This is an optimization exercise on Yosys and OpenROAD, whose aim is small area and a short achievable clock period, not a production implementation.
Only simulation tests tie the RTL to the original design; equivalence was not proved.
Not every run is shown, and edits may drop behaviour that the tests do not exercise.

File: design/flow/design.v
`timescale 1ns/1ps
module KEYBOARD_CONTROLLER (
	RST_N     ,
	DATA      ,
	CLK_50MHZ ,
	PS2CLK    ,
	ASCII_OUT ,
	COLOR     ,
	COMMAND
	);
	input        RST_N;
	input        DATA;
	input        CLK_50MHZ;
	input        PS2CLK;
	output [7:0] ASCII_OUT;
	output [7:0] COLOR;
	output [1:0] COMMAND;
	wire clk = CLK_50MHZ;
	localparam [5:0] Y_PT = 6'b010000, Y_LP = 6'b010010, Y_RP = 6'b010011,
		Y_SP = 6'b010100, Y_EQ = 6'b010101, Y_QU = 6'b010110, Y_MI = 6'b011001,
		Y_SL = 6'b011011;
	function [5:0] L;    
		input [4:0] n;
		L = {1'b1, n};
	endfunction
	function [5:0] scan2sym;
		input [7:0] s;
		case (s)
			8'h45, 8'h70: scan2sym = 6'd0;
			8'h16, 8'h69: scan2sym = 6'd1;
			8'h1E, 8'h72: scan2sym = 6'd2;
			8'h26, 8'h7A: scan2sym = 6'd3;
			8'h25, 8'h6B: scan2sym = 6'd4;
			8'h2E, 8'h73: scan2sym = 6'd5;
			8'h36, 8'h74: scan2sym = 6'd6;
			8'h3D, 8'h6C: scan2sym = 6'd7;
			8'h3E, 8'h75: scan2sym = 6'd8;
			8'h46, 8'h7D: scan2sym = 6'd9;
			8'h1C: scan2sym = L(1);   8'h32: scan2sym = L(2);   8'h21: scan2sym = L(3);
			8'h23: scan2sym = L(4);   8'h24: scan2sym = L(5);   8'h2B: scan2sym = L(6);
			8'h34: scan2sym = L(7);   8'h33: scan2sym = L(8);   8'h43: scan2sym = L(9);
			8'h3B: scan2sym = L(10);  8'h42: scan2sym = L(11);  8'h4B: scan2sym = L(12);
			8'h3A: scan2sym = L(13);  8'h31: scan2sym = L(14);  8'h44: scan2sym = L(15);
			8'h4D: scan2sym = L(16);  8'h15: scan2sym = L(17);  8'h2D: scan2sym = L(18);
			8'h1B: scan2sym = L(19);  8'h2C: scan2sym = L(20);  8'h3C: scan2sym = L(21);
			8'h2A: scan2sym = L(22);  8'h1D: scan2sym = L(23);  8'h22: scan2sym = L(24);
			8'h35: scan2sym = L(25);  8'h1A: scan2sym = L(26);
			8'h4E, 8'h7B: scan2sym = Y_MI;
			8'h55:        scan2sym = Y_EQ;
			8'h41:        scan2sym = 6'b010001;
			8'h49, 8'h71: scan2sym = Y_PT;
			8'h4A:        scan2sym = Y_SL;
			8'h7C:        scan2sym = 6'b011010;
			8'h79:        scan2sym = 6'b011000;
			8'h54:        scan2sym = Y_LP;
			8'h5B:        scan2sym = Y_RP;
			8'h52:        scan2sym = Y_QU;
			default:      scan2sym = Y_SP;
		endcase
	endfunction
	function [6:0] sym2asc;
		input [5:0] y;
		if (y[5])
			sym2asc = {2'b11, y[4:0]};
		else if (!y[4])
			sym2asc = {3'b011, y[3:0]};
		else
			case (y[3:0])
				4'b0000: sym2asc = 7'h2E;
				4'b0001: sym2asc = 7'h2C;
				4'b0010: sym2asc = 7'h28;
				4'b0011: sym2asc = 7'h29;
				4'b0100: sym2asc = 7'h20;
				4'b0101: sym2asc = 7'h3D;
				4'b0110: sym2asc = 7'h22;
				4'b1000: sym2asc = 7'h2B;
				4'b1001: sym2asc = 7'h2D;
				4'b1010: sym2asc = 7'h2A;
				default: sym2asc = 7'h2F;
			endcase
	endfunction
	function [2:0] sym2col;
		input [5:0] y;
		if (y[5] || y == Y_QU)
			sym2col = 3'b100;
		else if (!y[4] || y[3:1] == 3'b000)
			sym2col = 3'b010;
		else if (y == Y_SP)
			sym2col = 3'b111;
		else
			sym2col = 3'b001;
	endfunction
	function [31:0] atan32;
		input [4:0] i;
		case (i)
			5'd0  : atan32 = 32'b11001001000011111101101010100010;
			5'd1  : atan32 = 32'b01110110101100011001110000010110;
			5'd2  : atan32 = 32'b00111110101101101110101111110010;
			5'd3  : atan32 = 32'b00011111110101011011101010011011;
			5'd4  : atan32 = 32'b00001111111110101010110111011100;
			5'd5  : atan32 = 32'b00000111111111110101010101101111;
			5'd6  : atan32 = 32'b00000011111111111110101010101011;
			5'd7  : atan32 = 32'b00000001111111111111110101010101;
			5'd8  : atan32 = 32'b00000000111111111111111110101011;
			5'd9  : atan32 = 32'b00000000011111111111111111110101;
			5'd10 : atan32 = 32'b00000000001111111111111111111111;
			default: atan32 = 32'd1 << (6'd32 - {1'b0, i});
		endcase
	endfunction
	reg       c1, c2, d1;
	reg [3:0] bc;
	reg [7:0] sr;
	reg       bdone;
	reg       rel;
	wire      fall = c2 & ~c1;
	always @(posedge clk or negedge RST_N) begin
		if (!RST_N) begin
			c1    <= 1'b1;
			c2    <= 1'b1;
			bc    <= 4'd0;
			bdone <= 1'b0;
			rel   <= 1'b0;
		end
		else begin
			c1    <= PS2CLK;
			c2    <= c1;
			bdone <= fall & (bc == 4'd8);
			if (fall)
				bc <= (bc == 4'd10) ? 4'd0 : bc + 4'd1;
			if (bdone) begin
				if (sr == 8'hF0)
					rel <= 1'b1;
				else if (sr != 8'hE0)
					rel <= 1'b0;
			end
		end
	end
	always @(posedge clk) begin
		d1 <= DATA;
		if (fall && bc != 4'd0 && bc <= 4'd8)
			sr <= {d1, sr[7:1]};
	end
	wire kev   = bdone & ~rel & (sr != 8'hF0) & (sr != 8'hE0);
	wire k_ent = (sr == 8'h5A);
	wire k_bs  = (sr == 8'h66);
	wire [5:0] ksym = scan2sym(sr);
	reg [5:0] ring [0:79];
	reg [6:0] ph;
	reg [6:0] count;
	reg [6:0] r;
	reg       pend;
	reg       lock;
	reg       wen;
	reg [5:0] wdat;
	wire [5:0] rout = ring[79];
	integer gi;
	always @(posedge clk) begin
		for (gi = 79; gi > 0; gi = gi - 1)
			ring[gi] <= ring[gi-1];
		ring[0] <= wen ? wdat : ring[79];
	end
	reg [34:0] A, X, Y, T;
	reg [1:0]  psel;
	reg [2:0]  qsel;
	reg [2:0]  kidx;
	reg        sub, cinx, mask;
	reg [1:0]  aop;
	reg        abin;
	reg [2:0]  xop;
	reg        xbin;
	reg [1:0]  yop;
	reg [1:0]  top;
	reg [5:0] st;
	reg [5:0] cnt;
	reg [4:0] it;
	reg [1:0] dret;
	reg       fr, mulf, fb, qs, negr;
	reg [5:0] sym;
	reg       sym_ent;
	reg       x_int, x_fract, y_int, y_fract, letter, neg_oper, err;
	reg [2:0] oper;
	reg [2:0] cd;
	reg [1:0] cc;
	reg [5:0] mat;      
	reg [3:0] dlast;
	reg [1:0] conv;
	reg [34:0] P, Q, K;
	always @(*) begin
		case (kidx)
			3'd0:    K = {31'd0, sym[3:0]};
			3'd1:    K = {31'd0, dlast};
			3'd2:    K = 35'd100000;
			3'd3:    K = 35'd10;
			3'd4:    K = {3'b000, atan32(it)};
			3'd5:    K = {32'b001_10010010000111111011010101000, 3'b000};
			default: K = {32'b000_10011011011100111111011111001, 3'b000};
		endcase
		case (psel)
			2'd0:    P = A;
			2'd1:    P = X;
			2'd2:    P = Y;
			default: P = 35'd0;
		endcase
		case (qsel)
			3'd1:    Q = X;
			3'd2:    Q = Y;
			3'd3:    Q = T;
			3'd4:    Q = K;
			default: Q = 35'd0;
		endcase
	end
	wire [35:0] S    = {1'b0, P} + {1'b0, Q ^ {35{sub}}} + {35'd0, sub | cinx};
	wire        cout = S[35];
	wire [34:0] Sm   = mask ? {3'b000, S[31:0]} : S[34:0];
	always @(posedge clk) begin
		case (aop)
			2'd1: A <= Sm;
			2'd2: A <= {1'b0, S[34:1]};
			2'd3: A <= {A[33:0], abin};
			default: ;
		endcase
		case (xop)
			3'd1: X <= Sm;
			3'd2: X <= {X[33:0], xbin};
			3'd3: X[15:0] <= {X[14:0], xbin};
			3'd4: X[31:16] <= A[15:0];
			default: ;
		endcase
		case (yop)
			2'd1: Y <= Sm;
			2'd2: Y <= {3'b000, S[0], Y[31:1]};
			default: ;
		endcase
		case (top)
			2'd1: T <= Sm;
			2'd2: T <= {T[34], T[34:1]};
			default: ;
		endcase
	end
	localparam [5:0]
		S_IDLE = 6'd0,  S_FETCH = 6'd1, S_DISP = 6'd2,  S_M1 = 6'd3,   S_M2 = 6'd4,
		S_M3   = 6'd5,  S_M4 = 6'd6,    S_M5 = 6'd7,    S_DG6 = 6'd8,  S_DG7 = 6'd9,
		S_CLRA = 6'd10, S_FR0 = 6'd11,  S_FRA = 6'd12,  S_FRB = 6'd13, S_FRC = 6'd14,
		S_FRE  = 6'd15, S_YI = 6'd16,   S_YS = 6'd17,   S_EV = 6'd18,  S_CLRY = 6'd19,
		S_MST  = 6'd20, S_EVT = 6'd21,  S_QZ1 = 6'd22,  S_QZ2 = 6'd23, S_DV0 = 6'd24,
		S_DV2  = 6'd25, S_DV3 = 6'd26,  S_DS1 = 6'd27,  S_DS2 = 6'd28, S_DV4 = 6'd29,
		S_C1   = 6'd30, S_C2 = 6'd31,   S_C3 = 6'd32,   S_C4 = 6'd33,  S_C5 = 6'd34,
		S_I1   = 6'd35, S_I2 = 6'd36,   S_I3 = 6'd37,   S_I4 = 6'd38,  S_I5 = 6'd39,
		S_I6   = 6'd40, S_I7 = 6'd41,   S_R1 = 6'd42,   S_R2 = 6'd43,  S_R3 = 6'd44,
		S_R4   = 6'd45, S_R5 = 6'd46,   S_P0 = 6'd47,   S_P1 = 6'd48,  S_P2 = 6'd49,
		S_P3   = 6'd50, S_P4 = 6'd51,   S_PF1 = 6'd52,  S_PF2 = 6'd53, S_PF3 = 6'd54,
		S_PF4  = 6'd55, S_PF5 = 6'd56,  S_PF6 = 6'd57,  S_PF7 = 6'd58, S_PF8 = 6'd59,
		S_PSH  = 6'd60, S_PF9 = 6'd61,  S_OUT = 6'd62,  S_ERR = 6'd63;
	wire any_n  = x_int | x_fract | y_int | y_fract;
	wire none   = ~any_n & ~letter;
	wire is_dig = (sym[5:4] == 2'b00);
	wire is_pt  = (sym[5:1] == 5'b01000);
	wire is_op  = (sym[5:2] == 4'b0110);
	wire is_let = sym[5];
	wire cd_nz  = (cd != 3'd0);
	wire sgn_z  = A[34];                  
	wire cp     = ~A[34] & (A[33:3] > 31'b01_10111101011100001010001111011);
	wire cn     =  A[34] & (A[33:3] < 31'b10_01001100100011110101110000101);
	wire fnz    = |Y[31:0];
	wire is_sin = mat[1] & mat[3] & mat[5];
	wire is_cos = mat[0] & mat[2] & mat[4];
	wire c_swap = conv[1];
	wire srcY   = (oper[0] == c_swap);
	wire negv   = c_swap & (oper[0] ^ conv[0]);
	reg [5:0] msym;
	reg       mend;
	always @(*) begin
		mend = 1'b0;
		msym = Y_SP;
		case (cnt[4:0])
			5'd0: msym = Y_SP;   5'd1: msym = L(5);   5'd2: msym = L(18);  5'd3: msym = L(18);
			5'd4: msym = L(15);  5'd5: msym = L(18);  5'd6: msym = Y_SL;   5'd7: msym = Y_SP;
			default:
				if (err)
					case (cnt[4:0])
						5'd8:  msym = L(21); 5'd9:  msym = L(14); 5'd10: msym = L(11); 5'd11: msym = L(14);
						5'd12: msym = L(15); 5'd13: msym = L(23); 5'd14: msym = L(14); 5'd15: msym = Y_SP;
						5'd16: msym = L(3);  5'd17: msym = L(15); 5'd18: msym = L(13); 5'd19: msym = L(13);
						5'd20: msym = L(1);  5'd21: msym = L(14); 5'd22: msym = L(4);
						default: mend = 1'b1;
					endcase
				else if (sym_ent)
					case (cnt[4:0])
						5'd8:  msym = L(5);  5'd9:  msym = L(24); 5'd10: msym = L(16); 5'd11: msym = L(18);
						5'd12: msym = L(5);  5'd13: msym = L(19); 5'd14: msym = L(19); 5'd15: msym = L(9);
						5'd16: msym = L(15); 5'd17: msym = L(14); 5'd18: msym = Y_SP;  5'd19: msym = L(14);
						5'd20: msym = L(15); 5'd21: msym = L(20); 5'd22: msym = Y_SP;  5'd23: msym = L(6);
						5'd24: msym = L(21); 5'd25: msym = L(12); 5'd26: msym = L(12);
						default: mend = 1'b1;
					endcase
				else
					case (cnt[4:0])
						5'd8:  msym = L(21); 5'd9:  msym = L(14); 5'd10: msym = L(5);  5'd11: msym = L(24);
						5'd12: msym = L(16); 5'd13: msym = L(5);  5'd14: msym = L(3);  5'd15: msym = L(20);
						5'd16: msym = L(5);  5'd17: msym = L(4);  5'd18: msym = Y_SP;  5'd19: msym = L(20);
						5'd20: msym = L(15); 5'd21: msym = L(11); 5'd22: msym = L(5);  5'd23: msym = L(14);
						5'd24: msym = Y_SP;  5'd25: msym = Y_QU;  5'd27: msym = Y_QU;
						5'd26: if (sym[5:1] == 5'b01001) mend = 1'b1; else msym = sym;
						default: mend = 1'b1;
					endcase
		endcase
	end
	always @(*) begin
		psel = 2'd3; qsel = 3'd0; kidx = 3'd0; sub = 1'b0; cinx = 1'b0; mask = 1'b0;
		aop = 2'd0; abin = 1'b0; xop = 3'd0; xbin = 1'b0; yop = 2'd0; top = 2'd0;
		case (st)
			S_IDLE: begin aop = 2'd1; xop = 3'd1; yop = 2'd1; end
			S_DISP: begin
				if (!sym_ent && is_pt && cd_nz && x_int) begin
					xop = 3'd4; aop = 2'd1;
				end
				else if (!sym_ent && is_pt && cd_nz && y_int && !letter) begin
					psel = 2'd0; yop = 2'd1;
				end
				else if (!sym_ent && is_op && !letter && x_int) begin
					xop = 3'd4; aop = 2'd1;
				end
				else if (!sym_ent && sym == Y_RP && letter && x_int && cd_nz) begin
					xop = 3'd4; aop = 2'd1;
				end
			end
			S_CLRA: aop = 2'd1;
			S_M1:  begin psel = 2'd0; top = 2'd1; end
			S_M2, S_M3, S_M5, S_FRA: aop = 2'd3;
			S_M4:  begin psel = 2'd0; qsel = 3'd3; aop = 2'd1; end
			S_DG6: begin psel = 2'd0; mask = 1'b1; if (letter) yop = 2'd1; end
			S_DG7: begin psel = 2'd0; qsel = 3'd4; kidx = 3'd0; aop = 2'd1; end
			S_FRB: begin
				psel = 2'd0; qsel = 3'd4; kidx = 3'd2; sub = 1'b1;
				if (cout) aop = 2'd1;
				if (x_fract) begin xop = 3'd3; xbin = cout; end
			end
			S_FRC: begin psel = 2'd2; qsel = 3'd2; cinx = fb; mask = 1'b1; yop = 2'd1; end
			S_FRE: if (x_fract) aop = 2'd1;
			S_YI:  begin psel = 2'd0; mask = 1'b1; yop = 2'd1; end
			S_YS:  begin psel = 2'd2; qsel = 3'd2; mask = 1'b1; yop = 2'd1; end
			S_EV: begin
				case (oper[1:0])
					2'b00: begin psel = 2'd1; qsel = 3'd2; aop = 2'd1; end
					2'b01: begin psel = 2'd1; qsel = 3'd2; sub = 1'b1; mask = 1'b1; aop = 2'd1; end
					2'b10: aop = 2'd1;
					default: ;
				endcase
			end
			S_CLRY: yop = 2'd1;
			S_MST: begin psel = 2'd0; qsel = (mulf & Y[0]) ? 3'd1 : 3'd0; aop = 2'd2; yop = 2'd2; end
			S_EVT: if (oper != 3'b011 && !oper[2]) aop = 2'd1;
			S_QZ1: begin psel = 2'd2; mask = 1'b1; xop = 3'd1; end
			S_QZ2: begin qsel = 3'd4; kidx = 3'd1; yop = 2'd1; end
			S_DV0: begin
				if (Y[31:0] == 32'd0) aop = 2'd1;
				else if (X[31]) begin qsel = 3'd1; sub = 1'b1; mask = 1'b1; xop = 3'd1; end
			end
			S_DV2: if (Y[31]) begin qsel = 3'd2; sub = 1'b1; mask = 1'b1; yop = 2'd1; end
			S_DV3: aop = 2'd1;
			S_DS1: begin aop = 2'd3; abin = X[31]; end
			S_DS2: begin
				psel = 2'd0; qsel = 3'd2; sub = 1'b1;
				if (cout) aop = 2'd1;
				xop = 3'd2; xbin = cout;
			end
			S_DV4: begin qsel = 3'd1; sub = qs; mask = 1'b1; aop = 2'd1; end
			S_C1:  xop = 3'd2;
			S_C2:  begin qsel = 3'd1; sub = neg_oper; aop = 2'd1; end
			S_C3:  if (cp | cn) begin psel = 2'd0; qsel = 3'd4; kidx = 3'd5; sub = cp; aop = 2'd1; end
			S_C4:  begin qsel = 3'd4; kidx = 3'd6; xop = 3'd1; end
			S_C5:  yop = 2'd1;
			S_I1:  begin qsel = 3'd2; top = 2'd1; end
			S_I2, S_I5, S_R2, S_PF3: top = (st == S_PF3 || cnt != 6'd0) ? 2'd2 : 2'd0;
			S_I3:  begin psel = 2'd1; qsel = 3'd3; sub = ~sgn_z; xop = 3'd1; end
			S_I4:  begin psel = 2'd1; qsel = 3'd3; sub = sgn_z; top = 2'd1; end
			S_I6:  begin psel = 2'd2; qsel = 3'd3; sub = sgn_z; yop = 2'd1; end
			S_I7:  begin psel = 2'd0; qsel = 3'd4; kidx = 3'd4; sub = ~sgn_z; aop = 2'd1; end
			S_R1:  begin qsel = srcY ? 3'd2 : 3'd1; top = 2'd1; end
			S_R3:  begin qsel = 3'd3; sub = negv; mask = 1'b1; top = 2'd1; end
			S_R4:  if (T[31]) begin qsel = 3'd3; sub = 1'b1; mask = 1'b1; top = 2'd1; end
			S_R5:  begin qsel = 3'd3; aop = 2'd1; end
			S_P4:  if (!A[31]) begin psel = 2'd0; xop = 3'd1; end
			S_PF1: begin qsel = 3'd4; kidx = 3'd2; top = 2'd1; end
			S_PF2: aop = 2'd1;
			S_PF4: if (Y[31]) begin psel = 2'd0; qsel = 3'd3; aop = 2'd1; end
			S_PF5: begin psel = 2'd2; qsel = 3'd2; yop = 2'd1; end
			S_PF6: begin psel = 2'd1; top = 2'd1; end
			S_PF7: begin psel = 2'd0; xop = 3'd1; end
			S_PF8: begin qsel = 3'd4; kidx = 3'd3; yop = 2'd1; end
			S_PF9: begin qsel = 3'd3; xop = 3'd1; end
			default: ;
		endcase
	end
	reg [1:0] ocmd;
	reg [6:0] oasc;
	reg [2:0] ocol;
	reg       e_sym, e_nl, e_del;
	reg [5:0] esym;
	assign COMMAND   = ocmd;
	assign ASCII_OUT = {1'b0, oasc};
	assign COLOR     = {{3{ocol[2]}}, {3{ocol[1]}}, {2{ocol[0]}}};
	always @(posedge clk or negedge RST_N) begin
		if (!RST_N) begin
			ocmd <= 2'b11;
			oasc <= 7'd0;
			ocol <= 3'b111;
		end
		else if (e_sym) begin
			ocmd <= 2'b00;
			oasc <= sym2asc(esym);
			ocol <= sym2col(esym);
		end
		else begin
			ocmd <= e_nl ? 2'b10 : e_del ? 2'b01 : 2'b11;
			oasc <= 7'd0;
			ocol <= 3'b111;
		end
	end
	wire ph_r  = (ph == r);
	wire ph_c  = (ph == count);
	always @(*) begin
		e_sym = 1'b0; e_nl = 1'b0; e_del = 1'b0; esym = ksym;
		wen = 1'b0; wdat = ksym;
		if (pend && ph_c)
			wen = 1'b1;
		if (kev && !lock) begin
			if (k_bs) begin
				if (count != 7'd0) e_del = 1'b1;
			end
			else if (!k_ent && count != 7'd80)
				e_sym = 1'b1;
		end
		case (st)
			S_PSH: begin
				wdat = (dret == 2'd3) ? Y_PT : {2'b00, A[3:0]};
				wen  = ph_c;
			end
			S_P0, S_P2: begin e_sym = 1'b1; esym = Y_SP; end
			S_P1:       begin e_sym = 1'b1; esym = Y_EQ; end
			S_P3:       begin e_sym = negr; esym = Y_MI; end
			S_P4:       e_nl = A[31];
			S_OUT:      if (cnt[0] && ph_r) begin e_sym = 1'b1; esym = rout; end
			S_ERR:      if (cnt[5]) ; else if (mend) e_nl = 1'b1; else begin e_sym = 1'b1; esym = msym; end
			default: ;
		endcase
		if (st == S_OUT && cnt == 6'd2) begin e_nl = 1'b1; e_sym = 1'b0; end
	end
	always @(posedge clk or negedge RST_N) begin
		if (!RST_N) begin
			st    <= S_IDLE;
			ph    <= 7'd0;
			count <= 7'd0;
			r     <= 7'd0;
			pend  <= 1'b0;
			lock  <= 1'b0;
			cnt <= 6'd0; it <= 5'd0; dret <= 2'd0; fr <= 1'b0; mulf <= 1'b0; fb <= 1'b0;
			qs <= 1'b0; negr <= 1'b0; sym <= 6'd0; sym_ent <= 1'b0;
			x_int <= 1'b0; x_fract <= 1'b0; y_int <= 1'b0; y_fract <= 1'b0;
			letter <= 1'b0; neg_oper <= 1'b0; err <= 1'b0; oper <= 3'd0; cd <= 3'd0;
			cc <= 2'd0; mat <= 6'd0; dlast <= 4'd0; conv <= 2'd0;
		end
		else begin
			ph <= (ph == 7'd79) ? 7'd0 : ph + 7'd1;
			if (pend && ph_c) begin
				pend  <= 1'b0;
				count <= count + 7'd1;
			end
			if (kev && !lock) begin
				if (k_bs) begin
					if (count != 7'd0) count <= count - 7'd1;
				end
				else if (k_ent)
					lock <= 1'b1;
				else if (count != 7'd80)
					pend <= 1'b1;
			end
			case (st)
				S_FETCH: begin
					if (r == count) begin
						sym_ent <= 1'b1;
						st <= S_DISP;
					end
					else if (ph_r) begin
						sym     <= rout;
						sym_ent <= 1'b0;
						r       <= r + 7'd1;
						st      <= S_DISP;
					end
				end
				S_PSH: if (ph_c) begin
					count <= count - 7'd1;
					if (dret == 2'd3) begin
						dret <= 2'd2;
						st <= S_PF9;
					end
					else if (dret == 2'd1) begin
						it <= it - 5'd1;
						if (it == 5'd1) dret <= 2'd3;
						else st <= S_DV3;
					end
					else if (X[31:0] == 32'd0) begin
						r   <= count - 7'd1;
						cnt <= 6'd0;
						st  <= S_OUT;
					end
					else
						st <= S_DV3;
				end
				S_OUT: begin
					if (cnt == 6'd2) begin
						lock  <= 1'b0;
						count <= 7'd0;
						st    <= S_IDLE;
					end
					else if (!cnt[0]) begin
						r   <= r + 7'd1;
						cnt <= 6'd1;
					end
					else if (ph_r) begin
						if (r == 7'd79) cnt <= 6'd2;
						else cnt <= 6'd0;
					end
				end
				S_ERR: begin
					if (cnt[5] || mend) begin
						lock  <= 1'b0;
						count <= 7'd0;
						st    <= S_IDLE;
					end
					else
						cnt <= cnt + 6'd1;
				end
				S_P4: begin
					if (A[31]) begin
						cnt <= 6'd32;
						st  <= S_ERR;
					end
					else begin
						count <= 7'd79;
						dret  <= fnz ? 2'd1 : 2'd2;
						it    <= 5'd5;
						st    <= fnz ? S_PF1 : S_PF8;
					end
				end
				S_IDLE: begin
					if (lock && !pend) begin
						r <= 7'd0;
						st <= S_FETCH;
					end
					x_int <= 1'b0; x_fract <= 1'b0; y_int <= 1'b0; y_fract <= 1'b0;
					letter <= 1'b0; neg_oper <= 1'b0; err <= 1'b0; negr <= 1'b0;
					oper <= 3'b000; cd <= 3'd0; cc <= 2'd0; mat <= 6'd0;
				end
				S_DISP: begin
					if (sym_ent) begin
						if (letter)                 st <= S_EVT;
						else if (y_int && cd_nz)    st <= S_YI;
						else if (y_fract)           st <= S_FR0;
						else                        begin cnt <= 6'd0; st <= S_ERR; end
					end
					else if (is_dig) begin
						if (none) begin x_int <= 1'b1; fr <= 1'b0; st <= S_M1; end
						else if (any_n) begin fr <= 1'b0; st <= S_M1; end
						else begin cnt <= 6'd0; st <= S_ERR; end
					end
					else if (is_pt) begin
						if (cd_nz && x_int) begin
							x_int <= 1'b0; x_fract <= 1'b1; cd <= 3'd0; st <= S_FETCH;
						end
						else if (cd_nz && y_int) begin
							y_int <= 1'b0; y_fract <= 1'b1; cd <= 3'd0; st <= S_CLRA;
						end
						else begin cnt <= 6'd0; st <= S_ERR; end
					end
					else if (is_op) begin
						if (!letter) begin
							if (x_int) begin
								x_int <= 1'b0; y_int <= 1'b1; oper <= {1'b0, sym[1:0]}; cd <= 3'd0;
								st <= S_FETCH;
							end
							else if (x_fract) begin
								oper <= {1'b0, sym[1:0]};
								st <= S_FR0;
							end
							else begin cnt <= 6'd0; st <= S_ERR; end
						end
						else if (x_int && !cd_nz && sym[1:0] == 2'b01 && !neg_oper) begin
							neg_oper <= 1'b1; st <= S_FETCH;
						end
						else begin cnt <= 6'd0; st <= S_ERR; end
					end
					else if (is_let) begin
						if (none || (letter && !any_n)) begin
							letter <= 1'b1;
							cc <= cc + 2'd1;
							case (cc)
								2'd0: mat[1:0] <= {sym == L(19), sym == L(3)};
								2'd1: mat[3:2] <= {sym == L(9),  sym == L(15)};
								2'd2: mat[5:4] <= {sym == L(14), sym == L(19)};
								default: ;
							endcase
							st <= S_FETCH;
						end
						else begin cnt <= 6'd0; st <= S_ERR; end
					end
					else if (sym == Y_LP) begin
						if (letter) begin
							x_int <= 1'b1;
							if (is_sin)      begin oper <= 3'b100; st <= S_FETCH; end
							else if (is_cos) begin oper <= 3'b101; st <= S_FETCH; end
							else begin err <= 1'b1; cnt <= 6'd0; st <= S_ERR; end
						end
						else begin cnt <= 6'd0; st <= S_ERR; end
					end
					else if (sym == Y_RP) begin
						if (letter && x_int && cd_nz) begin
							x_int <= 1'b0; y_int <= 1'b1; oper <= 3'b011; cd <= 3'd0;
							st <= S_FETCH;
						end
						else if (letter && x_fract) st <= S_FR0;
						else begin cnt <= 6'd0; st <= S_ERR; end
					end
					else if (sym == Y_SP) st <= S_FETCH;
					else begin cnt <= 6'd0; st <= S_ERR; end
				end
				S_CLRA: st <= S_FETCH;
				S_M1: st <= S_M2;
				S_M2: st <= S_M3;
				S_M3: st <= S_M4;
				S_M4: st <= S_M5;
				S_M5: begin
					if (cd != 3'd7) cd <= cd + 3'd1;
					st <= fr ? S_FR0 : S_DG6;
				end
				S_DG6: begin
					if (letter) dlast <= sym[3:0];
					st <= S_DG7;
				end
				S_DG7: st <= S_FETCH;
				S_FR0: begin
					if (cd == 3'd0 || cd > 3'd5) begin cnt <= 6'd0; st <= S_ERR; end
					else if (cd != 3'd5) begin fr <= 1'b1; st <= S_M1; end
					else begin cd <= 3'd0; cnt <= 6'd16; st <= S_FRA; end
				end
				S_FRA: st <= S_FRB;
				S_FRB: begin
					fb <= cout;
					if (x_fract) begin
						cnt <= cnt - 6'd1;
						st <= cnt == 6'd1 ? S_FRE : S_FRA;
					end
					else st <= S_FRC;
				end
				S_FRC: begin
					cnt <= cnt - 6'd1;
					st <= cnt == 6'd1 ? S_FRE : S_FRA;
				end
				S_FRE: begin
					if (x_fract) begin
						x_fract <= 1'b0; y_int <= 1'b1; st <= S_FETCH;
					end
					else begin
						y_fract <= 1'b0; st <= S_EV;
					end
				end
				S_YI: begin y_int <= 1'b0; cnt <= 6'd16; st <= S_YS; end
				S_YS: begin
					cnt <= cnt - 6'd1;
					if (cnt == 6'd1) st <= S_EV;
				end
				S_EV: begin
					mulf <= (oper[1:0] == 2'b10);
					case (oper[1:0])
						2'b00, 2'b01: begin cnt <= 6'd16; st <= S_CLRY; end
						2'b10: begin cnt <= 6'd32; st <= S_MST; end
						default: st <= S_DV0;
					endcase
				end
				S_CLRY: begin
					mulf <= 1'b0;
					st <= cnt == 6'd0 ? S_P0 : S_MST;
				end
				S_MST: begin
					cnt <= cnt - 6'd1;
					if (cnt == 6'd1) st <= S_P0;
				end
				S_EVT: begin
					if (oper == 3'b011) st <= S_QZ1;
					else if (oper[2]) begin cnt <= 6'd16; st <= S_C1; end
					else begin cnt <= 6'd0; st <= S_CLRY; end
				end
				S_QZ1: st <= S_QZ2;
				S_QZ2: st <= S_DV0;
				S_DV0: begin
					qs <= X[31] ^ Y[31];
					dret <= 2'd0;
					if (Y[31:0] == 32'd0) begin cnt <= 6'd0; st <= S_CLRY; end
					else st <= S_DV2;
				end
				S_DV2: st <= S_DV3;
				S_DV3: begin cnt <= 6'd32; st <= S_DS1; end
				S_DS1: st <= S_DS2;
				S_DS2: begin
					cnt <= cnt - 6'd1;
					if (cnt != 6'd1) st <= S_DS1;
					else if (dret == 2'd0) st <= S_DV4;
					else st <= S_PSH;
				end
				S_DV4: begin cnt <= 6'd0; st <= S_CLRY; end
				S_C1: begin
					cnt <= cnt - 6'd1;
					if (cnt == 6'd1) st <= S_C2;
				end
				S_C2: st <= S_C3;
				S_C3: begin
					conv <= cp ? 2'b10 : cn ? 2'b11 : 2'b00;
					st <= S_C4;
				end
				S_C4: st <= S_C5;
				S_C5: begin it <= 5'd0; st <= S_I1; end
				S_I1: begin cnt <= {1'b0, it}; st <= S_I2; end
				S_I2: begin
					if (cnt == 6'd0) st <= S_I3;
					else cnt <= cnt - 6'd1;
				end
				S_I3: st <= S_I4;
				S_I4: begin cnt <= {1'b0, it}; st <= S_I5; end
				S_I5: begin
					if (cnt == 6'd0) st <= S_I6;
					else cnt <= cnt - 6'd1;
				end
				S_I6: st <= S_I7;
				S_I7: begin
					it <= it + 5'd1;
					st <= it == 5'd31 ? S_R1 : S_I1;
				end
				S_R1: begin cnt <= 6'd3; st <= S_R2; end
				S_R2: begin
					cnt <= cnt - 6'd1;
					if (cnt == 6'd1) st <= S_R3;
				end
				S_R3: st <= S_R4;
				S_R4: begin
					if (T[31]) negr <= 1'b1;
					st <= S_R5;
				end
				S_R5: begin cnt <= 6'd29; st <= S_CLRY; end
				S_P0: st <= S_P1;
				S_P1: st <= S_P2;
				S_P2: st <= S_P3;
				S_P3: st <= S_P4;
				S_PF1: st <= S_PF2;
				S_PF2: begin cnt <= 6'd16; st <= S_PF3; end
				S_PF3: st <= S_PF4;
				S_PF4: st <= S_PF5;
				S_PF5: begin
					cnt <= cnt - 6'd1;
					st <= cnt == 6'd1 ? S_PF6 : S_PF3;
				end
				S_PF6: st <= S_PF7;
				S_PF7: st <= S_PF8;
				S_PF8: st <= S_DV3;
				S_PF9: st <= S_DV3;
				default: ;
			endcase
		end
	end
endmodule  
File: design/flow/config.mk
export PLATFORM = sky130hd
export DESIGN_NAME = KEYBOARD_CONTROLLER
export DESIGN_NICKNAME = KEYBOARD_CONTROLLER
export VERILOG_FILES = /design/flow/design.v
export SDC_FILE = /design/flow/constraint.sdc
export NUM_CORES = 4
export LEC_CHECK = 0
export CAP_MARGIN = 20
export CORE_MARGIN = 2
export CORE_UTILIZATION = 40
export SLEW_MARGIN = 20
File: design/flow/constraint.sdc
create_clock -name core_clock -period 160.0 [get_ports {CLK_50MHZ}]
set_input_delay 32.0000 -clock core_clock [delete_from_list [all_inputs] [get_ports {CLK_50MHZ}]]
set_output_delay 32.0000 -clock core_clock [all_outputs]
set_load 0.01 [all_outputs]
File: design/flow/run.sh
#!/bin/bash
# synth_recipe.tcl (not shown) runs the flow's synth.tcl, then flattens the netlist and writes it again
# the make line also repeats each setting of config.mk as NAME=value (left out here)
make -C /OpenROAD-flow-scripts/flow DESIGN_CONFIG=/design/flow/config.mk WORK_HOME=/design/flow/orfs CLKGATE_MAP_FILE= SYNTH_SCRIPT=/design/flow/synth_recipe.tcl finish
Fig. 1: run 1, layout detail
Bar = 20 um. Region (119, 62) to (169, 112) um. Cells in grey, sequential cells in the stronger grey; small squares are vias.
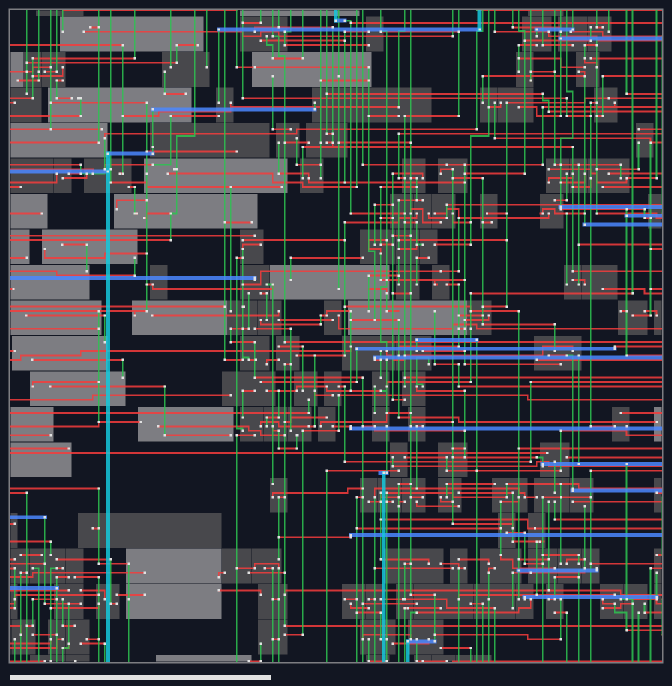
| colour | layer |
|---|---|
| blue | metal 3 |
| red | metal 1 |
| green | metal 2 |
| cyan | metal 4 |
most frequent: nor2_1 (17), o21ai_0 (15), a21oi_1 (13)
cells with their middle in the window: 126
sequential cells in the window: 18
netlist names of flops here include: ring (8), A (2), X (2)

Fig. 2: run 1, clock distribution
Bar = 100 um.
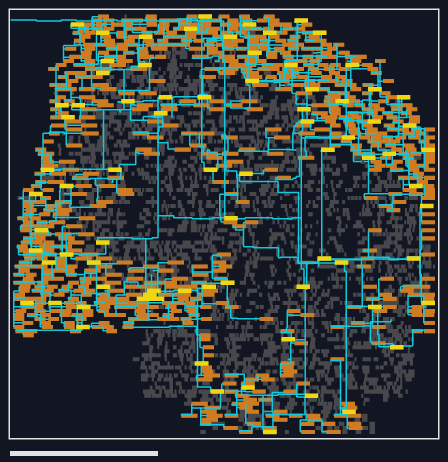
[orange] flip-flops | count: 736
[cyan] clock wires | length: 8,890 um
[yellow] clock drivers | count: 78
routed clock nets: 79
flops lie: widely spread
Clock Skews: 0.04033 ns
insertion delay to the later sink of the worst-skew pair: 0.66 ns

Fig. 3: run 1, cell classes on the final placement
Bar = 100 um.
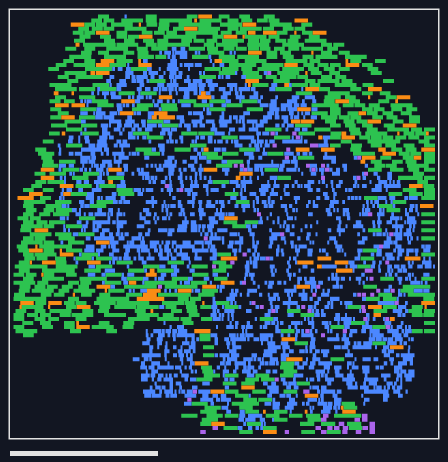
| colour | class | cells |
|---|---|---|
| purple | remaining buffers and delay cells | 83 |
| blue | combinational and other logic | 2,389 |
| orange | clock drivers and dummy loads | 146 |
| green | sequential cells | 736 |
Post-Layout Inst Area: 36,200 sq um
core box area: 80,420 sq um

==> run notes, run 1 <==
- The DRC marker count from the first detailed-route iteration is 2,806.
- The worst setup path is of the reg -> out kind.
- Counting the buffers created by CTS gives 78.
- The critical path ends at COLOR[2].
- Sorting the synthesized cells by area gives the leading types as sky130_fd_sc_hd__dfxtp_1, sky130_fd_sc_hd__edfxtp_1, sky130_fd_sc_hd__dfrtp_1.
- The clock transition at the register clock pins on the worst setup and hold paths after CTS is 0.06 ns.
- OpenSTA, run right after detailed placement, puts the worst setup slack at about 130 ns.
- The remaining global-route overflow is 0.
- For this design, the slowest cell found on the critical path is sky130_fd_sc_hd__dfstp_2.
- Hold timing on the final database bottoms out at a slack of approximately 0.3 ns.
- The post-detailed-route via-to-cell ratio is 5.966.
- The relative slew slack is 29.11%.
- Based on the critical path, the design can be clocked at up to a little under 30 MHz.
- Setup repair after global routing left no endpoint under its margin.
- The number of rows in the core area is between 100 and 150.
- The critical path buffer and inverter count is 1.
- The I/O pin total is 22.
- The number of setup buffers added after CTS is 0.
- The final critical-path share of the clock period is 21.07%.
- In the synthesized netlist, the number of instances is around 3,400.
- The number of optimization iterations in the first detailed-route pass is 6.
- The fraction of final layout cells with drive strength greater than 1 is 8.676%.
- The post-detailed-route count of antenna-violating nets is 0.
- The wire length of the first global-routing pass is ~160,000 um.
- Yosys printed 2 warnings.
- The number of antenna diodes in the final layout is 0.
- The data required time of the critical path is roughly 130 ns.
- The number of cells on the worst reg-to-reg path is 22.
- The tree is rooted in a sky130_fd_sc_hd__clkbuf_16.
- The nature of the critical path startpoint is a flip-flop.
- Summing all multi-input logic gate instances after layout gives approximately 15,000 sq um.
- In the routed design, unresolved DRC markers number 0.
- STA classifies the critical path endpoint as an output pin.
- The sequential cell area fraction in the yosys report is 51.62%.
- For this run, the total global-route usage over all layers was measured as 24.71%.
- The post-cts repair resize count is 0.
- Max-cap violations in this run came to 0.
- In the synthesized netlist the dominant register cell turns out to be sky130_fd_sc_hd__dfxtp_1.
- In this run the number of cells on the critical path is 1.
- The mapped netlist covers 32,410 sq um.
- The data arrival time of the critical path is 1.72 ns.
- The number of flops mapped to enable cells by yosys is 148.
- The final estimated routing congestion in global placement is 1.014.
- The setup total negative slack is 0 ns.
- The pin count of the biggest net entering global routing is 73.
- The family with the most delay on the worst path is flip-flops.
- The number of antenna violations at the first check in global routing was 5.
- The number of clock sinks is 736.
- The detailed placement HPWL is 72,040 um.
- Traced cell by cell, the critical path runs through clkdlybuf4s50_1.
- The count of hold-fix buffers inserted at cts is 0.
- The launching point of the worst reg2reg path is st[4].
- TritonCTS built the clock tree.
- The setup slack of the worst register-to-register path is 151.30 ns.
- The post-layout net count is 3,371.
- The synthesized netlist net count is 3,442.
- The total length of routed wires is a little over 100,000 um.
- The die extent in y is 288.7 um.
- The largest total area in the synthesized netlist belongs to sky130_fd_sc_hd__dfxtp_1.
- The endpoint of the lowest-slack register-to-register path is A[22].
- The flow ran to the end and the layout has no timing, DRC or antenna violations.
- The mean post-synth cell area is approximately 9.6 sq um.
- The die extent in x is about 290 um.
run 1: Yosys cell counts (all sizes together), types with 48 or more instances:
cell    instances
a31oi          48
nand2         375
edfxtp        148
xnor2          69
buf            78
inv            58
dfxtp         487
nand3          95
nor2          223
mux2i          87
clkbuf        156
o21ai         343
ha             77
dfrtp          94
nor3           73
a21oi         193
run 1: registers in the layout, summed over array words and instances (netlist names), 2 cells and up, named ones only:
name and cells:
ring 480, A 35, T 35, X 35, Y 35, sr 8
count 7, oasc 7, ph 7, r 7, cnt 6, mat 6
st 6, sym 6, it 5, bc 4, dlast 4, cd 3
ocol 3, oper 3, cc 2, conv 2, dret 2, ocmd 2
run 1: cell usage in the layout, fill, tap and decap left out, types with 48 or more instances in the layout:
master and count:
sky130_fd_sc_hd__mux2i_1 83, sky130_fd_sc_hd__edfxtp_1 148, sky130_fd_sc_hd__clkbuf_16 83, sky130_fd_sc_hd__dfrtp_1 93
sky130_fd_sc_hd__buf_4 63, sky130_fd_sc_hd__xnor2_1 69, sky130_fd_sc_hd__ha_1 75, sky130_fd_sc_hd__a31oi_1 48
sky130_fd_sc_hd__nor3_1 70, sky130_fd_sc_hd__o21ai_0 334, sky130_fd_sc_hd__inv_1 57, sky130_fd_sc_hd__nor2_1 222
sky130_fd_sc_hd__dfxtp_1 487, sky130_fd_sc_hd__nand2_1 375, sky130_fd_sc_hd__nand3_1 95, sky130_fd_sc_hd__a21oi_1 190
run 1: stage by stage:
stage / instances / area (sq um)
after floorplan: 3359 / 32410
after global placement: 4268 / 33490
after detailed placement: 4268 / 33500
after CTS: 4414 / 36200
after global routing: 4414 / 36200
final: 4414 / 36200
run 1: cell families after synthesis:
family | Yosys count | synth area share, %
and+or+nand+nor | 1032 | 15.13
AOI/OAI and AO/OA | 990 | 19.71
DFF | 736 | 51.62
buffers and inverters | 295 | 3.752
xor gates and xnor gates | 115 | 3.108
muxes | 111 | 3.571
adders and majority gates | 79 | 3.096
other | 1 | 0.01157
run 1: final cells by class:
| class | count | area share, % |
|---|---|---|
| clock buffer | 104 | 6.176 |
| clock inverter | 42 | 1.272 |
| inverter | 61 | 0.6324 |
| multi-input combinational | 2328 | 40.18 |
| sequential | 736 | 46.21 |
| tap | 1060 | 3.663 |
| timing repair buffer | 83 | 1.863 |
run 1: worst reg2reg max path, stage by stage (launching register included):
cell and delay [ns]:
sky130_fd_sc_hd__dfrtp_1 0.75, sky130_fd_sc_hd__buf_4 0.55, sky130_fd_sc_hd__nor2b_1 0.21, sky130_fd_sc_hd__a22o_1 0.23, sky130_fd_sc_hd__nand2_1 0.08, sky130_fd_sc_hd__a21o_1 0.12
sky130_fd_sc_hd__nand2_1 0.05, sky130_fd_sc_hd__buf_4 0.26, sky130_fd_sc_hd__a2111oi_0 0.78, sky130_fd_sc_hd__nand3_1 0.86, sky130_fd_sc_hd__buf_4 0.50, sky130_fd_sc_hd__o21ai_0 0.22
sky130_fd_sc_hd__ha_1 0.28, sky130_fd_sc_hd__nand4_1 0.17, sky130_fd_sc_hd__or2_2 0.36, sky130_fd_sc_hd__a211oi_1 0.45, sky130_fd_sc_hd__nor4_1 0.21, sky130_fd_sc_hd__a211oi_1 0.60
sky130_fd_sc_hd__a2111oi_0 0.23, sky130_fd_sc_hd__nor2_1 0.14, sky130_fd_sc_hd__nor2_1 0.14, sky130_fd_sc_hd__o21ai_4 0.57, sky130_fd_sc_hd__buf_4 0.50
run 1: how the worst min path moves through the flow:
stage | slack [ns] | endpoint | depth (start not counted) | startpoint
after floorplan | 0.31 | ring[10][0] | 0 | ring[9][0]
after global placement | 0.31 | ring[38][5] | 0 | ring[37][5]
after detailed placement | 0.31 | ring[11][4] | 0 | ring[10][4]
after CTS | 0.30 | ring[65][4] | 0 | ring[64][4]
after global routing | 0.32 | ring[65][4] | 0 | ring[64][4]
final | 0.30 | ring[77][3] | 0 | ring[76][3]
run 1: per-layer routing:
metal | vias up | GRT usage [%] | share of wire, %
met3 | 234 | 4.605 | 8.4
met2 | 1265 | 37.61 | 43
met4 | 2 | 10.10 | 4.1
met1 | 12710 | 34.52 | 44
li1 | 12130 | - | -
met5 | - | 0 | 0.0087
Fig. 4: run 1, signal wires by layer
Bar = 100 um. Only two layers are drawn.
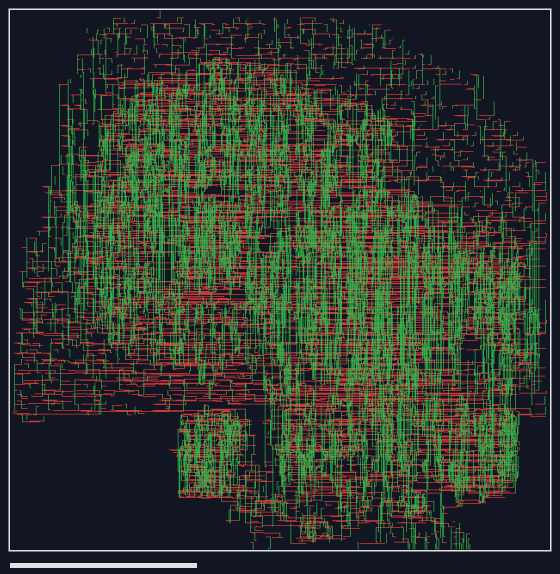

--- run 2 (changed files replaced; the others as in run 1) ---
==> design/flow/design.v <==
`timescale 1ns/1ps
module KEYBOARD_CONTROLLER (
	RST_N     ,
	DATA      ,
	CLK_50MHZ ,
	PS2CLK    ,
	ASCII_OUT ,
	COLOR     ,
	COMMAND
	);
	input        RST_N;
	input        DATA;
	input        CLK_50MHZ;
	input        PS2CLK;
	output [7:0] ASCII_OUT;
	output [7:0] COLOR;
	output [1:0] COMMAND;
	wire clk = CLK_50MHZ;
	localparam [5:0] Y_PT = 6'b010000, Y_LP = 6'b010010, Y_RP = 6'b010011,
		Y_SP = 6'b010100, Y_EQ = 6'b010101, Y_QU = 6'b010110, Y_MI = 6'b011001,
		Y_SL = 6'b011011;
	function [5:0] L;    
		input [4:0] n;
		L = {1'b1, n};
	endfunction
	function [5:0] scan2sym;
		input [7:0] s;
		case (s)
			8'h45, 8'h70: scan2sym = 6'd0;
			8'h16, 8'h69: scan2sym = 6'd1;
			8'h1E, 8'h72: scan2sym = 6'd2;
			8'h26, 8'h7A: scan2sym = 6'd3;
			8'h25, 8'h6B: scan2sym = 6'd4;
			8'h2E, 8'h73: scan2sym = 6'd5;
			8'h36, 8'h74: scan2sym = 6'd6;
			8'h3D, 8'h6C: scan2sym = 6'd7;
			8'h3E, 8'h75: scan2sym = 6'd8;
			8'h46, 8'h7D: scan2sym = 6'd9;
			8'h1C: scan2sym = L(1);   8'h32: scan2sym = L(2);   8'h21: scan2sym = L(3);
			8'h23: scan2sym = L(4);   8'h24: scan2sym = L(5);   8'h2B: scan2sym = L(6);
			8'h34: scan2sym = L(7);   8'h33: scan2sym = L(8);   8'h43: scan2sym = L(9);
			8'h3B: scan2sym = L(10);  8'h42: scan2sym = L(11);  8'h4B: scan2sym = L(12);
			8'h3A: scan2sym = L(13);  8'h31: scan2sym = L(14);  8'h44: scan2sym = L(15);
			8'h4D: scan2sym = L(16);  8'h15: scan2sym = L(17);  8'h2D: scan2sym = L(18);
			8'h1B: scan2sym = L(19);  8'h2C: scan2sym = L(20);  8'h3C: scan2sym = L(21);
			8'h2A: scan2sym = L(22);  8'h1D: scan2sym = L(23);  8'h22: scan2sym = L(24);
			8'h35: scan2sym = L(25);  8'h1A: scan2sym = L(26);
			8'h4E, 8'h7B: scan2sym = Y_MI;
			8'h55:        scan2sym = Y_EQ;
			8'h41:        scan2sym = 6'b010001;
			8'h49, 8'h71: scan2sym = Y_PT;
			8'h4A:        scan2sym = Y_SL;
			8'h7C:        scan2sym = 6'b011010;
			8'h79:        scan2sym = 6'b011000;
			8'h54:        scan2sym = Y_LP;
			8'h5B:        scan2sym = Y_RP;
			8'h52:        scan2sym = Y_QU;
			default:      scan2sym = Y_SP;
		endcase
	endfunction
	function [6:0] sym2asc;
		input [5:0] y;
		if (y[5])
			sym2asc = {2'b11, y[4:0]};
		else if (!y[4])
			sym2asc = {3'b011, y[3:0]};
		else
			case (y[3:0])
				4'b0000: sym2asc = 7'h2E;
				4'b0001: sym2asc = 7'h2C;
				4'b0010: sym2asc = 7'h28;
				4'b0011: sym2asc = 7'h29;
				4'b0100: sym2asc = 7'h20;
				4'b0101: sym2asc = 7'h3D;
				4'b0110: sym2asc = 7'h22;
				4'b1000: sym2asc = 7'h2B;
				4'b1001: sym2asc = 7'h2D;
				4'b1010: sym2asc = 7'h2A;
				default: sym2asc = 7'h2F;
			endcase
	endfunction
	function [2:0] sym2col;
		input [5:0] y;
		if (y[5] || y == Y_QU)
			sym2col = 3'b100;
		else if (!y[4] || y[3:1] == 3'b000)
			sym2col = 3'b010;
		else if (y == Y_SP)
			sym2col = 3'b111;
		else
			sym2col = 3'b001;
	endfunction
	function [31:0] atan32;
		input [4:0] i;
		case (i)
			5'd0  : atan32 = 32'b11001001000011111101101010100010;
			5'd1  : atan32 = 32'b01110110101100011001110000010110;
			5'd2  : atan32 = 32'b00111110101101101110101111110010;
			5'd3  : atan32 = 32'b00011111110101011011101010011011;
			5'd4  : atan32 = 32'b00001111111110101010110111011100;
			5'd5  : atan32 = 32'b00000111111111110101010101101111;
			5'd6  : atan32 = 32'b00000011111111111110101010101011;
			5'd7  : atan32 = 32'b00000001111111111111110101010101;
			5'd8  : atan32 = 32'b00000000111111111111111110101011;
			5'd9  : atan32 = 32'b00000000011111111111111111110101;
			5'd10 : atan32 = 32'b00000000001111111111111111111111;
			default: atan32 = 32'd1 << (6'd32 - {1'b0, i});
		endcase
	endfunction
	reg       c1, c2, d1;
	reg [3:0] bc;
	reg [7:0] sr;
	reg       bdone;
	reg       rel;
	wire      fall = c2 & ~c1;
	always @(posedge clk or negedge RST_N) begin
		if (!RST_N) begin
			c1    <= 1'b1;
			c2    <= 1'b1;
			bc    <= 4'd0;
			bdone <= 1'b0;
			rel   <= 1'b0;
		end
		else begin
			c1    <= PS2CLK;
			c2    <= c1;
			bdone <= fall & (bc == 4'd8);
			if (fall)
				bc <= (bc == 4'd10) ? 4'd0 : bc + 4'd1;
			if (bdone) begin
				if (sr == 8'hF0)
					rel <= 1'b1;
				else if (sr != 8'hE0)
					rel <= 1'b0;
			end
		end
	end
	always @(posedge clk) begin
		d1 <= DATA;
		if (fall && bc != 4'd0 && bc <= 4'd8)
			sr <= {d1, sr[7:1]};
	end
	wire kev   = bdone & ~rel & (sr != 8'hF0) & (sr != 8'hE0);
	wire k_ent = (sr == 8'h5A);
	wire k_bs  = (sr == 8'h66);
	wire [5:0] ksym = scan2sym(sr);
	reg [5:0] ring [0:79];
	reg [6:0] ph;
	reg [6:0] count;
	reg [6:0] r;
	reg       pend;
	reg       lock;
	reg       wen;
	reg [5:0] wdat;
	wire [5:0] rout = ring[79];
	integer gi;
	always @(posedge clk) begin
		for (gi = 79; gi > 0; gi = gi - 1)
			ring[gi] <= ring[gi-1];
		ring[0] <= wen ? wdat : ring[79];
	end
	reg [34:0] A, X, Y, T;
	reg [5:0]  b;                  
	wire       pe = (b == 6'd34);  
	wire       b0 = (b == 6'd0);
	reg [6:0] st;
	reg [5:0] cnt;
	reg [4:0] it;
	reg [1:0] dret;
	reg       fr, mulf, qs, negr, got;
	reg [5:0] sym;
	reg       sym_ent;
	reg       x_int, x_fract, y_int, y_fract, letter, neg_oper, err;
	reg [2:0] oper;
	reg [2:0] cd;
	reg [1:0] cc;
	reg [5:0] mat;
	reg [3:0] dlast;
	reg [1:0] conv;
	reg       cpf, cnf;
	reg       xs, ys, yz, tsg, aneg, fz, ybit, xz;
	reg        c;         
	reg        ad;        
	reg        ex, ey;    
	reg        y0f, s0f, tsf;
	reg        asg;       
	reg [2:0]  psel;      
	reg [2:0]  qsel;      
	reg [3:0]  kidx;
	reg        sub, cinx, mask, abin;
	reg [1:0]  amode;     
	reg [2:0]  xmode;     
	reg        xbin;
	reg [1:0]  ymode;     
	reg        ybin;
	reg [1:0]  tmode;     
	function kbit;
		input [3:0] k;
		input [5:0] bb;
		input [4:0] ii;
		input [5:0] sy;
		input [3:0] dl;
		reg [34:0] v;
		reg [31:0] at;
		begin
			at = atan32(ii);
			case (k)
				4'd0:    v = {31'd0, sy[3:0]};
				4'd1:    v = {31'd0, dl};
				4'd2:    v = 35'd100000;
				4'd3:    v = 35'd10;
				4'd4:    v = {3'b000, at};
				4'd5:    v = {32'b001_10010010000111111011010101000, 3'b000};
				4'd6:    v = {32'b000_10011011011100111111011111001, 3'b000};
				4'd7:    v = {1'b0, 31'b01_10111101011100001010001111011 + 31'd1, 3'b000};
				default: v = {1'b1, 31'b10_01001100100011110101110000101, 3'b000};
			endcase
			kbit = v[bb];
		end
	endfunction
	reg pb, qb;
	always @(*) begin
		case (psel)
			3'd0:    pb = A[0];
			3'd1:    pb = X[0];
			3'd2:    pb = Y[0];
			3'd4:    pb = b0 ? abin : ad;
			default: pb = 1'b0;
		endcase
		case (qsel)
			3'd1:    qb = X[0];
			3'd2:    qb = Y[0];
			3'd3:    qb = T[0];
			3'd4:    qb = kbit(kidx, b, it, sym, dlast);
			default: qb = 1'b0;
		endcase
	end
	wire qx   = qb ^ sub;
	wire ci   = b0 ? (sub | cinx) : c;
	wire sb   = pb ^ qx ^ ci;
	wire co   = (pb & qx) | (pb & ci) | (qx & ci);
	wire sbm  = sb & ~(mask & b[5]);      
	wire y0   = b0 ? Y[0] : y0f;
	reg a34;    
	always @(*) begin
		case (amode)
			2'd1:    a34 = sbm;
			2'd2:    a34 = 1'b0;
			default: a34 = A[0];
		endcase
	end
	always @(posedge clk) begin
		b  <= pe ? 6'd0 : b + 6'd1;
		c  <= co;
		ad <= A[0];
		ex <= X[0];
		ey <= Y[0];
		if (b0) begin
			y0f <= Y[0];
			s0f <= sb;
			tsf <= T[34];
		end
		if (pe) asg <= a34;
		if (amode == 2'd2)
			A <= {1'b0, pe ? 1'b0 : sb, A[33:1]};
		else
			A <= {a34, A[34:1]};
		case (xmode)
			3'd1:    X <= {sbm, X[34:1]};
			3'd2:    X <= {(b >= 6'd16 && b < 6'd32) ? A[19] : X[0], X[34:1]};
			3'd3:    X <= {b0 ? xbin : ex, X[34:1]};
			3'd4:    X <= {b0 ? xbin : (b < 6'd16) ? ex : X[0], X[34:1]};
			default: X <= {X[0], X[34:1]};
		endcase
		case (ymode)
			2'd1:    Y <= {sbm, Y[34:1]};
			2'd2:    Y <= {1'b0, (b < 6'd32) ? Y[0] : (b == 6'd32) ? s0f : 1'b0, Y[33:1]};
			2'd3:    Y <= {b0 ? ybin : ey, Y[34:1]};
			default: Y <= {Y[0], Y[34:1]};
		endcase
		case (tmode)
			2'd1:    T <= {sbm, T[34:1]};
			2'd2:    T <= {tsf, pe ? tsf : T[0], T[33:1]};
			default: T <= {T[0], T[34:1]};
		endcase
	end
	localparam [6:0]
		S_IDLE = 7'd0,  S_FETCH = 7'd1, S_DISP = 7'd2,  S_M1 = 7'd3,   S_M2 = 7'd4,
		S_M3   = 7'd5,  S_M4 = 7'd6,    S_DG6 = 7'd8,  S_DG7 = 7'd9,
		S_CLRA = 7'd10, S_FR0 = 7'd11,  S_FRA = 7'd12,  S_FRF = 7'd13, S_YM = 7'd14,
		S_YI   = 7'd16, S_YS = 7'd17,   S_EV = 7'd18,  S_CLRY = 7'd19,
		S_MST  = 7'd20, S_EVT = 7'd21,  S_QZ1 = 7'd22,  S_QZ2 = 7'd23, S_DV0 = 7'd24,
		S_DV1  = 7'd7,  S_DV2 = 7'd25,  S_DV3 = 7'd26,  S_DS = 7'd27,  S_DSF = 7'd28, S_DV4 = 7'd29,
		S_C1   = 7'd30, S_C2 = 7'd31,   S_C3A = 7'd32,  S_C3B = 7'd15, S_C3C = 7'd64, S_C4 = 7'd33,
		S_C5   = 7'd34,
		S_I1   = 7'd35, S_I2 = 7'd36,   S_I3 = 7'd37,   S_I4 = 7'd38,  S_I5 = 7'd39,
		S_I6   = 7'd40, S_I7 = 7'd41,   S_R1 = 7'd42,   S_R2 = 7'd43,  S_R3 = 7'd44,
		S_R4   = 7'd45, S_R5 = 7'd46,   S_P0 = 7'd47,   S_P1 = 7'd48,  S_P2 = 7'd49,
		S_P3   = 7'd50, S_P4 = 7'd51,   S_PF1 = 7'd52,  S_PF2 = 7'd53, S_PF3 = 7'd54,
		S_PF4  = 7'd55, S_ZR = 7'd56,   S_PF6 = 7'd57,  S_PF7 = 7'd58, S_PF8 = 7'd59,
		S_PSH  = 7'd60, S_PF9 = 7'd61,  S_OUT = 7'd62,  S_ERR = 7'd63, S_PPT = 7'd65;
	wire any_n  = x_int | x_fract | y_int | y_fract;
	wire none   = ~any_n & ~letter;
	wire is_dig = (sym[5:4] == 2'b00);
	wire is_pt  = (sym[5:1] == 5'b01000);
	wire is_op  = (sym[5:2] == 4'b0110);
	wire is_let = sym[5];
	wire cd_nz  = (cd != 3'd0);
	wire is_sin = mat[1] & mat[3] & mat[5];
	wire is_cos = mat[0] & mat[2] & mat[4];
	wire c_swap = conv[1];
	wire srcY   = (oper[0] == c_swap);
	wire negv   = c_swap & (oper[0] ^ conv[0]);
	wire d_pt_x = !sym_ent && is_pt && cd_nz && x_int;
	wire d_pt_y = !sym_ent && is_pt && cd_nz && !x_int && y_int;
	wire d_op_x = !sym_ent && is_op && !letter && x_int;
	wire d_rp_x = !sym_ent && !is_pt && !is_op && sym == Y_RP && letter && x_int && cd_nz;
	reg [5:0] msym;
	reg       mend;
	always @(*) begin
		mend = 1'b0;
		msym = Y_SP;
		case (cnt[4:0])
			5'd0: msym = Y_SP;   5'd1: msym = L(5);   5'd2: msym = L(18);  5'd3: msym = L(18);
			5'd4: msym = L(15);  5'd5: msym = L(18);  5'd6: msym = Y_SL;   5'd7: msym = Y_SP;
			default:
				if (err)
					case (cnt[4:0])
						5'd8:  msym = L(21); 5'd9:  msym = L(14); 5'd10: msym = L(11); 5'd11: msym = L(14);
						5'd12: msym = L(15); 5'd13: msym = L(23); 5'd14: msym = L(14); 5'd15: msym = Y_SP;
						5'd16: msym = L(3);  5'd17: msym = L(15); 5'd18: msym = L(13); 5'd19: msym = L(13);
						5'd20: msym = L(1);  5'd21: msym = L(14); 5'd22: msym = L(4);
						default: mend = 1'b1;
					endcase
				else if (sym_ent)
					case (cnt[4:0])
						5'd8:  msym = L(5);  5'd9:  msym = L(24); 5'd10: msym = L(16); 5'd11: msym = L(18);
						5'd12: msym = L(5);  5'd13: msym = L(19); 5'd14: msym = L(19); 5'd15: msym = L(9);
						5'd16: msym = L(15); 5'd17: msym = L(14); 5'd18: msym = Y_SP;  5'd19: msym = L(14);
						5'd20: msym = L(15); 5'd21: msym = L(20); 5'd22: msym = Y_SP;  5'd23: msym = L(6);
						5'd24: msym = L(21); 5'd25: msym = L(12); 5'd26: msym = L(12);
						default: mend = 1'b1;
					endcase
				else
					case (cnt[4:0])
						5'd8:  msym = L(21); 5'd9:  msym = L(14); 5'd10: msym = L(5);  5'd11: msym = L(24);
						5'd12: msym = L(16); 5'd13: msym = L(5);  5'd14: msym = L(3);  5'd15: msym = L(20);
						5'd16: msym = L(5);  5'd17: msym = L(4);  5'd18: msym = Y_SP;  5'd19: msym = L(20);
						5'd20: msym = L(15); 5'd21: msym = L(11); 5'd22: msym = L(5);  5'd23: msym = L(14);
						5'd24: msym = Y_SP;  5'd25: msym = Y_QU;  5'd27: msym = Y_QU;
						5'd26: if (sym[5:1] == 5'b01001) mend = 1'b1; else msym = sym;
						default: mend = 1'b1;
					endcase
		endcase
	end
	always @(*) begin
		psel = 3'd3; qsel = 3'd0; kidx = 4'd0; sub = 1'b0; cinx = 1'b0; mask = 1'b0; abin = 1'b0;
		amode = 2'd0; xmode = 3'd0; xbin = 1'b0; ymode = 2'd0; ybin = 1'b0; tmode = 2'd0;
		case (st)
			S_IDLE: begin amode = 2'd1; xmode = 3'd1; ymode = 2'd1; end
			S_DISP: begin
				if (d_pt_x || d_op_x || d_rp_x) xmode = 3'd2;
				else if (d_pt_y && !letter) begin psel = 3'd0; ymode = 2'd1; end
			end
			S_CLRA, S_DV3, S_PF2, S_ZR: amode = 2'd1;
			S_M1:  begin psel = 3'd4; tmode = 2'd1; end
			S_M2, S_M3: begin psel = 3'd4; amode = 2'd1; end
			S_M4:  begin psel = 3'd4; qsel = 3'd3; amode = 2'd1; end
			S_DG6: if (letter) begin psel = 3'd0; mask = 1'b1; ymode = 2'd1; end
			S_DG7: begin psel = 3'd0; qsel = 3'd4; kidx = 4'd0; amode = 2'd1; end
			S_FRA: begin
				psel = 3'd4; qsel = 3'd4; kidx = 4'd2; sub = ~asg; amode = 2'd1;
				if (cnt != 6'd16) begin
					if (x_fract) begin xmode = 3'd4; xbin = ~asg; end
					else begin ymode = 2'd3; ybin = ~asg; end
				end
			end
			S_FRF: begin
				if (x_fract) begin xmode = 3'd4; xbin = ~asg; end
				else begin ymode = 2'd3; ybin = ~asg; end
			end
			S_YM:  begin psel = 3'd2; mask = 1'b1; ymode = 2'd1; end
			S_YI:  begin psel = 3'd0; ymode = 2'd1; end
			S_YS:  begin psel = 3'd2; qsel = 3'd2; mask = 1'b1; ymode = 2'd1; end
			S_EV: begin
				case (oper[1:0])
					2'b00: begin psel = 3'd1; qsel = 3'd2; amode = 2'd1; end
					2'b01: begin psel = 3'd1; qsel = 3'd2; sub = 1'b1; mask = 1'b1; amode = 2'd1; end
					2'b10: amode = 2'd1;
					default: ;
				endcase
			end
			S_CLRY, S_C5: ymode = 2'd1;
			S_MST: begin psel = 3'd0; qsel = (mulf & y0) ? 3'd1 : 3'd0; amode = 2'd2; ymode = 2'd2; end
			S_EVT: if (oper != 3'b011 && !oper[2]) amode = 2'd1;
			S_QZ1: begin psel = 3'd2; mask = 1'b1; xmode = 3'd1; end
			S_QZ2: begin qsel = 3'd4; kidx = 4'd1; ymode = 2'd1; end
			S_DV1: if (xs) begin qsel = 3'd1; sub = 1'b1; mask = 1'b1; xmode = 3'd1; end
			S_DV2: if (ys) begin qsel = 3'd2; sub = 1'b1; mask = 1'b1; ymode = 2'd1; end
			S_DS:  begin psel = 3'd4; abin = X[31]; qsel = 3'd2; sub = ~asg; amode = 2'd1; xmode = 3'd3; xbin = ~asg; end
			S_DSF: begin
				xmode = 3'd3; xbin = ~asg;
				if (asg) begin psel = 3'd0; qsel = 3'd2; amode = 2'd1; end
			end
			S_DV4: begin qsel = 3'd1; sub = qs; mask = 1'b1; amode = 2'd1; end
			S_C1:  xmode = 3'd3;
			S_C2:  begin qsel = 3'd1; sub = neg_oper; amode = 2'd1; end
			S_C3A: begin psel = 3'd0; qsel = 3'd4; kidx = 4'd7; sub = 1'b1; end
			S_C3B: begin psel = 3'd0; qsel = 3'd4; kidx = 4'd8; sub = 1'b1; end
			S_C3C: if (cpf | cnf) begin psel = 3'd0; qsel = 3'd4; kidx = 4'd5; sub = cpf; amode = 2'd1; end
			S_C4:  begin qsel = 3'd4; kidx = 4'd6; xmode = 3'd1; end
			S_I1:  begin qsel = 3'd2; tmode = 2'd1; end
			S_I2, S_I5, S_R2: tmode = 2'd2;
			S_PF3: begin tmode = 2'd2; ymode = 2'd3; end
			S_I3:  begin psel = 3'd1; qsel = 3'd3; sub = ~asg; xmode = 3'd1; end
			S_I4:  begin psel = 3'd1; qsel = 3'd3; sub = asg; tmode = 2'd1; end
			S_I6:  begin psel = 3'd2; qsel = 3'd3; sub = asg; ymode = 2'd1; end
			S_I7:  begin psel = 3'd0; qsel = 3'd4; kidx = 4'd4; sub = ~asg; amode = 2'd1; end
			S_R1:  begin qsel = srcY ? 3'd2 : 3'd1; tmode = 2'd1; end
			S_R3:  begin qsel = 3'd3; sub = negv; mask = 1'b1; tmode = 2'd1; end
			S_R4:  if (tsg) begin qsel = 3'd3; sub = 1'b1; mask = 1'b1; tmode = 2'd1; end
			S_R5:  begin qsel = 3'd3; amode = 2'd1; end
			S_P4:  if (!aneg) begin psel = 3'd0; xmode = 3'd1; end
			S_PF1: begin qsel = 3'd4; kidx = 4'd2; tmode = 2'd1; end
			S_PF4: if (ybit) begin psel = 3'd0; qsel = 3'd3; amode = 2'd1; end
			S_PF6: begin psel = 3'd1; tmode = 2'd1; end
			S_PF7: begin psel = 3'd0; xmode = 3'd1; end
			S_PF8: begin qsel = 3'd4; kidx = 4'd3; ymode = 2'd1; end
			S_PF9: begin qsel = 3'd3; xmode = 3'd1; end
			default: ;
		endcase
	end
	reg [1:0] ocmd;
	reg [6:0] oasc;
	reg [2:0] ocol;
	reg       e_sym, e_nl, e_del;
	reg [5:0] esym;
	assign COMMAND   = ocmd;
	assign ASCII_OUT = {1'b0, oasc};
	assign COLOR     = {{3{ocol[2]}}, {3{ocol[1]}}, {2{ocol[0]}}};
	always @(posedge clk or negedge RST_N) begin
		if (!RST_N) begin
			ocmd <= 2'b11;
			oasc <= 7'd0;
			ocol <= 3'b111;
		end
		else if (e_sym) begin
			ocmd <= 2'b00;
			oasc <= sym2asc(esym);
			ocol <= sym2col(esym);
		end
		else begin
			ocmd <= e_nl ? 2'b10 : e_del ? 2'b01 : 2'b11;
			oasc <= 7'd0;
			ocol <= 3'b111;
		end
	end
	wire ph_r  = (ph == r);
	wire ph_c  = (ph == count);
	wire psh_w = (st == S_PSH || st == S_PPT) && ph_c && !got && !b0;
	always @(*) begin
		e_sym = 1'b0; e_nl = 1'b0; e_del = 1'b0; esym = ksym;
		wen = 1'b0; wdat = ksym;
		if (pend && ph_c)
			wen = 1'b1;
		if (kev && !lock) begin
			if (k_bs) begin
				if (count != 7'd0) e_del = 1'b1;
			end
			else if (!k_ent && count != 7'd80)
				e_sym = 1'b1;
		end
		if (psh_w) begin
			wen  = 1'b1;
			wdat = (st == S_PPT) ? Y_PT : sym;
		end
		case (st)
			S_P0, S_P2: begin e_sym = b0; esym = Y_SP; end
			S_P1:       begin e_sym = b0; esym = Y_EQ; end
			S_P3:       begin e_sym = b0 & negr; esym = Y_MI; end
			S_P4:       e_nl = b0 & aneg;
			S_OUT:      if (cnt == 6'd2) e_nl = 1'b1; else if (cnt[0] && ph_r) begin e_sym = 1'b1; esym = rout; end
			S_ERR:      if (mend) e_nl = 1'b1; else begin e_sym = 1'b1; esym = msym; end
			default: ;
		endcase
	end
	always @(posedge clk or negedge RST_N) begin
		if (!RST_N) begin
			st    <= S_IDLE;
			ph    <= 7'd0;
			count <= 7'd0;
			r     <= 7'd0;
			pend  <= 1'b0;
			lock  <= 1'b0;
			cnt <= 6'd0; it <= 5'd0; dret <= 2'd0; fr <= 1'b0; mulf <= 1'b0; got <= 1'b0;
			qs <= 1'b0; negr <= 1'b0; sym <= 6'd0; sym_ent <= 1'b0;
			x_int <= 1'b0; x_fract <= 1'b0; y_int <= 1'b0; y_fract <= 1'b0;
			letter <= 1'b0; neg_oper <= 1'b0; err <= 1'b0; oper <= 3'd0; cd <= 3'd0;
			cc <= 2'd0; mat <= 6'd0; dlast <= 4'd0; conv <= 2'd0;
			cpf <= 1'b0; cnf <= 1'b0; xs <= 1'b0; ys <= 1'b0; yz <= 1'b0; tsg <= 1'b0;
			aneg <= 1'b0; fz <= 1'b0; ybit <= 1'b0; xz <= 1'b0;
		end
		else begin
			ph <= (ph == 7'd79) ? 7'd0 : ph + 7'd1;
			if (pend && ph_c) begin
				pend  <= 1'b0;
				count <= count + 7'd1;
			end
			if (kev && !lock) begin
				if (k_bs) begin
					if (count != 7'd0) count <= count - 7'd1;
				end
				else if (k_ent)
					lock <= 1'b1;
				else if (count != 7'd80)
					pend <= 1'b1;
			end
			if (psh_w) begin
				count <= count - 7'd1;
				got   <= 1'b1;
			end
			if (b == 6'd31) begin
				xs   <= X[0];
				ys   <= Y[0];
				aneg <= A[0];
				ybit <= Y[0];
			end
			if (st == S_R3 && b == 6'd31) tsg <= sbm;
			if (b0) begin
				yz <= ~Y[0];
				fz <= Y[0];
				xz <= X[0];
			end
			else if (!b[5]) begin
				yz <= yz & ~Y[0];
				fz <= fz | Y[0];
				xz <= xz | X[0];
			end
			if (st == S_PSH && b0) sym <= {2'b00, A[3:0]};
			case (st)
				S_IDLE: begin
					x_int <= 1'b0; x_fract <= 1'b0; y_int <= 1'b0; y_fract <= 1'b0;
					letter <= 1'b0; neg_oper <= 1'b0; err <= 1'b0; negr <= 1'b0;
					oper <= 3'b000; cd <= 3'd0; cc <= 2'd0; mat <= 6'd0; got <= 1'b0;
					if (lock && !pend && pe) begin
						r  <= 7'd0;
						st <= S_FETCH;
					end
				end
				S_FETCH: begin
					if (!got) begin
						if (r == count) begin
							sym_ent <= 1'b1;
							got     <= 1'b1;
						end
						else if (ph_r) begin
							sym     <= rout;
							sym_ent <= 1'b0;
							r       <= r + 7'd1;
							got     <= 1'b1;
						end
					end
					if (pe && got) begin
						got <= 1'b0;
						st  <= S_DISP;
					end
				end
				S_PSH: if (pe && got) begin
					got <= 1'b0;
					if (dret == 2'd1) begin
						it <= it - 5'd1;
						st <= (it == 5'd1) ? S_PPT : S_DV3;
					end
					else if (!xz) begin
						r   <= count;
						cnt <= 6'd0;
						st  <= S_OUT;
					end
					else
						st <= S_DV3;
				end
				S_PPT: if (pe && got) begin
					got  <= 1'b0;
					dret <= 2'd2;
					st   <= S_PF9;
				end
				S_OUT: begin
					if (cnt == 6'd2) begin
						lock  <= 1'b0;
						count <= 7'd0;
						st    <= S_IDLE;
					end
					else if (!cnt[0]) begin
						r   <= r + 7'd1;
						cnt <= 6'd1;
					end
					else if (ph_r) begin
						if (r == 7'd79) cnt <= 6'd2;
						else cnt <= 6'd0;
					end
				end
				S_ERR: begin
					if (mend) begin
						lock  <= 1'b0;
						count <= 7'd0;
						st    <= S_IDLE;
					end
					else
						cnt <= cnt + 6'd1;
				end
				default: if (pe) begin
					case (st)
						S_DISP: begin
							if (sym_ent) begin
								if (letter)                 st <= S_EVT;
								else if (y_int && cd_nz)    st <= S_YI;
								else if (y_fract)           st <= S_FR0;
								else begin cnt <= 6'd0; st <= S_ERR; end
							end
							else if (is_dig) begin
								if (none) begin x_int <= 1'b1; fr <= 1'b0; st <= S_M1; end
								else if (any_n) begin fr <= 1'b0; st <= S_M1; end
								else begin cnt <= 6'd0; st <= S_ERR; end
							end
							else if (is_pt) begin
								if (cd_nz && x_int) begin
									x_int <= 1'b0; x_fract <= 1'b1; cd <= 3'd0; st <= S_CLRA;
								end
								else if (cd_nz && y_int) begin
									y_int <= 1'b0; y_fract <= 1'b1; cd <= 3'd0; st <= S_CLRA;
								end
								else begin cnt <= 6'd0; st <= S_ERR; end
							end
							else if (is_op) begin
								if (!letter) begin
									if (x_int) begin
										x_int <= 1'b0; y_int <= 1'b1; oper <= {1'b0, sym[1:0]}; cd <= 3'd0;
										st <= S_CLRA;
									end
									else if (x_fract) begin
										oper <= {1'b0, sym[1:0]};
										st <= S_FR0;
									end
									else begin cnt <= 6'd0; st <= S_ERR; end
								end
								else if (x_int && !cd_nz && sym[1:0] == 2'b01 && !neg_oper) begin
									neg_oper <= 1'b1; st <= S_FETCH;
								end
								else begin cnt <= 6'd0; st <= S_ERR; end
							end
							else if (is_let) begin
								if (none || (letter && !any_n)) begin
									letter <= 1'b1;
									cc <= cc + 2'd1;
									case (cc)
										2'd0: mat[1:0] <= {sym == L(19), sym == L(3)};
										2'd1: mat[3:2] <= {sym == L(9),  sym == L(15)};
										2'd2: mat[5:4] <= {sym == L(14), sym == L(19)};
										default: ;
									endcase
									st <= S_FETCH;
								end
								else begin cnt <= 6'd0; st <= S_ERR; end
							end
							else if (sym == Y_LP) begin
								if (letter) begin
									x_int <= 1'b1;
									if (is_sin)      begin oper <= 3'b100; st <= S_FETCH; end
									else if (is_cos) begin oper <= 3'b101; st <= S_FETCH; end
									else begin err <= 1'b1; cnt <= 6'd0; st <= S_ERR; end
								end
								else begin cnt <= 6'd0; st <= S_ERR; end
							end
							else if (sym == Y_RP) begin
								if (letter && x_int && cd_nz) begin
									x_int <= 1'b0; y_int <= 1'b1; oper <= 3'b011; cd <= 3'd0;
									st <= S_CLRA;
								end
								else if (letter && x_fract) st <= S_FR0;
								else begin cnt <= 6'd0; st <= S_ERR; end
							end
							else if (sym == Y_SP) st <= S_FETCH;
							else begin cnt <= 6'd0; st <= S_ERR; end
						end
						S_CLRA: st <= S_FETCH;
						S_M1: st <= S_M2;
						S_M2: st <= S_M3;
						S_M3: st <= S_M4;
						S_M4: begin
							if (cd != 3'd7) cd <= cd + 3'd1;
							st <= fr ? S_FR0 : S_DG6;
						end
						S_DG6: begin
							if (letter) dlast <= sym[3:0];
							st <= S_DG7;
						end
						S_DG7: st <= S_FETCH;
						S_FR0: begin
							if (cd == 3'd0 || cd > 3'd5) begin cnt <= 6'd0; st <= S_ERR; end
							else if (cd != 3'd5) begin fr <= 1'b1; st <= S_M1; end
							else begin cd <= 3'd0; cnt <= 6'd16; st <= S_FRA; end
						end
						S_FRA: begin
							cnt <= cnt - 6'd1;
							if (cnt == 6'd1) st <= S_FRF;
						end
						S_FRF: begin
							if (x_fract) begin
								x_fract <= 1'b0; y_int <= 1'b1; st <= S_CLRA;
							end
							else begin
								y_fract <= 1'b0; st <= S_YM;
							end
						end
						S_YM: st <= S_EV;
						S_YI: begin y_int <= 1'b0; cnt <= 6'd16; st <= S_YS; end
						S_YS: begin
							cnt <= cnt - 6'd1;
							if (cnt == 6'd1) st <= S_EV;
						end
						S_EV: begin
							mulf <= (oper[1:0] == 2'b10);
							case (oper[1:0])
								2'b00, 2'b01: begin cnt <= 6'd16; st <= S_CLRY; end
								2'b10: begin cnt <= 6'd32; st <= S_MST; end
								default: st <= S_DV0;
							endcase
						end
						S_CLRY: begin
							mulf <= 1'b0;
							st <= (cnt == 6'd0) ? S_P0 : S_MST;
						end
						S_MST: begin
							cnt <= cnt - 6'd1;
							if (cnt == 6'd1) st <= S_P0;
						end
						S_EVT: begin
							if (oper == 3'b011) st <= S_QZ1;
							else if (oper[2]) begin cnt <= 6'd16; st <= S_C1; end
							else begin cnt <= 6'd0; st <= S_CLRY; end
						end
						S_QZ1: st <= S_QZ2;
						S_QZ2: st <= S_DV0;
						S_DV0: begin
							qs   <= xs ^ ys;
							dret <= 2'd0;
							st   <= yz ? S_ZR : S_DV1;
						end
						S_ZR: begin cnt <= 6'd0; st <= S_CLRY; end
						S_DV1: st <= S_DV2;
						S_DV2: st <= S_DV3;
						S_DV3: begin cnt <= 6'd32; st <= S_DS; end
						S_DS: begin
							cnt <= cnt - 6'd1;
							if (cnt == 6'd1) st <= S_DSF;
						end
						S_DSF: st <= (dret == 2'd0) ? S_DV4 : S_PSH;
						S_DV4: begin cnt <= 6'd0; st <= S_CLRY; end
						S_C1: begin
							cnt <= cnt - 6'd1;
							if (cnt == 6'd1) st <= S_C2;
						end
						S_C2:  st <= S_C3A;
						S_C3A: begin cpf <= ~asg & co; st <= S_C3B; end
						S_C3B: begin cnf <= asg & ~co; st <= S_C3C; end
						S_C3C: begin conv <= cpf ? 2'b10 : cnf ? 2'b11 : 2'b00; st <= S_C4; end
						S_C4:  st <= S_C5;
						S_C5:  begin it <= 5'd0; st <= S_I1; end
						S_I1:  begin cnt <= {1'b0, it}; st <= (it == 5'd0) ? S_I3 : S_I2; end
						S_I2:  begin cnt <= cnt - 6'd1; if (cnt == 6'd1) st <= S_I3; end
						S_I3:  st <= S_I4;
						S_I4:  begin cnt <= {1'b0, it}; st <= (it == 5'd0) ? S_I6 : S_I5; end
						S_I5:  begin cnt <= cnt - 6'd1; if (cnt == 6'd1) st <= S_I6; end
						S_I6:  st <= S_I7;
						S_I7:  begin it <= it + 5'd1; st <= (it == 5'd31) ? S_R1 : S_I1; end
						S_R1:  begin cnt <= 6'd3; st <= S_R2; end
						S_R2:  begin cnt <= cnt - 6'd1; if (cnt == 6'd1) st <= S_R3; end
						S_R3:  st <= S_R4;
						S_R4:  begin if (tsg) negr <= 1'b1; st <= S_R5; end
						S_R5:  begin cnt <= 6'd29; st <= S_CLRY; end
						S_P0:  st <= S_P1;
						S_P1:  st <= S_P2;
						S_P2:  st <= S_P3;
						S_P3:  st <= S_P4;
						S_P4: begin
							if (aneg) begin
								lock  <= 1'b0;
								count <= 7'd0;
								st    <= S_IDLE;
							end
							else begin
								count <= 7'd79;
								dret  <= fz ? 2'd1 : 2'd2;
								it    <= 5'd5;
								st    <= fz ? S_PF1 : S_PF8;
							end
						end
						S_PF1: st <= S_PF2;
						S_PF2: begin cnt <= 6'd16; st <= S_PF3; end
						S_PF3: st <= S_PF4;
						S_PF4: begin
							cnt <= cnt - 6'd1;
							st <= (cnt == 6'd1) ? S_PF6 : S_PF3;
						end
						S_PF6: st <= S_PF7;
						S_PF7: st <= S_PF8;
						S_PF8: st <= S_DV3;
						S_PF9: st <= S_DV3;
						default: st <= S_IDLE;
					endcase
				end
			endcase
		end
	end
endmodule  
==> design/flow/config.mk <==
export PLATFORM = sky130hd
export DESIGN_NAME = KEYBOARD_CONTROLLER
export DESIGN_NICKNAME = KEYBOARD_CONTROLLER
export VERILOG_FILES = /design/flow/design.v
export SDC_FILE = /design/flow/constraint.sdc
export NUM_CORES = 4
export LEC_CHECK = 0
export ABC_AREA = 1
export CAP_MARGIN = 20
export CORE_MARGIN = 2
export CORE_UTILIZATION = 40
export CTS_BUF_LIST = sky130_fd_sc_hd__clkbuf_4
export SLEW_MARGIN = 20
Fig. 5: run 2, signal wires by layer
Bar = 100 um. Only two layers are drawn.
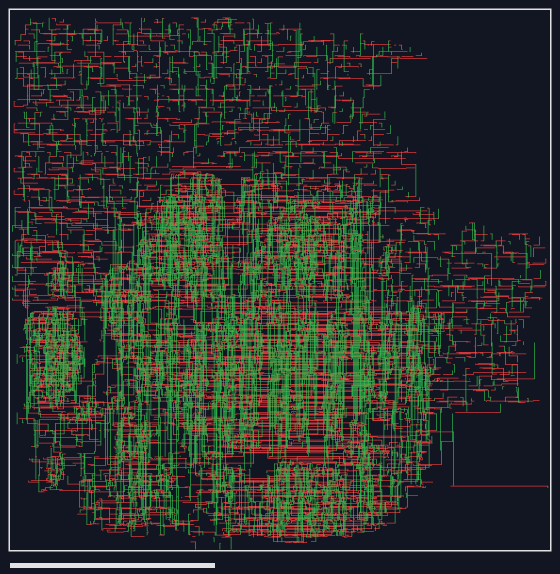
| colour | layer | wire length |
|---|---|---|
| red | metal 1 | 32.6 mm |
| green | metal 2 | 30.3 mm |
Tot GR Track Use: 20.55%
detailed-route wire length: 70,970 um
routed vias: 20,980
mean routed wirelength per cell: 17.17 um

Fig. 6: run 2, routing congestion map
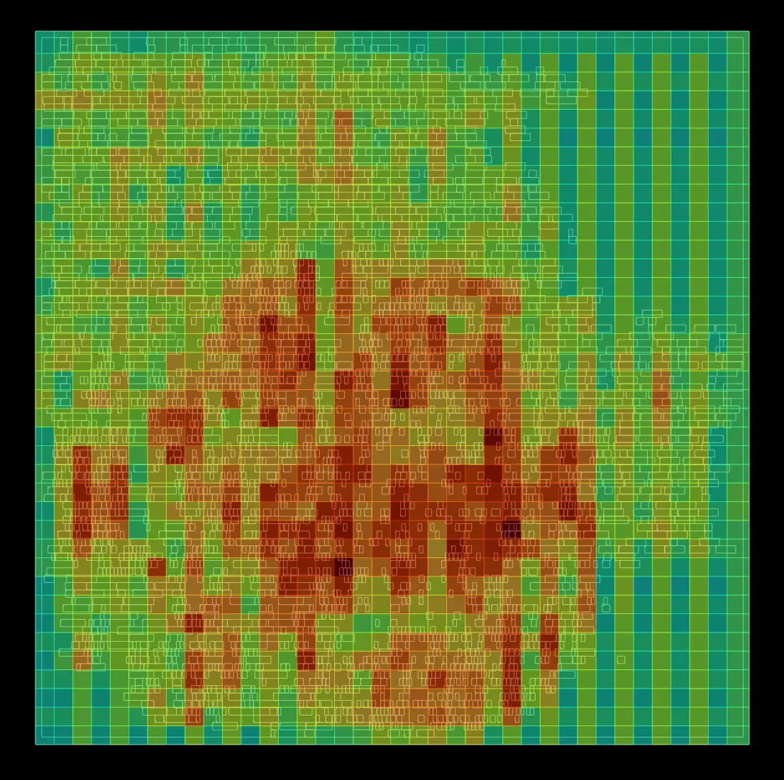
met1 Track Usage GR: 28.27%
Final Core Density: 45.44%
met3 usage in global routing: 5.491%
Global Route met2 Usage: 30.21%
GR peak layer: met2

==> run 2 against run 1 <==
Compared with the run above:
- sequential share of layout area is 6.0 points higher
- via count is 20% lower
- final cell count is 6.4% lower
- critical path type unchanged
- critical endpoint is now COLOR[6]
- highest routed layer is now met4
==> run notes, run 2 <==
- The I/O pin total is 22 (unchanged).
- The area of all sequential standard cells is 15,890 sq um.
- The clock tree from TritonCTS is built.
- The post-layout net count came to 3,160 (-6.3%).
- The number of optimization iterations in the first detailed-route pass is 6 (unchanged).
- The remaining global-route overflow is 0 (unchanged).
- The setup clock skew after layout was 0.08605 ns (+0.04572 ns).
- The worst setup path is launched from a flip-flop.
- The top cell types in the final layout, fill and taps aside, are sky130_fd_sc_hd__dfxtp_1, sky130_fd_sc_hd__nand2_1, sky130_fd_sc_hd__nor2_1.
- The setup total negative slack is 0 ns (unchanged).
- The number of clock sinks is 760 (+3.3%).
- The number of DRC violations after detailed routing is 0 (unchanged).
- The proportion of synthesized flip-flops having asynchronous set or reset is 14.61%.
- The mean post-synth cell area is 9.089 sq um (-5.8%).
- The number of rows in the core area is 95 (-8.7%).
- The number of buffers added for setup after CTS is 0 (unchanged).
- The max-cap violation count was 0 (unchanged).
- The data required time of the critical path is 128.00 ns (about the same).
- The sequential cell area fraction in the yosys report is 59.00% (+7.4 points).
- The pin count of the biggest net entering global routing came to 59 (-19%).
- The number of cells on the worst reg-to-reg path is 28 (+27%).
- The signal on the critical path passes through clkdlybuf4s50_1.
- The total count of max-transition violations in the final report came to 0.
- The most common cell after layout, fill and taps aside is sky130_fd_sc_hd__dfxtp_1.
- The post-route minimum period is ~34 ns.
- The relative slew slack is 36.44% (+7.3 points).
- The layout filler cell count is 6,555.
- The fraction of final layout cells with drive strength greater than 1 is 13.36% (+4.7 points).
- The longest individual stage delay on the worst path is 0.55 ns.
- The worst register-to-register path begins at it[0].
- The core box area came to 66,920 sq um (-17%).
- The setup slack of the worst register-to-register path is 154.92 ns (+3.62 ns).
- The post-detailed-route via-to-cell ratio came to 5.077 (-15%).
- The top cell type's share of synthesized area is 47.43%.
- Yosys instantiated no cell more often than sky130_fd_sc_hd__dfxtp_1.
- The clock passes through at most 3 buffers.
- For hold timing, the worst endpoint is ring[35][2].
- Along the worst path, the maximum fanout reaches 3.
- For this design, the slowest cell found on the critical path is sky130_fd_sc_hd__dfstp_2.
- The count of hold-fix buffers inserted at cts came to 0 (unchanged).
- The final hold violation count is 0.
- The wire length of the first global-routing pass came to 112,400 um (-29%).
- The clock transition at the register clock pins on the worst setup and hold paths after CTS is 0.07 ns (about the same).
- The DRC marker count from the first detailed-route iteration is 1,904 (-32%).
- Once the floorplan was initialized, standard cells occupied between 40 and 50% of the core.
- The number of flops mapped to enable cells by yosys was 11 (-93%).
- The number of cells traversed by the worst hold path came to 0 (unchanged).
- The maximum operating frequency came to 29.37 MHz (-0.97%).
- The post-synthesis register bit count is 760.
- The post-synthesis cell area was 26,930 sq um (-17%).
- Setup slack on the critical path of the routed design comes to 125.95 ns.
- The data arrival time of the critical path is 2.05 ns (+0.33 ns).
- Counting flops per register, the top entry is ring.
- By count the netlist is led by sky130_fd_sc_hd__dfxtp_1, sky130_fd_sc_hd__nand2_1, sky130_fd_sc_hd__nor2_1.
- During placement, the flow inserted port buffers numbering 20.
- For this run, the leading register cell type out of synthesis is sky130_fd_sc_hd__dfxtp_1.
- The synthesized netlist net count is 3,014 (-12%).
- The die extent in y is 263.5 um (-8.7%).
- The type of the worst setup path is reg -> out.
- The cell at the root of the clock tree is sky130_fd_sc_hd__clkbuf_4.
- The number of flip-flops under the largest register name is 480 (unchanged).
- The flow ran to the end and the layout has no timing, DRC or antenna violations.
- The startpoint of the worst hold path is ring[34][2].
- In this run, distinct cell masters in the synthesized netlist total 75.
- The post-detailed-route count of antenna-violating nets is 0 (unchanged).
- The category of the worst setup path capture point is an output pin.
- The number of failing setup endpoints in the final timing report is 0.
- The final estimated routing congestion in global placement came to 1.028 (+1.4%).
- The worst setup timing slack at the placement stage came to 126.50 ns (-0.06100 ns).
- The final critical-path share of the clock period came to 21.28% (+0.21 points).
- The post-cts repair resize count is 0 (unchanged).
- The number of buffers created by CTS came to 183 (+130%).
- The number of H-tree branching levels is 4.
- The clock latency reported for the late side of the worst-skew pair is 1.02 ns (+0.36 ns).
- The warning count from the yosys run is 2 (unchanged).
- Yosys attributes the largest share of cell area to sky130_fd_sc_hd__dfxtp_1, sky130_fd_sc_hd__dfrtp_1, sky130_fd_sc_hd__nand2_1.
- The family with the most delay on the worst path is flip-flops.
- The endpoint of the lowest-slack register-to-register path is asg.
- The detailed placement HPWL is 50,370 um (-30%).
- The critical path buffer and inverter count is 1 (unchanged).
- The path category of the worst min-delay check is reg -> reg.
- The instance count of the mapped netlist came to 2,963 (-12%).
- Setup repair after global routing left no endpoint under its margin.
- The die extent in x came to 263.5 um (-8.7%).
- The area added between synthesis and finish is 12.92%.
- sky130_fd_sc_hd__dfxtp_1 takes more of the synthesized area than any other cell.
- The combined area of the multi-input logic cells came to 9351 sq um (-36%).
- The number of antenna violations at the first check in global routing is 2 (-3).
[run 2: layout make-up]
| type | instances | share of cell area [%] |
|---|---|---|
| clock buffer | 276 | 6.814 |
| sequential | 760 | 52.25 |
| antenna | 3 | 0.02469 |
| tap | 873 | 3.592 |
| inverter | 352 | 4.353 |
| timing repair buffer | 26 | 0.7982 |
| clock inverter | 57 | 1.415 |
| multi-input combinational | 1786 | 30.75 |
[run 2: kinds of logic after synthesis]
group,after synthesis,share of synthesized area [%]
flip-flops,760,59.00
other,1,0.01393
AND/OR/NAND/NOR,1265,21.35
buffers and inverters,417,6.272
XOR/XNOR,37,1.231
adder cells (fa/ha/maj),47,2.212
AO/OA/AOI/OAI,431,9.706
multiplexers,5,0.2091
[run 2: worst max path at each step]
stage / from / end / cells after the start / slack [ns]
floorplan: ocol[1] / COLOR[3] / 1 / 127.34
global placement: RST_N / oasc[0] / 2 / 126.51
detailed placement: RST_N / oasc[5] / 2 / 126.50
CTS: ocol[2] / COLOR[6] / 1 / 125.78
global route: ocol[2] / COLOR[6] / 1 / 125.82
finish: ocol[2] / COLOR[6] / 1 / 125.95
[run 2: per-stage QoR]
stage	std cells	area (sq um)	hold slack, ns	utilization, %
after floorplan	2963	26930	0.3096	-
after global placement	3797	27900	0.3101	41.69
after CTS	4130	30400	0.2563	45.43
after detailed placement	3797	27900	0.3121	41.69
final	4133	30410	0.2845	45.44
after global routing	4133	30410	0.2837	45.44
[run 2: per-layer routing]
metal | part of all wire [%] | GRT usage [%] | up-vias
li1 | - | - | 10200
met1 | 46 | 28.27 | 9772
met2 | 43 | 30.21 | 858
met3 | 8.0 | 5.491 | 156
met4 | 3.4 | 9.112 | 0
met5 | 0 | 0 | -
==> run 3, diff against run 2 <==
--- a/design/flow/config.mk
+++ b/design/flow/config.mk
@@ -6,8 +6,6 @@
 export NUM_CORES = 4
 export LEC_CHECK = 0
-export ABC_AREA = 1
 export CAP_MARGIN = 20
 export CORE_MARGIN = 2
 export CORE_UTILIZATION = 40
-export CTS_BUF_LIST = sky130_fd_sc_hd__clkbuf_4
 export SLEW_MARGIN = 20
==> run 3 against run 2 <==
Compared with the run above:
- synthesized cell count decreased by 12%
- routed wire length rose by 11%
- cell area grew 0.94%
- sequential share of layout area shrank 0.48 points
- clock skew shrank 0.022 ns
- global-route usage rose by 1.8 points
- die area up 0.30%
- maximum frequency increased by 0.98%
- non-clock buffer count up 33
- hold slack worse by 0.00070 ns
- register-to-register slack got worse by 0.74 ns
- flip-flop and latch count is the same
==> run notes, run 3 <==
- The number of failing setup endpoints in the final timing report came to 0 (unchanged).
- The post-route minimum period is 33.72 ns (-0.3290 ns).
- The core box area is 67,040 sq um (+0.18%).
- The die extent in y is 263.9 um (+0.15%).
- The post-layout net count came to 2,651 (-16%).
- The number of antenna violations at the first check in global routing is 2 (unchanged).
- The category of the worst setup path capture point is an output pin.
- The data required time of the critical path is 128.00 ns (about the same).
- The number of DRC violations after detailed routing is 0 (unchanged).
- The worst setup timing slack at the placement stage came to 126.42 ns (-0.07300 ns).
- The critical path buffer and inverter count came to 1 (unchanged).
- The data arrival time of the critical path is 1.72 ns (-0.33 ns).
- Summed over all instances, the cell type with the most area after synthesis is sky130_fd_sc_hd__dfxtp_1.
- The flow ran to the end and the layout has no timing, DRC or antenna violations.
- In this run the worst hold path is classified as reg -> reg.
- The post-route worst setup slack is 126.28 ns (+0.3290 ns).
- The fraction of final layout cells with drive strength greater than 1 is 9.741% (-3.6 points).
- The warning count from the yosys run is 2 (unchanged).
- The post-synthesis register bit count was 760 (unchanged).
- The longest individual stage delay on the worst path was 0.54 ns (about the same).
- The total count of max-transition violations in the final report is 0 (unchanged).
- The synthesized netlist net count is 2,673 (-11%).
- The number of optimization iterations in the first detailed-route pass came to 6 (unchanged).
- The mean post-synth cell area came to 10.30 sq um (+13%).
- By instance count, the leading cell after synthesis is sky130_fd_sc_hd__dfxtp_1.
- The final critical-path share of the clock period is 21.08% (-0.21 points).
- The setup total negative slack came to 0 ns (unchanged).
- In the post-synthesis netlist, the biggest area contributors are sky130_fd_sc_hd__dfxtp_1, sky130_fd_sc_hd__dfrtp_1, sky130_fd_sc_hd__a21oi_1.
- The library cell contributing the largest single delay on the critical path is sky130_fd_sc_hd__dfstp_2.
- The number of flip-flops under the largest register name is 480 (unchanged).
- For this run, the leading register cell type out of synthesis is sky130_fd_sc_hd__dfxtp_1.
- In the layout the commonest cells are sky130_fd_sc_hd__dfxtp_1, sky130_fd_sc_hd__nor2_1, sky130_fd_sc_hd__nand2_1.
- By count the netlist is led by sky130_fd_sc_hd__dfxtp_1, sky130_fd_sc_hd__nor2_1, sky130_fd_sc_hd__nand2_1.
- The number of buffers added for setup after CTS is 0 (unchanged).
- The launching point of the worst reg2reg path is it[1].
- The library cell used most frequently in the layout, excluding fill and tap cells, is sky130_fd_sc_hd__dfxtp_1.
- The count of hold-fix buffers inserted at cts is 0 (unchanged).
- The family with the most delay on the worst path is flip-flops.
- The instance count of the mapped netlist was 2,622 (-12%).
- The largest fanout on the critical path is 3 (unchanged).
- The post-detailed-route count of antenna-violating nets was 0 (unchanged).
- The clock latency reported for the late side of the worst-skew pair is 0.64 ns (-0.38 ns).
==> run 3: cell types whose count changed in the layout (fill, tap and decap cells not counted), moves of 27 or more <==
cell	previous run	this run
sky130_fd_sc_hd__clkbuf_4	276	0
sky130_fd_sc_hd__nand2_1	480	205
sky130_fd_sc_hd__inv_1	308	58
sky130_fd_sc_hd__nand3_1	224	70
sky130_fd_sc_hd__nor2_1	320	227
sky130_fd_sc_hd__a21oi_1	92	174
sky130_fd_sc_hd__clkbuf_16	0	77
sky130_fd_sc_hd__clkinv_1	44	1
sky130_fd_sc_hd__inv_2	35	3
sky130_fd_sc_hd__buf_4	7	38
sky130_fd_sc_hd__nor2b_1	0	29
sky130_fd_sc_hd__nand2b_1	0	27
==> run 3: path summary, 6_finish.rpt <==
kind | to | slack [ns] | cells past startpoint
max in group asynchronous | cd[0] | 127.39 | 3
max | COLOR[6] | 126.28 | 1
max reg2reg | A[34] | 154.18 | 19
min in group asynchronous | bdone | 31.37 | 1
min reg2reg | A[25] | 0.28 | 0
min | A[25] | 0.28 | 0
==> run 3: stage by stage <==
stage	hold slack (ns)	cells	area, sq um	util (%)
2_1_floorplan	0.3096	2622	27010	-
3_3_place_gp	0.3098	3394	27890	41.60
3_5_place_dp	0.3121	3394	27890	41.61
4_1_cts	0.2789	3530	30650	45.73
5_1_grt	0.2957	3532	30690	45.78
6_report	0.2838	3533	30700	45.79
==> run 3: routing by layer <==
layer	global-route usage, %	vias up	wire length, um
li1	-	9358	-
met1	30.10	9909	33980
met2	34.22	934	34830
met3	3.906	236	5680
met4	11.86	0	4003
met5	0	-	0
==> run 3: kinds of logic (layout without fill, tap and decap cells) <==
family          Yosys count  after routing  share of synthesized area [%]
buf+inv                 220            257                          3.543
fa+ha+maj                47             47                          2.205
mux                      43             43                          1.691
other cells               1              2                        0.01388
flops                   760            760                          58.82
compound gates          674            674                          16.56
xor+xnor                 42             42                          1.362
simple gates            835            835                          15.80
==> run 3: layout make-up <==
class                           count  share of cell area (%)
Clock inverter                     41                   2.136
Timing Repair Buffer               59                   1.651
Multi-Input combinational cell   1642                   33.27
Tap cell                          873                   3.558
Inverter                           62                  0.7582
Sequential cell                   760                   51.77
Antenna cell                        1                0.008152
Clock buffer                       95                   6.856
Fig. 7: run 3, the routed nets
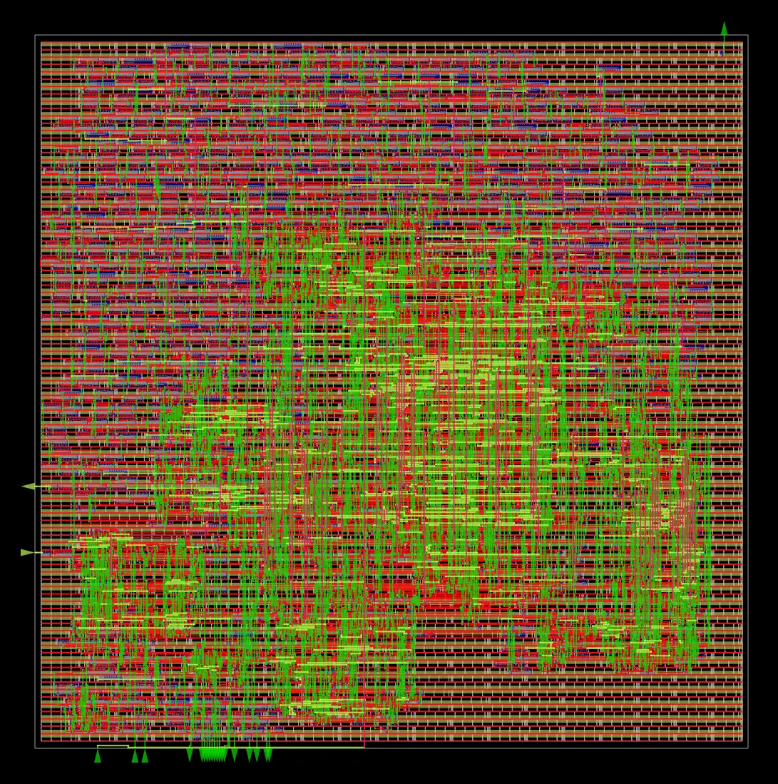
Tot GR Track Use: 22.30%
routed length on met3: 5680 um

Fig. 8: run 3, signal wires by layer
Bar = 100 um. Only two layers are drawn.
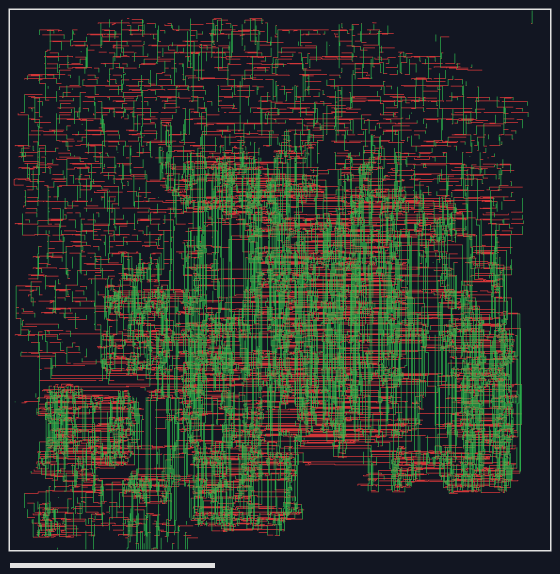
| colour | layer | wire length |
|---|---|---|
| red | metal 1 | 34.0 mm |
| green | metal 2 | 34.8 mm |
mean routed wirelength per cell: 22.22 um
routed vias: 20,440
detailed-route wire length: 78,490 um

==> run 4, diff against run 3 <==
--- a/design/flow/design.v
+++ b/design/flow/design.v
@@ -164,5 +164,7 @@
 	wire       pe = (b == 6'd34);  
 	wire       b0 = (b == 6'd0);
-	reg [6:0] st;
+	reg [6:0] st_n;
+	reg       rdy;
+	wire [6:0] st;
 	reg [5:0] cnt;
 	reg [4:0] it;
@@ -485,22 +487,16 @@
 		endcase
 	end
+	assign st = rdy ? st_n : S_IDLE;
+	wire rel_line = (st == S_OUT && cnt == 6'd2) || (st == S_ERR && mend) || (st == S_P4 && pe && aneg);
+	wire set79    = (st == S_P4 && pe && !aneg);
 	always @(posedge clk or negedge RST_N) begin
 		if (!RST_N) begin
-			st    <= S_IDLE;
-			ph    <= 7'd0;
+			rdy   <= 1'b0;
 			count <= 7'd0;
-			r     <= 7'd0;
 			pend  <= 1'b0;
 			lock  <= 1'b0;
-			cnt <= 6'd0; it <= 5'd0; dret <= 2'd0; fr <= 1'b0; mulf <= 1'b0; got <= 1'b0;
-			qs <= 1'b0; negr <= 1'b0; sym <= 6'd0; sym_ent <= 1'b0;
-			x_int <= 1'b0; x_fract <= 1'b0; y_int <= 1'b0; y_fract <= 1'b0;
-			letter <= 1'b0; neg_oper <= 1'b0; err <= 1'b0; oper <= 3'd0; cd <= 3'd0;
-			cc <= 2'd0; mat <= 6'd0; dlast <= 4'd0; conv <= 2'd0;
-			cpf <= 1'b0; cnf <= 1'b0; xs <= 1'b0; ys <= 1'b0; yz <= 1'b0; tsg <= 1'b0;
-			aneg <= 1'b0; fz <= 1'b0; ybit <= 1'b0; xz <= 1'b0;
 		end
 		else begin
-			ph <= (ph == 7'd79) ? 7'd0 : ph + 7'd1;
+			rdy <= 1'b1;
 			if (pend && ph_c) begin
 				pend  <= 1'b0;
@@ -516,8 +512,16 @@
 					pend <= 1'b1;
 			end
-			if (psh_w) begin
-				count <= count - 7'd1;
-				got   <= 1'b1;
+			if (psh_w) count <= count - 7'd1;
+			if (set79) count <= 7'd79;
+			if (rel_line) begin
+				lock  <= 1'b0;
+				count <= 7'd0;
 			end
+		end
+	end
+	always @(posedge clk) begin
+		begin
+			ph <= (ph == 7'd79) ? 7'd0 : ph + 7'd1;
+			if (psh_w) got <= 1'b1;
 			if (b == 6'd31) begin
 				xs   <= X[0];
@@ -545,6 +549,8 @@
 					if (lock && !pend && pe) begin
 						r  <= 7'd0;
-						st <= S_FETCH;
+						st_n <= S_FETCH;
 					end
+					else
+						st_n <= S_IDLE;
 				end
 				S_FETCH: begin
@@ -563,5 +569,5 @@
 					if (pe && got) begin
 						got <= 1'b0;
-						st  <= S_DISP;
+						st_n  <= S_DISP;
 					end
 				end
@@ -570,24 +576,22 @@
 					if (dret == 2'd1) begin
 						it <= it - 5'd1;
-						st <= (it == 5'd1) ? S_PPT : S_DV3;
+						st_n <= (it == 5'd1) ? S_PPT : S_DV3;
 					end
 					else if (!xz) begin
 						r   <= count;
 						cnt <= 6'd0;
-						st  <= S_OUT;
+						st_n  <= S_OUT;
 					end
 					else
-						st <= S_DV3;
+						st_n <= S_DV3;
 				end
 				S_PPT: if (pe && got) begin
 					got  <= 1'b0;
 					dret <= 2'd2;
-					st   <= S_PF9;
+					st_n <= S_PF9;
 				end
 				S_OUT: begin
 					if (cnt == 6'd2) begin
-						lock  <= 1'b0;
-						count <= 7'd0;
-						st    <= S_IDLE;
+						st_n  <= S_IDLE;
 					end
 					else if (!cnt[0]) begin
@@ -602,7 +606,5 @@
 				S_ERR: begin
 					if (mend) begin
-						lock  <= 1'b0;
-						count <= 7'd0;
-						st    <= S_IDLE;
+						st_n  <= S_IDLE;
 					end
 					else
@@ -613,22 +615,22 @@
 						S_DISP: begin
 							if (sym_ent) begin
-								if (letter)                 st <= S_EVT;
-								else if (y_int && cd_nz)    st <= S_YI;
-								else if (y_fract)           st <= S_FR0;
-								else begin cnt <= 6'd0; st <= S_ERR; end
+								if (letter)                 st_n <= S_EVT;
+								else if (y_int && cd_nz)    st_n <= S_YI;
+								else if (y_fract)           st_n <= S_FR0;
+								else begin cnt <= 6'd0; st_n <= S_ERR; end
 							end
 							else if (is_dig) begin
-								if (none) begin x_int <= 1'b1; fr <= 1'b0; st <= S_M1; end
-								else if (any_n) begin fr <= 1'b0; st <= S_M1; end
-								else begin cnt <= 6'd0; st <= S_ERR; end
+								if (none) begin x_int <= 1'b1; fr <= 1'b0; st_n <= S_M1; end
+								else if (any_n) begin fr <= 1'b0; st_n <= S_M1; end
+								else begin cnt <= 6'd0; st_n <= S_ERR; end
 							end
 							else if (is_pt) begin
 								if (cd_nz && x_int) begin
-									x_int <= 1'b0; x_fract <= 1'b1; cd <= 3'd0; st <= S_CLRA;
+									x_int <= 1'b0; x_fract <= 1'b1; cd <= 3'd0; st_n <= S_CLRA;
 								end
 								else if (cd_nz && y_int) begin
-									y_int <= 1'b0; y_fract <= 1'b1; cd <= 3'd0; st <= S_CLRA;
+									y_int <= 1'b0; y_fract <= 1'b1; cd <= 3'd0; st_n <= S_CLRA;
 								end
-								else begin cnt <= 6'd0; st <= S_ERR; end
+								else begin cnt <= 6'd0; st_n <= S_ERR; end
 							end
 							else if (is_op) begin
@@ -636,16 +638,16 @@
 									if (x_int) begin
 										x_int <= 1'b0; y_int <= 1'b1; oper <= {1'b0, sym[1:0]}; cd <= 3'd0;
-										st <= S_CLRA;
+										st_n <= S_CLRA;
 									end
 									else if (x_fract) begin
 										oper <= {1'b0, sym[1:0]};
-										st <= S_FR0;
+										st_n <= S_FR0;
 									end
-									else begin cnt <= 6'd0; st <= S_ERR; end
+									else begin cnt <= 6'd0; st_n <= S_ERR; end
 								end
 								else if (x_int && !cd_nz && sym[1:0] == 2'b01 && !neg_oper) begin
-									neg_oper <= 1'b1; st <= S_FETCH;
+									neg_oper <= 1'b1; st_n <= S_FETCH;
 								end
-								else begin cnt <= 6'd0; st <= S_ERR; end
+								else begin cnt <= 6'd0; st_n <= S_ERR; end
 							end
 							else if (is_let) begin
@@ -659,153 +661,150 @@
 										default: ;
 									endcase
-									st <= S_FETCH;
+									st_n <= S_FETCH;
 								end
-								else begin cnt <= 6'd0; st <= S_ERR; end
+								else begin cnt <= 6'd0; st_n <= S_ERR; end
 							end
 							else if (sym == Y_LP) begin
 								if (letter) begin
 									x_int <= 1'b1;
-									if (is_sin)      begin oper <= 3'b100; st <= S_FETCH; end
-									else if (is_cos) begin oper <= 3'b101; st <= S_FETCH; end
-									else begin err <= 1'b1; cnt <= 6'd0; st <= S_ERR; end
+									if (is_sin)      begin oper <= 3'b100; st_n <= S_FETCH; end
+									else if (is_cos) begin oper <= 3'b101; st_n <= S_FETCH; end
+									else begin err <= 1'b1; cnt <= 6'd0; st_n <= S_ERR; end
 								end
-								else begin cnt <= 6'd0; st <= S_ERR; end
+								else begin cnt <= 6'd0; st_n <= S_ERR; end
 							end
 							else if (sym == Y_RP) begin
 								if (letter && x_int && cd_nz) begin
 									x_int <= 1'b0; y_int <= 1'b1; oper <= 3'b011; cd <= 3'd0;
-									st <= S_CLRA;
+									st_n <= S_CLRA;
 								end
-								else if (letter && x_fract) st <= S_FR0;
-								else begin cnt <= 6'd0; st <= S_ERR; end
+								else if (letter && x_fract) st_n <= S_FR0;
+								else begin cnt <= 6'd0; st_n <= S_ERR; end
 							end
-							else if (sym == Y_SP) st <= S_FETCH;
-							else begin cnt <= 6'd0; st <= S_ERR; end
+							else if (sym == Y_SP) st_n <= S_FETCH;
+							else begin cnt <= 6'd0; st_n <= S_ERR; end
 						end
-						S_CLRA: st <= S_FETCH;
-						S_M1: st <= S_M2;
-						S_M2: st <= S_M3;
-						S_M3: st <= S_M4;
+						S_CLRA: st_n <= S_FETCH;
+						S_M1: st_n <= S_M2;
+						S_M2: st_n <= S_M3;
+						S_M3: st_n <= S_M4;
 						S_M4: begin
 							if (cd != 3'd7) cd <= cd + 3'd1;
-							st <= fr ? S_FR0 : S_DG6;
+							st_n <= fr ? S_FR0 : S_DG6;
 						end
 						S_DG6: begin
 							if (letter) dlast <= sym[3:0];
-							st <= S_DG7;
+							st_n <= S_DG7;
 						end
-						S_DG7: st <= S_FETCH;
+						S_DG7: st_n <= S_FETCH;
 						S_FR0: begin
-							if (cd == 3'd0 || cd > 3'd5) begin cnt <= 6'd0; st <= S_ERR; end
-							else if (cd != 3'd5) begin fr <= 1'b1; st <= S_M1; end
-							else begin cd <= 3'd0; cnt <= 6'd16; st <= S_FRA; end
+							if (cd == 3'd0 || cd > 3'd5) begin cnt <= 6'd0; st_n <= S_ERR; end
+							else if (cd != 3'd5) begin fr <= 1'b1; st_n <= S_M1; end
+							else begin cd <= 3'd0; cnt <= 6'd16; st_n <= S_FRA; end
 						end
 						S_FRA: begin
 							cnt <= cnt - 6'd1;
-							if (cnt == 6'd1) st <= S_FRF;
+							if (cnt == 6'd1) st_n <= S_FRF;
 						end
 						S_FRF: begin
 							if (x_fract) begin
-								x_fract <= 1'b0; y_int <= 1'b1; st <= S_CLRA;
+								x_fract <= 1'b0; y_int <= 1'b1; st_n <= S_CLRA;
 							end
 							else begin
-								y_fract <= 1'b0; st <= S_YM;
+								y_fract <= 1'b0; st_n <= S_YM;
 							end
 						end
-						S_YM: st <= S_EV;
-						S_YI: begin y_int <= 1'b0; cnt <= 6'd16; st <= S_YS; end
+						S_YM: st_n <= S_EV;
+						S_YI: begin y_int <= 1'b0; cnt <= 6'd16; st_n <= S_YS; end
 						S_YS: begin
 							cnt <= cnt - 6'd1;
-							if (cnt == 6'd1) st <= S_EV;
+							if (cnt == 6'd1) st_n <= S_EV;
 						end
 						S_EV: begin
 							mulf <= (oper[1:0] == 2'b10);
 							case (oper[1:0])
-								2'b00, 2'b01: begin cnt <= 6'd16; st <= S_CLRY; end
-								2'b10: begin cnt <= 6'd32; st <= S_MST; end
-								default: st <= S_DV0;
+								2'b00, 2'b01: begin cnt <= 6'd16; st_n <= S_CLRY; end
+								2'b10: begin cnt <= 6'd32; st_n <= S_MST; end
+								default: st_n <= S_DV0;
 							endcase
 						end
 						S_CLRY: begin
 							mulf <= 1'b0;
-							st <= (cnt == 6'd0) ? S_P0 : S_MST;
+							st_n <= (cnt == 6'd0) ? S_P0 : S_MST;
 						end
 						S_MST: begin
 							cnt <= cnt - 6'd1;
-							if (cnt == 6'd1) st <= S_P0;
+							if (cnt == 6'd1) st_n <= S_P0;
 						end
 						S_EVT: begin
-							if (oper == 3'b011) st <= S_QZ1;
-							else if (oper[2]) begin cnt <= 6'd16; st <= S_C1; end
-							else begin cnt <= 6'd0; st <= S_CLRY; end
+							if (oper == 3'b011) st_n <= S_QZ1;
+							else if (oper[2]) begin cnt <= 6'd16; st_n <= S_C1; end
+							else begin cnt <= 6'd0; st_n <= S_CLRY; end
 						end
-						S_QZ1: st <= S_QZ2;
-						S_QZ2: st <= S_DV0;
+						S_QZ1: st_n <= S_QZ2;
+						S_QZ2: st_n <= S_DV0;
 						S_DV0: begin
 							qs   <= xs ^ ys;
 							dret <= 2'd0;
-							st   <= yz ? S_ZR : S_DV1;
+							st_n <= yz ? S_ZR : S_DV1;
 						end
-						S_ZR: begin cnt <= 6'd0; st <= S_CLRY; end
-						S_DV1: st <= S_DV2;
-						S_DV2: st <= S_DV3;
-						S_DV3: begin cnt <= 6'd32; st <= S_DS; end
+						S_ZR: begin cnt <= 6'd0; st_n <= S_CLRY; end
+						S_DV1: st_n <= S_DV2;
+						S_DV2: st_n <= S_DV3;
+						S_DV3: begin cnt <= 6'd32; st_n <= S_DS; end
 						S_DS: begin
 							cnt <= cnt - 6'd1;
-							if (cnt == 6'd1) st <= S_DSF;
+							if (cnt == 6'd1) st_n <= S_DSF;
 						end
-						S_DSF: st <= (dret == 2'd0) ? S_DV4 : S_PSH;
-						S_DV4: begin cnt <= 6'd0; st <= S_CLRY; end
+						S_DSF: st_n <= (dret == 2'd0) ? S_DV4 : S_PSH;
+						S_DV4: begin cnt <= 6'd0; st_n <= S_CLRY; end
 						S_C1: begin
 							cnt <= cnt - 6'd1;
-							if (cnt == 6'd1) st <= S_C2;
+							if (cnt == 6'd1) st_n <= S_C2;
 						end
-						S_C2:  st <= S_C3A;
-						S_C3A: begin cpf <= ~asg & co; st <= S_C3B; end
-						S_C3B: begin cnf <= asg & ~co; st <= S_C3C; end
-						S_C3C: begin conv <= cpf ? 2'b10 : cnf ? 2'b11 : 2'b00; st <= S_C4; end
-						S_C4:  st <= S_C5;
-						S_C5:  begin it <= 5'd0; st <= S_I1; end
-						S_I1:  begin cnt <= {1'b0, it}; st <= (it == 5'd0) ? S_I3 : S_I2; end
-						S_I2:  begin cnt <= cnt - 6'd1; if (cnt == 6'd1) st <= S_I3; end
-						S_I3:  st <= S_I4;
-						S_I4:  begin cnt <= {1'b0, it}; st <= (it == 5'd0) ? S_I6 : S_I5; end
-						S_I5:  begin cnt <= cnt - 6'd1; if (cnt == 6'd1) st <= S_I6; end
-						S_I6:  st <= S_I7;
-						S_I7:  begin it <= it + 5'd1; st <= (it == 5'd31) ? S_R1 : S_I1; end
-						S_R1:  begin cnt <= 6'd3; st <= S_R2; end
-						S_R2:  begin cnt <= cnt - 6'd1; if (cnt == 6'd1) st <= S_R3; end
-						S_R3:  st <= S_R4;
-						S_R4:  begin if (tsg) negr <= 1'b1; st <= S_R5; end
-						S_R5:  begin cnt <= 6'd29; st <= S_CLRY; end
-						S_P0:  st <= S_P1;
-						S_P1:  st <= S_P2;
-						S_P2:  st <= S_P3;
-						S_P3:  st <= S_P4;
+						S_C2:  st_n <= S_C3A;
+						S_C3A: begin cpf <= ~asg & co; st_n <= S_C3B; end
+						S_C3B: begin cnf <= asg & ~co; st_n <= S_C3C; end
+						S_C3C: begin conv <= cpf ? 2'b10 : cnf ? 2'b11 : 2'b00; st_n <= S_C4; end
+						S_C4:  st_n <= S_C5;
+						S_C5:  begin it <= 5'd0; st_n <= S_I1; end
+						S_I1:  begin cnt <= {1'b0, it}; st_n <= (it == 5'd0) ? S_I3 : S_I2; end
+						S_I2:  begin cnt <= cnt - 6'd1; if (cnt == 6'd1) st_n <= S_I3; end
+						S_I3:  st_n <= S_I4;
+						S_I4:  begin cnt <= {1'b0, it}; st_n <= (it == 5'd0) ? S_I6 : S_I5; end
+						S_I5:  begin cnt <= cnt - 6'd1; if (cnt == 6'd1) st_n <= S_I6; end
+						S_I6:  st_n <= S_I7;
+						S_I7:  begin it <= it + 5'd1; st_n <= (it == 5'd31) ? S_R1 : S_I1; end
+						S_R1:  begin cnt <= 6'd3; st_n <= S_R2; end
+						S_R2:  begin cnt <= cnt - 6'd1; if (cnt == 6'd1) st_n <= S_R3; end
+						S_R3:  st_n <= S_R4;
+						S_R4:  begin if (tsg) negr <= 1'b1; st_n <= S_R5; end
+						S_R5:  begin cnt <= 6'd29; st_n <= S_CLRY; end
+						S_P0:  st_n <= S_P1;
+						S_P1:  st_n <= S_P2;
+						S_P2:  st_n <= S_P3;
+						S_P3:  st_n <= S_P4;
 						S_P4: begin
 							if (aneg) begin
-								lock  <= 1'b0;
-								count <= 7'd0;
-								st    <= S_IDLE;
+								st_n  <= S_IDLE;
 							end
 							else begin
-								count <= 7'd79;
 								dret  <= fz ? 2'd1 : 2'd2;
 								it    <= 5'd5;
-								st    <= fz ? S_PF1 : S_PF8;
+								st_n  <= fz ? S_PF1 : S_PF8;
 							end
 						end
-						S_PF1: st <= S_PF2;
-						S_PF2: begin cnt <= 6'd16; st <= S_PF3; end
-						S_PF3: st <= S_PF4;
+						S_PF1: st_n <= S_PF2;
+						S_PF2: begin cnt <= 6'd16; st_n <= S_PF3; end
+						S_PF3: st_n <= S_PF4;
 						S_PF4: begin
 							cnt <= cnt - 6'd1;
-							st <= (cnt == 6'd1) ? S_PF6 : S_PF3;
+							st_n <= (cnt == 6'd1) ? S_PF6 : S_PF3;
 						end
-						S_PF6: st <= S_PF7;
-						S_PF7: st <= S_PF8;
-						S_PF8: st <= S_DV3;
-						S_PF9: st <= S_DV3;
-						default: st <= S_IDLE;
+						S_PF6: st_n <= S_PF7;
+						S_PF7: st_n <= S_PF8;
+						S_PF8: st_n <= S_DV3;
+						S_PF9: st_n <= S_DV3;
+						default: st_n <= S_IDLE;
 					endcase
 				end
--- a/design/flow/config.mk
+++ b/design/flow/config.mk
@@ -9,3 +9,6 @@
 export CORE_MARGIN = 2
 export CORE_UTILIZATION = 40
+export CTS_BUF_LIST = sky130_fd_sc_hd__clkbuf_16
+export CTS_CLUSTER_DIAMETER = 60
+export CTS_CLUSTER_SIZE = 20
 export SLEW_MARGIN = 20
Fig. 9: run 4, the routed nets
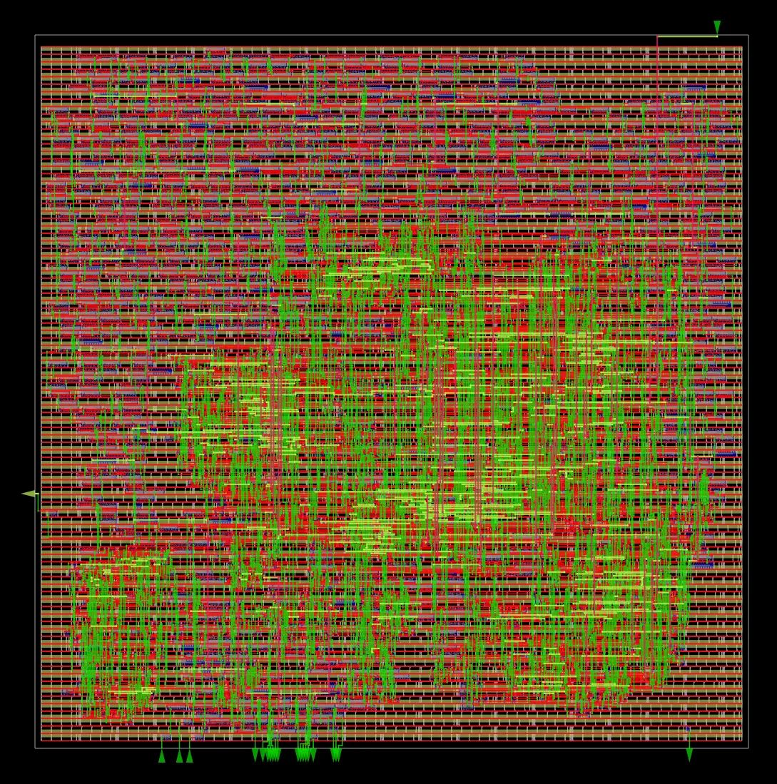
routed length on met3: 4318 um
detailed-route wire length: 72,570 um
total met2 wirelength after detailed routing: 32,530 um
mean routed wirelength per cell: 21.99 um
total routed wire length on the met1 layer: 33,220 um

==> run 4 against run 3 <==
Compared with the run above:
- still clean
- register-to-register slack got worse by 0.61 ns
- maximum frequency about the same
- cell area decreased by 6.1%
- via count decreased by 8.7%
- clock skew increased by 0.0013 ns
==> run notes, run 4 <==
- The post-synthesis register bit count is 761 (+0.13%).
- Setup repair after global routing left no endpoint under its margin.
- The core box area is 64,580 sq um (-3.7%).
- The worst setup timing slack at the placement stage is 126.94 ns (+0.5150 ns).
- Leaving out fill and tap cells, the most frequent cells in the layout are sky130_fd_sc_hd__dfxtp_1, sky130_fd_sc_hd__nor2_1, sky130_fd_sc_hd__nand2_1.
- The path category of the worst min-delay check is reg -> reg.
- The post-synthesis cell area is 26,220 sq um.
- The critical path goes through clkdlybuf4s50_1.
- The most common cell after layout, fill and taps aside is sky130_fd_sc_hd__dfxtp_1.
- The setup total negative slack came to 0 ns (unchanged).
- By count the netlist is led by sky130_fd_sc_hd__dfxtp_1, sky130_fd_sc_hd__nor2_1, sky130_fd_sc_hd__nand2_1.
- The fraction of final layout cells with drive strength greater than 1 came to 6.953% (-2.8 points).
- The number of antenna diodes was 0 (-1).
- The via count is 18,660 (-8.7%).
- The longest individual stage delay on the worst path is 0.54 ns (about the same).
- The number of antenna violations at the first check in global routing is 1 (-1).
- For this run, the leading register cell type out of synthesis is sky130_fd_sc_hd__dfxtp_1.
- The library cell contributing the largest single delay on the critical path is sky130_fd_sc_hd__dfstp_2.
- The data arrival time of the critical path is 1.72 ns (about the same).
- The critical path buffer and inverter count came to 1 (unchanged).
- The die extent in y is 260.0 um (-1.5%).
- The clock latency reported for the late side of the worst-skew pair was 0.64 ns (about the same).
- The number of DRC violations after detailed routing was 0 (unchanged).
- The post-route worst setup slack is 126.28 ns (-0.002000 ns).
- The largest fanout on the critical path is 3 (unchanged).
- STA classifies the critical path endpoint as an output pin.
- The count of non-filler cells in the finished layout was 3,300 (-6.6%).
- Summed over all layers, the global routing overflow is 0.
- The warning count from the yosys run was 2 (unchanged).
- The most frequent cell after synthesis is sky130_fd_sc_hd__dfxtp_1.
- The number of buffers added for setup after CTS is 0 (unchanged).
- The post-layout net count is 2,469 (-6.9%).
- The die covers 67,600 sq um.
- The final critical-path share of the clock period was 21.08% (about the same).
- The synthesized netlist net count was 2,505 (-6.3%).
- The pin count of the biggest net entering global routing is 36.
- By area the synthesized netlist is led by sky130_fd_sc_hd__dfxtp_1, sky130_fd_sc_hd__edfxtp_1, sky130_fd_sc_hd__nor2_1.
- The proportion of synthesized flip-flops having asynchronous set or reset is 3.942%.
- The number of failing setup endpoints in the final timing report is 0 (unchanged).
- The worst hold margin is 0.2813 ns (-0.002527 ns).
- The count of hold-fix buffers inserted at cts is 0 (unchanged).
- The total global-route track usage is 21.33% (-0.97 points).
- The total count of max-transition violations in the final report is 0 (unchanged).
- The post-route minimum period was 33.72 ns (+0.002000 ns).
- The top cell type's share of synthesized area is between 40% and 50%.
- The total placed cells including tap cells is 3,217 (-5.2%).
- The family with the most delay on the worst path is flip-flops.
- The data required time of the critical path is 128.00 ns (about the same).
- The DRC marker count from the first detailed-route iteration is 1,744.
- The mean post-synth cell area is 10.68 sq um (+3.7%).
- After clock tree synthesis, the clock-pin slew on the worst setup and hold paths is 0.08 ns.
- The number of flip-flops under the largest register name is 480 (unchanged).
- The post-detailed-route count of antenna-violating nets is 0 (unchanged).
- The number of optimization iterations in the first detailed-route pass is 6 (unchanged).
- In the final layout, flip-flops and latches occupy 16,180 sq um.
- The instance count of the mapped netlist came to 2,454 (-6.4%).
- Port buffering added 20 buffers.
- The largest area contributor in the synthesized netlist is sky130_fd_sc_hd__dfxtp_1.
- The run finished with no timing, DRC or antenna violations.
Fig. 10: run 4, cell classes on the final placement
Bar = 100 um.
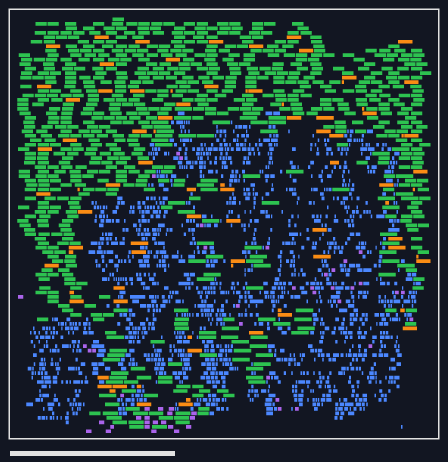
| colour | class | cells |
|---|---|---|
| blue | combinational and other logic | 1,549 |
| orange | clock drivers and dummy loads | 83 |
| green | sequential cells | 761 |
| purple | remaining buffers and delay cells | 52 |

[run 4: cell types whose count changed after synthesis, sizes merged, moves of 8 or more]
cell	change
a21oi	-41
dfrtp	-81
o2111ai	+8
xor2	+9
o41ai	-8
o31ai	-13
edfxtp	+68
buf	-32
mux2	-10
o21ai	-30
nor2	-21
inv	-18
clkbuf	+18
dfxtp	+14
[run 4: kinds of logic (layout without fill, tap and decap cells)]
kind of cell,after synthesis,count (layout),synth area share [%]
compound gates,577,577,14.78
buf+inv,192,183,3.026
flops,761,761,61.74
other cells,2,2,0.02865
xor+xnor,49,49,1.637
fa+ha+maj,48,48,2.310
simple gates,789,789,15.07
mux,36,36,1.413
[run 4: path summary, 6_finish.rpt]
path,startpoint,endpoint,slack [ns],cells after the start
min,Y[27],Y[26],0.28,0
min reg2reg,Y[27],Y[26],0.28,0
max in group asynchronous,RST_N,ocmd[0],127.93,2
max reg2reg,it[3],X[34],153.57,16
max,ocol[1],COLOR[4],126.28,1
min in group asynchronous,RST_N,oasc[6],31.75,2
[run 4: per-layer routing]
layer  up-vias  global-route usage [%]  wire, um
met1      9128                   30.30     33220
li1       8674                       -         -
met3       140                   2.632      4318
met2       719                   33.30     32530
met4         0                   7.870      2499
met5         -                       0         0
[run 4: stage by stage]
stage	utilization (%)	instance area [sq um]
5_1_grt	44.64	28830
6_report	44.64	28830
3_5_place_dp	42.04	27150
4_1_cts	44.63	28820
2_1_floorplan	-	26220
3_3_place_gp	42.03	27150
[run 4: layout make-up]
cell class	instances	area share, %
flip-flops and latches	761	56.13
multi-input cells	1501	32.19
clock buffers	54	4.687
well taps	855	3.710
repair buffers	52	1.528
clock inverters	29	1.124
inverters	48	0.6249
==> run 5, diff against run 4 <==
--- a/design/flow/config.mk
+++ b/design/flow/config.mk
@@ -10,5 +10,5 @@
 export CORE_UTILIZATION = 40
 export CTS_BUF_LIST = sky130_fd_sc_hd__clkbuf_16
-export CTS_CLUSTER_DIAMETER = 60
-export CTS_CLUSTER_SIZE = 20
+export CTS_CLUSTER_DIAMETER = 80
+export CTS_CLUSTER_SIZE = 28
 export SLEW_MARGIN = 20
==> run 5 against run 4 <==
Compared with the run above:
- hold slack improved by 0.033 ns
- cell area decreased by 1.2%
- global-route usage shrank 0.16 points
- die area unchanged
- first-iteration DRC count up 2.7%
- still clean
- flip-flop and latch count unchanged
- non-clock buffer count stayed put
- count of clock-buffer cells in the layout fell by 14
- core utilization fell by 0.54 points
- worst setup slack better by 0.0090 ns
==> run notes, run 5 <==
- The post-layout net count is 2,454 (-0.61%).
- The proportion of synthesized flip-flops having asynchronous set or reset is 3.942% (unchanged).
- The setup total negative slack came to 0 ns (unchanged).
- The number of optimization iterations in the first detailed-route pass is 6 (unchanged).
- The setup slack of the worst register-to-register path is 153.48 ns (-0.09 ns).
- The die extent in y was 260.0 um (unchanged).
- The count of hold-fix buffers inserted at cts was 0 (unchanged).
- The library cell used most frequently in the layout, excluding fill and tap cells, is sky130_fd_sc_hd__dfxtp_1.
- The pin count of the biggest net entering global routing was 36 (unchanged).
- The largest fanout on the critical path is 3 (unchanged).
- The total count of max-transition violations in the final report is 0 (unchanged).
- Sorting the synthesized cells by how often they occur yields sky130_fd_sc_hd__dfxtp_1, sky130_fd_sc_hd__nor2_1, sky130_fd_sc_hd__nand2_1.
- The mean post-synth cell area is 10.68 sq um (unchanged).
- The number of failing setup endpoints in the final timing report is 0 (unchanged).
- The clock latency reported for the late side of the worst-skew pair is 0.62 ns (-0.02 ns).
- The quantity of I/O buffers inserted on ports is 20 (unchanged).
- The instance count of the mapped netlist is 2,454 (unchanged).
- The longest individual stage delay on the worst path was 0.55 ns (about the same).
- The flow ran to the end and the layout has no timing, DRC or antenna violations.
- The top cell type's share of synthesized area came to 49.79% (unchanged).
- The clock transition at the register clock pins on the worst setup and hold paths after CTS is 0.10 ns (+0.02 ns).
- The post-synthesis cell area is 26,220 sq um (unchanged).
- After synthesis, the cell types taking the most area are sky130_fd_sc_hd__dfxtp_1, sky130_fd_sc_hd__edfxtp_1, sky130_fd_sc_hd__nor2_1.
- The count of non-filler cells in the finished layout is 3,275 (-0.76%).
- The number of antenna violations at the first check in global routing is 1 (unchanged).
- The total length of routed wires came to 72,190 um (-0.52%).
- The data required time of the critical path is 128.00 ns (about the same).
- In the post-synthesis netlist, the cell with the most instances is sky130_fd_sc_hd__dfxtp_1.
- The worst hold path belongs to the class reg -> reg.
- The number of antenna diodes is 0 (unchanged).
- The remaining global-route overflow came to 0 (unchanged).
- The worst hold margin is 0.3148 ns (+0.03345 ns).
- The fraction of final layout cells with drive strength greater than 1 is 6.240% (-0.71 points).
- The core box area came to 64,580 sq um (unchanged).
- The warning count from the yosys run is 2 (unchanged).
-- run 5: cell type report --
class	instances	area (sq um)	area share (%)
flip-flops and latches	761	16180	56.82
clock inverters	18	327.8	1.151
inverters	48	180.2	0.6325
multi-input cells	1501	9281	32.58
repair buffers	52	440.4	1.546
well taps	855	1070	3.756
clock buffers	40	1001	3.514
-- run 5: per-layer routing --
layer | vias up | wire length [um] | share of wire (%) | GRT usage [%]
li1 | 8627 | - | - | -
met1 | 9100 | 33350 | 46 | 30.06
met3 | 152 | 4245 | 5.9 | 2.719
met4 | 0 | 2740 | 3.8 | 8.046
met2 | 684 | 31860 | 44 | 32.88
met5 | - | 0 | 0 | 0
-- run 5: worst paths after layout --
| path | cells past startpoint | to | startpoint |
|---|---|---|---|
| max in group asynchronous | 2 | c2 | RST_N |
| hold / removal | 0 | X[33] | X[34] |
| min in group asynchronous | 2 | oasc[6] | RST_N |
| hold reg to reg | 0 | X[33] | X[34] |
| setup / recovery | 1 | COLOR[4] | ocol[1] |
| setup reg to reg | 16 | X[34] | it[3] |
-- run 5: per-stage QoR --
step	util [%]	cell area (sq um)	setup slack (ns)
finish	44.11	28480	126.29
global route	44.11	28480	126.23
CTS	44.09	28480	126.25
detailed placement	42.04	27150	126.94
global placement	42.03	27150	126.96
floorplan	-	26220	127.34
-- run 5: cells by family (layout without fill, tap and decap cells) --
kind of cell | Yosys count | count (layout) | share of synthesized area [%]
xor+xnor | 49 | 49 | 1.637
simple gates | 789 | 789 | 15.07
flops | 761 | 761 | 61.74
other cells | 2 | 2 | 0.02865
compound gates | 577 | 577 | 14.78
buf+inv | 192 | 158 | 3.026
fa+ha+maj | 48 | 48 | 2.310
mux | 36 | 36 | 1.413
Fig. 11: run 5, routing congestion map
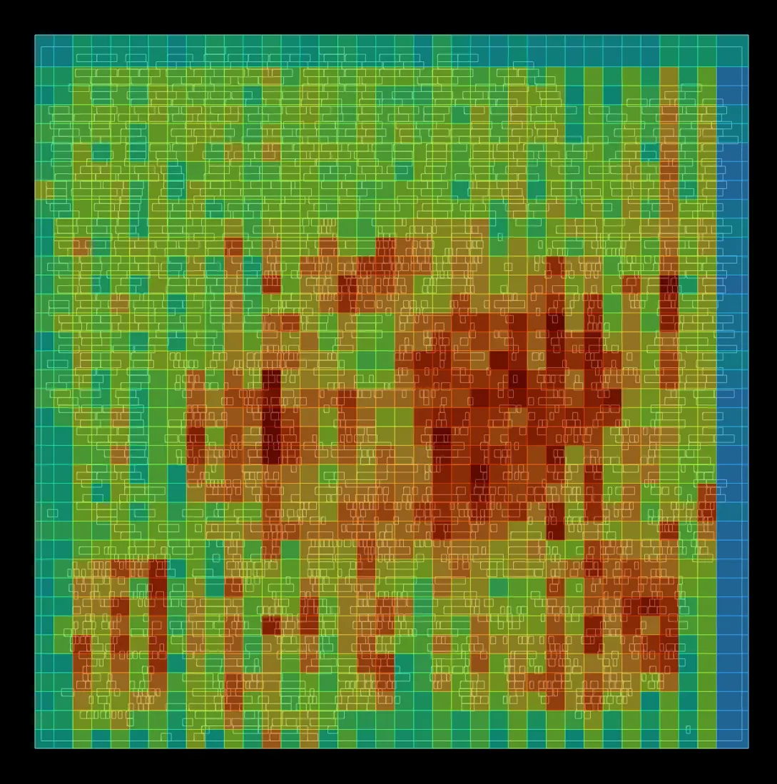
mean routed wirelength per cell: 22.04 um
Global Route met2 Usage: 32.88%
Final Core Density: 44.11%

Fig. 12: run 5, layout detail
Bar = 20 um. Region (105, 53) to (155, 103) um. Cells in grey, sequential cells in the stronger grey; small squares are vias.
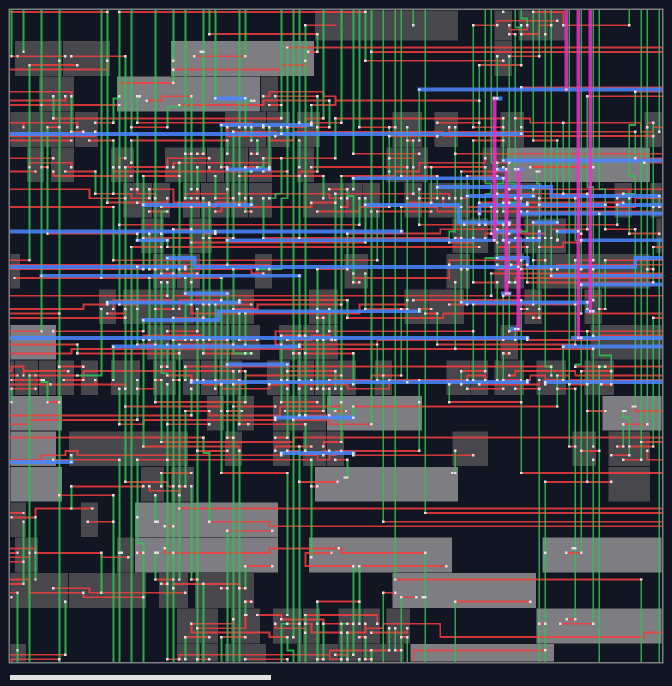
| colour | layer |
|---|---|
| red | metal 1 |
| magenta | metal 4 |
| green | metal 2 |
| blue | metal 3 |
most frequent: nand2_1 (18), nor2_1 (15), o21ai_0 (13)
cells with their middle in the window: 136
sequential cells in the window: 12
netlist names of flops here include: r (5), cnt (2), dret (2)

[what the ideal ports hide]
The results above use ideal ports. As a check the final layouts listed here were re-extracted and re-timed, cells and wires unchanged. Step 1: set_driving_cell puts a clkbuf_16 on CLK_50MHZ and a buf_2 on each other input, an assumption about the parent block. Step 2, shift: input delay + t, output delay - t, t = (earliest + latest rising clock arrival at the registers) / 2. This alone moves slack from input paths to output paths. Slacks: ideal / step 1 / step 2; pairs: ideal / step 1.
| run | t, ns | setup slack, ns | slew at the worst register clock pin (ns) |
|---|---|---|---|
| run 1 | 0.710 | 126.281 / 126.213 / 126.923 | 0.07 / 0.07 |
| run 2 | 1.034 | 125.950 / 125.892 / 126.525 | 0.08 / 0.08 |
| run 3 | 0.672 | 126.279 / 126.219 / 126.755 | 0.07 / 0.07 |
| run 4 | 0.672 | 126.277 / 126.214 / 126.886 | 0.08 / 0.08 |
| run 5 | 0.666 | 126.286 / 126.222 / 126.888 | 0.10 / 0.10 |
After both steps every run listed still meets setup and hold. Setup slack includes reset recovery checks.
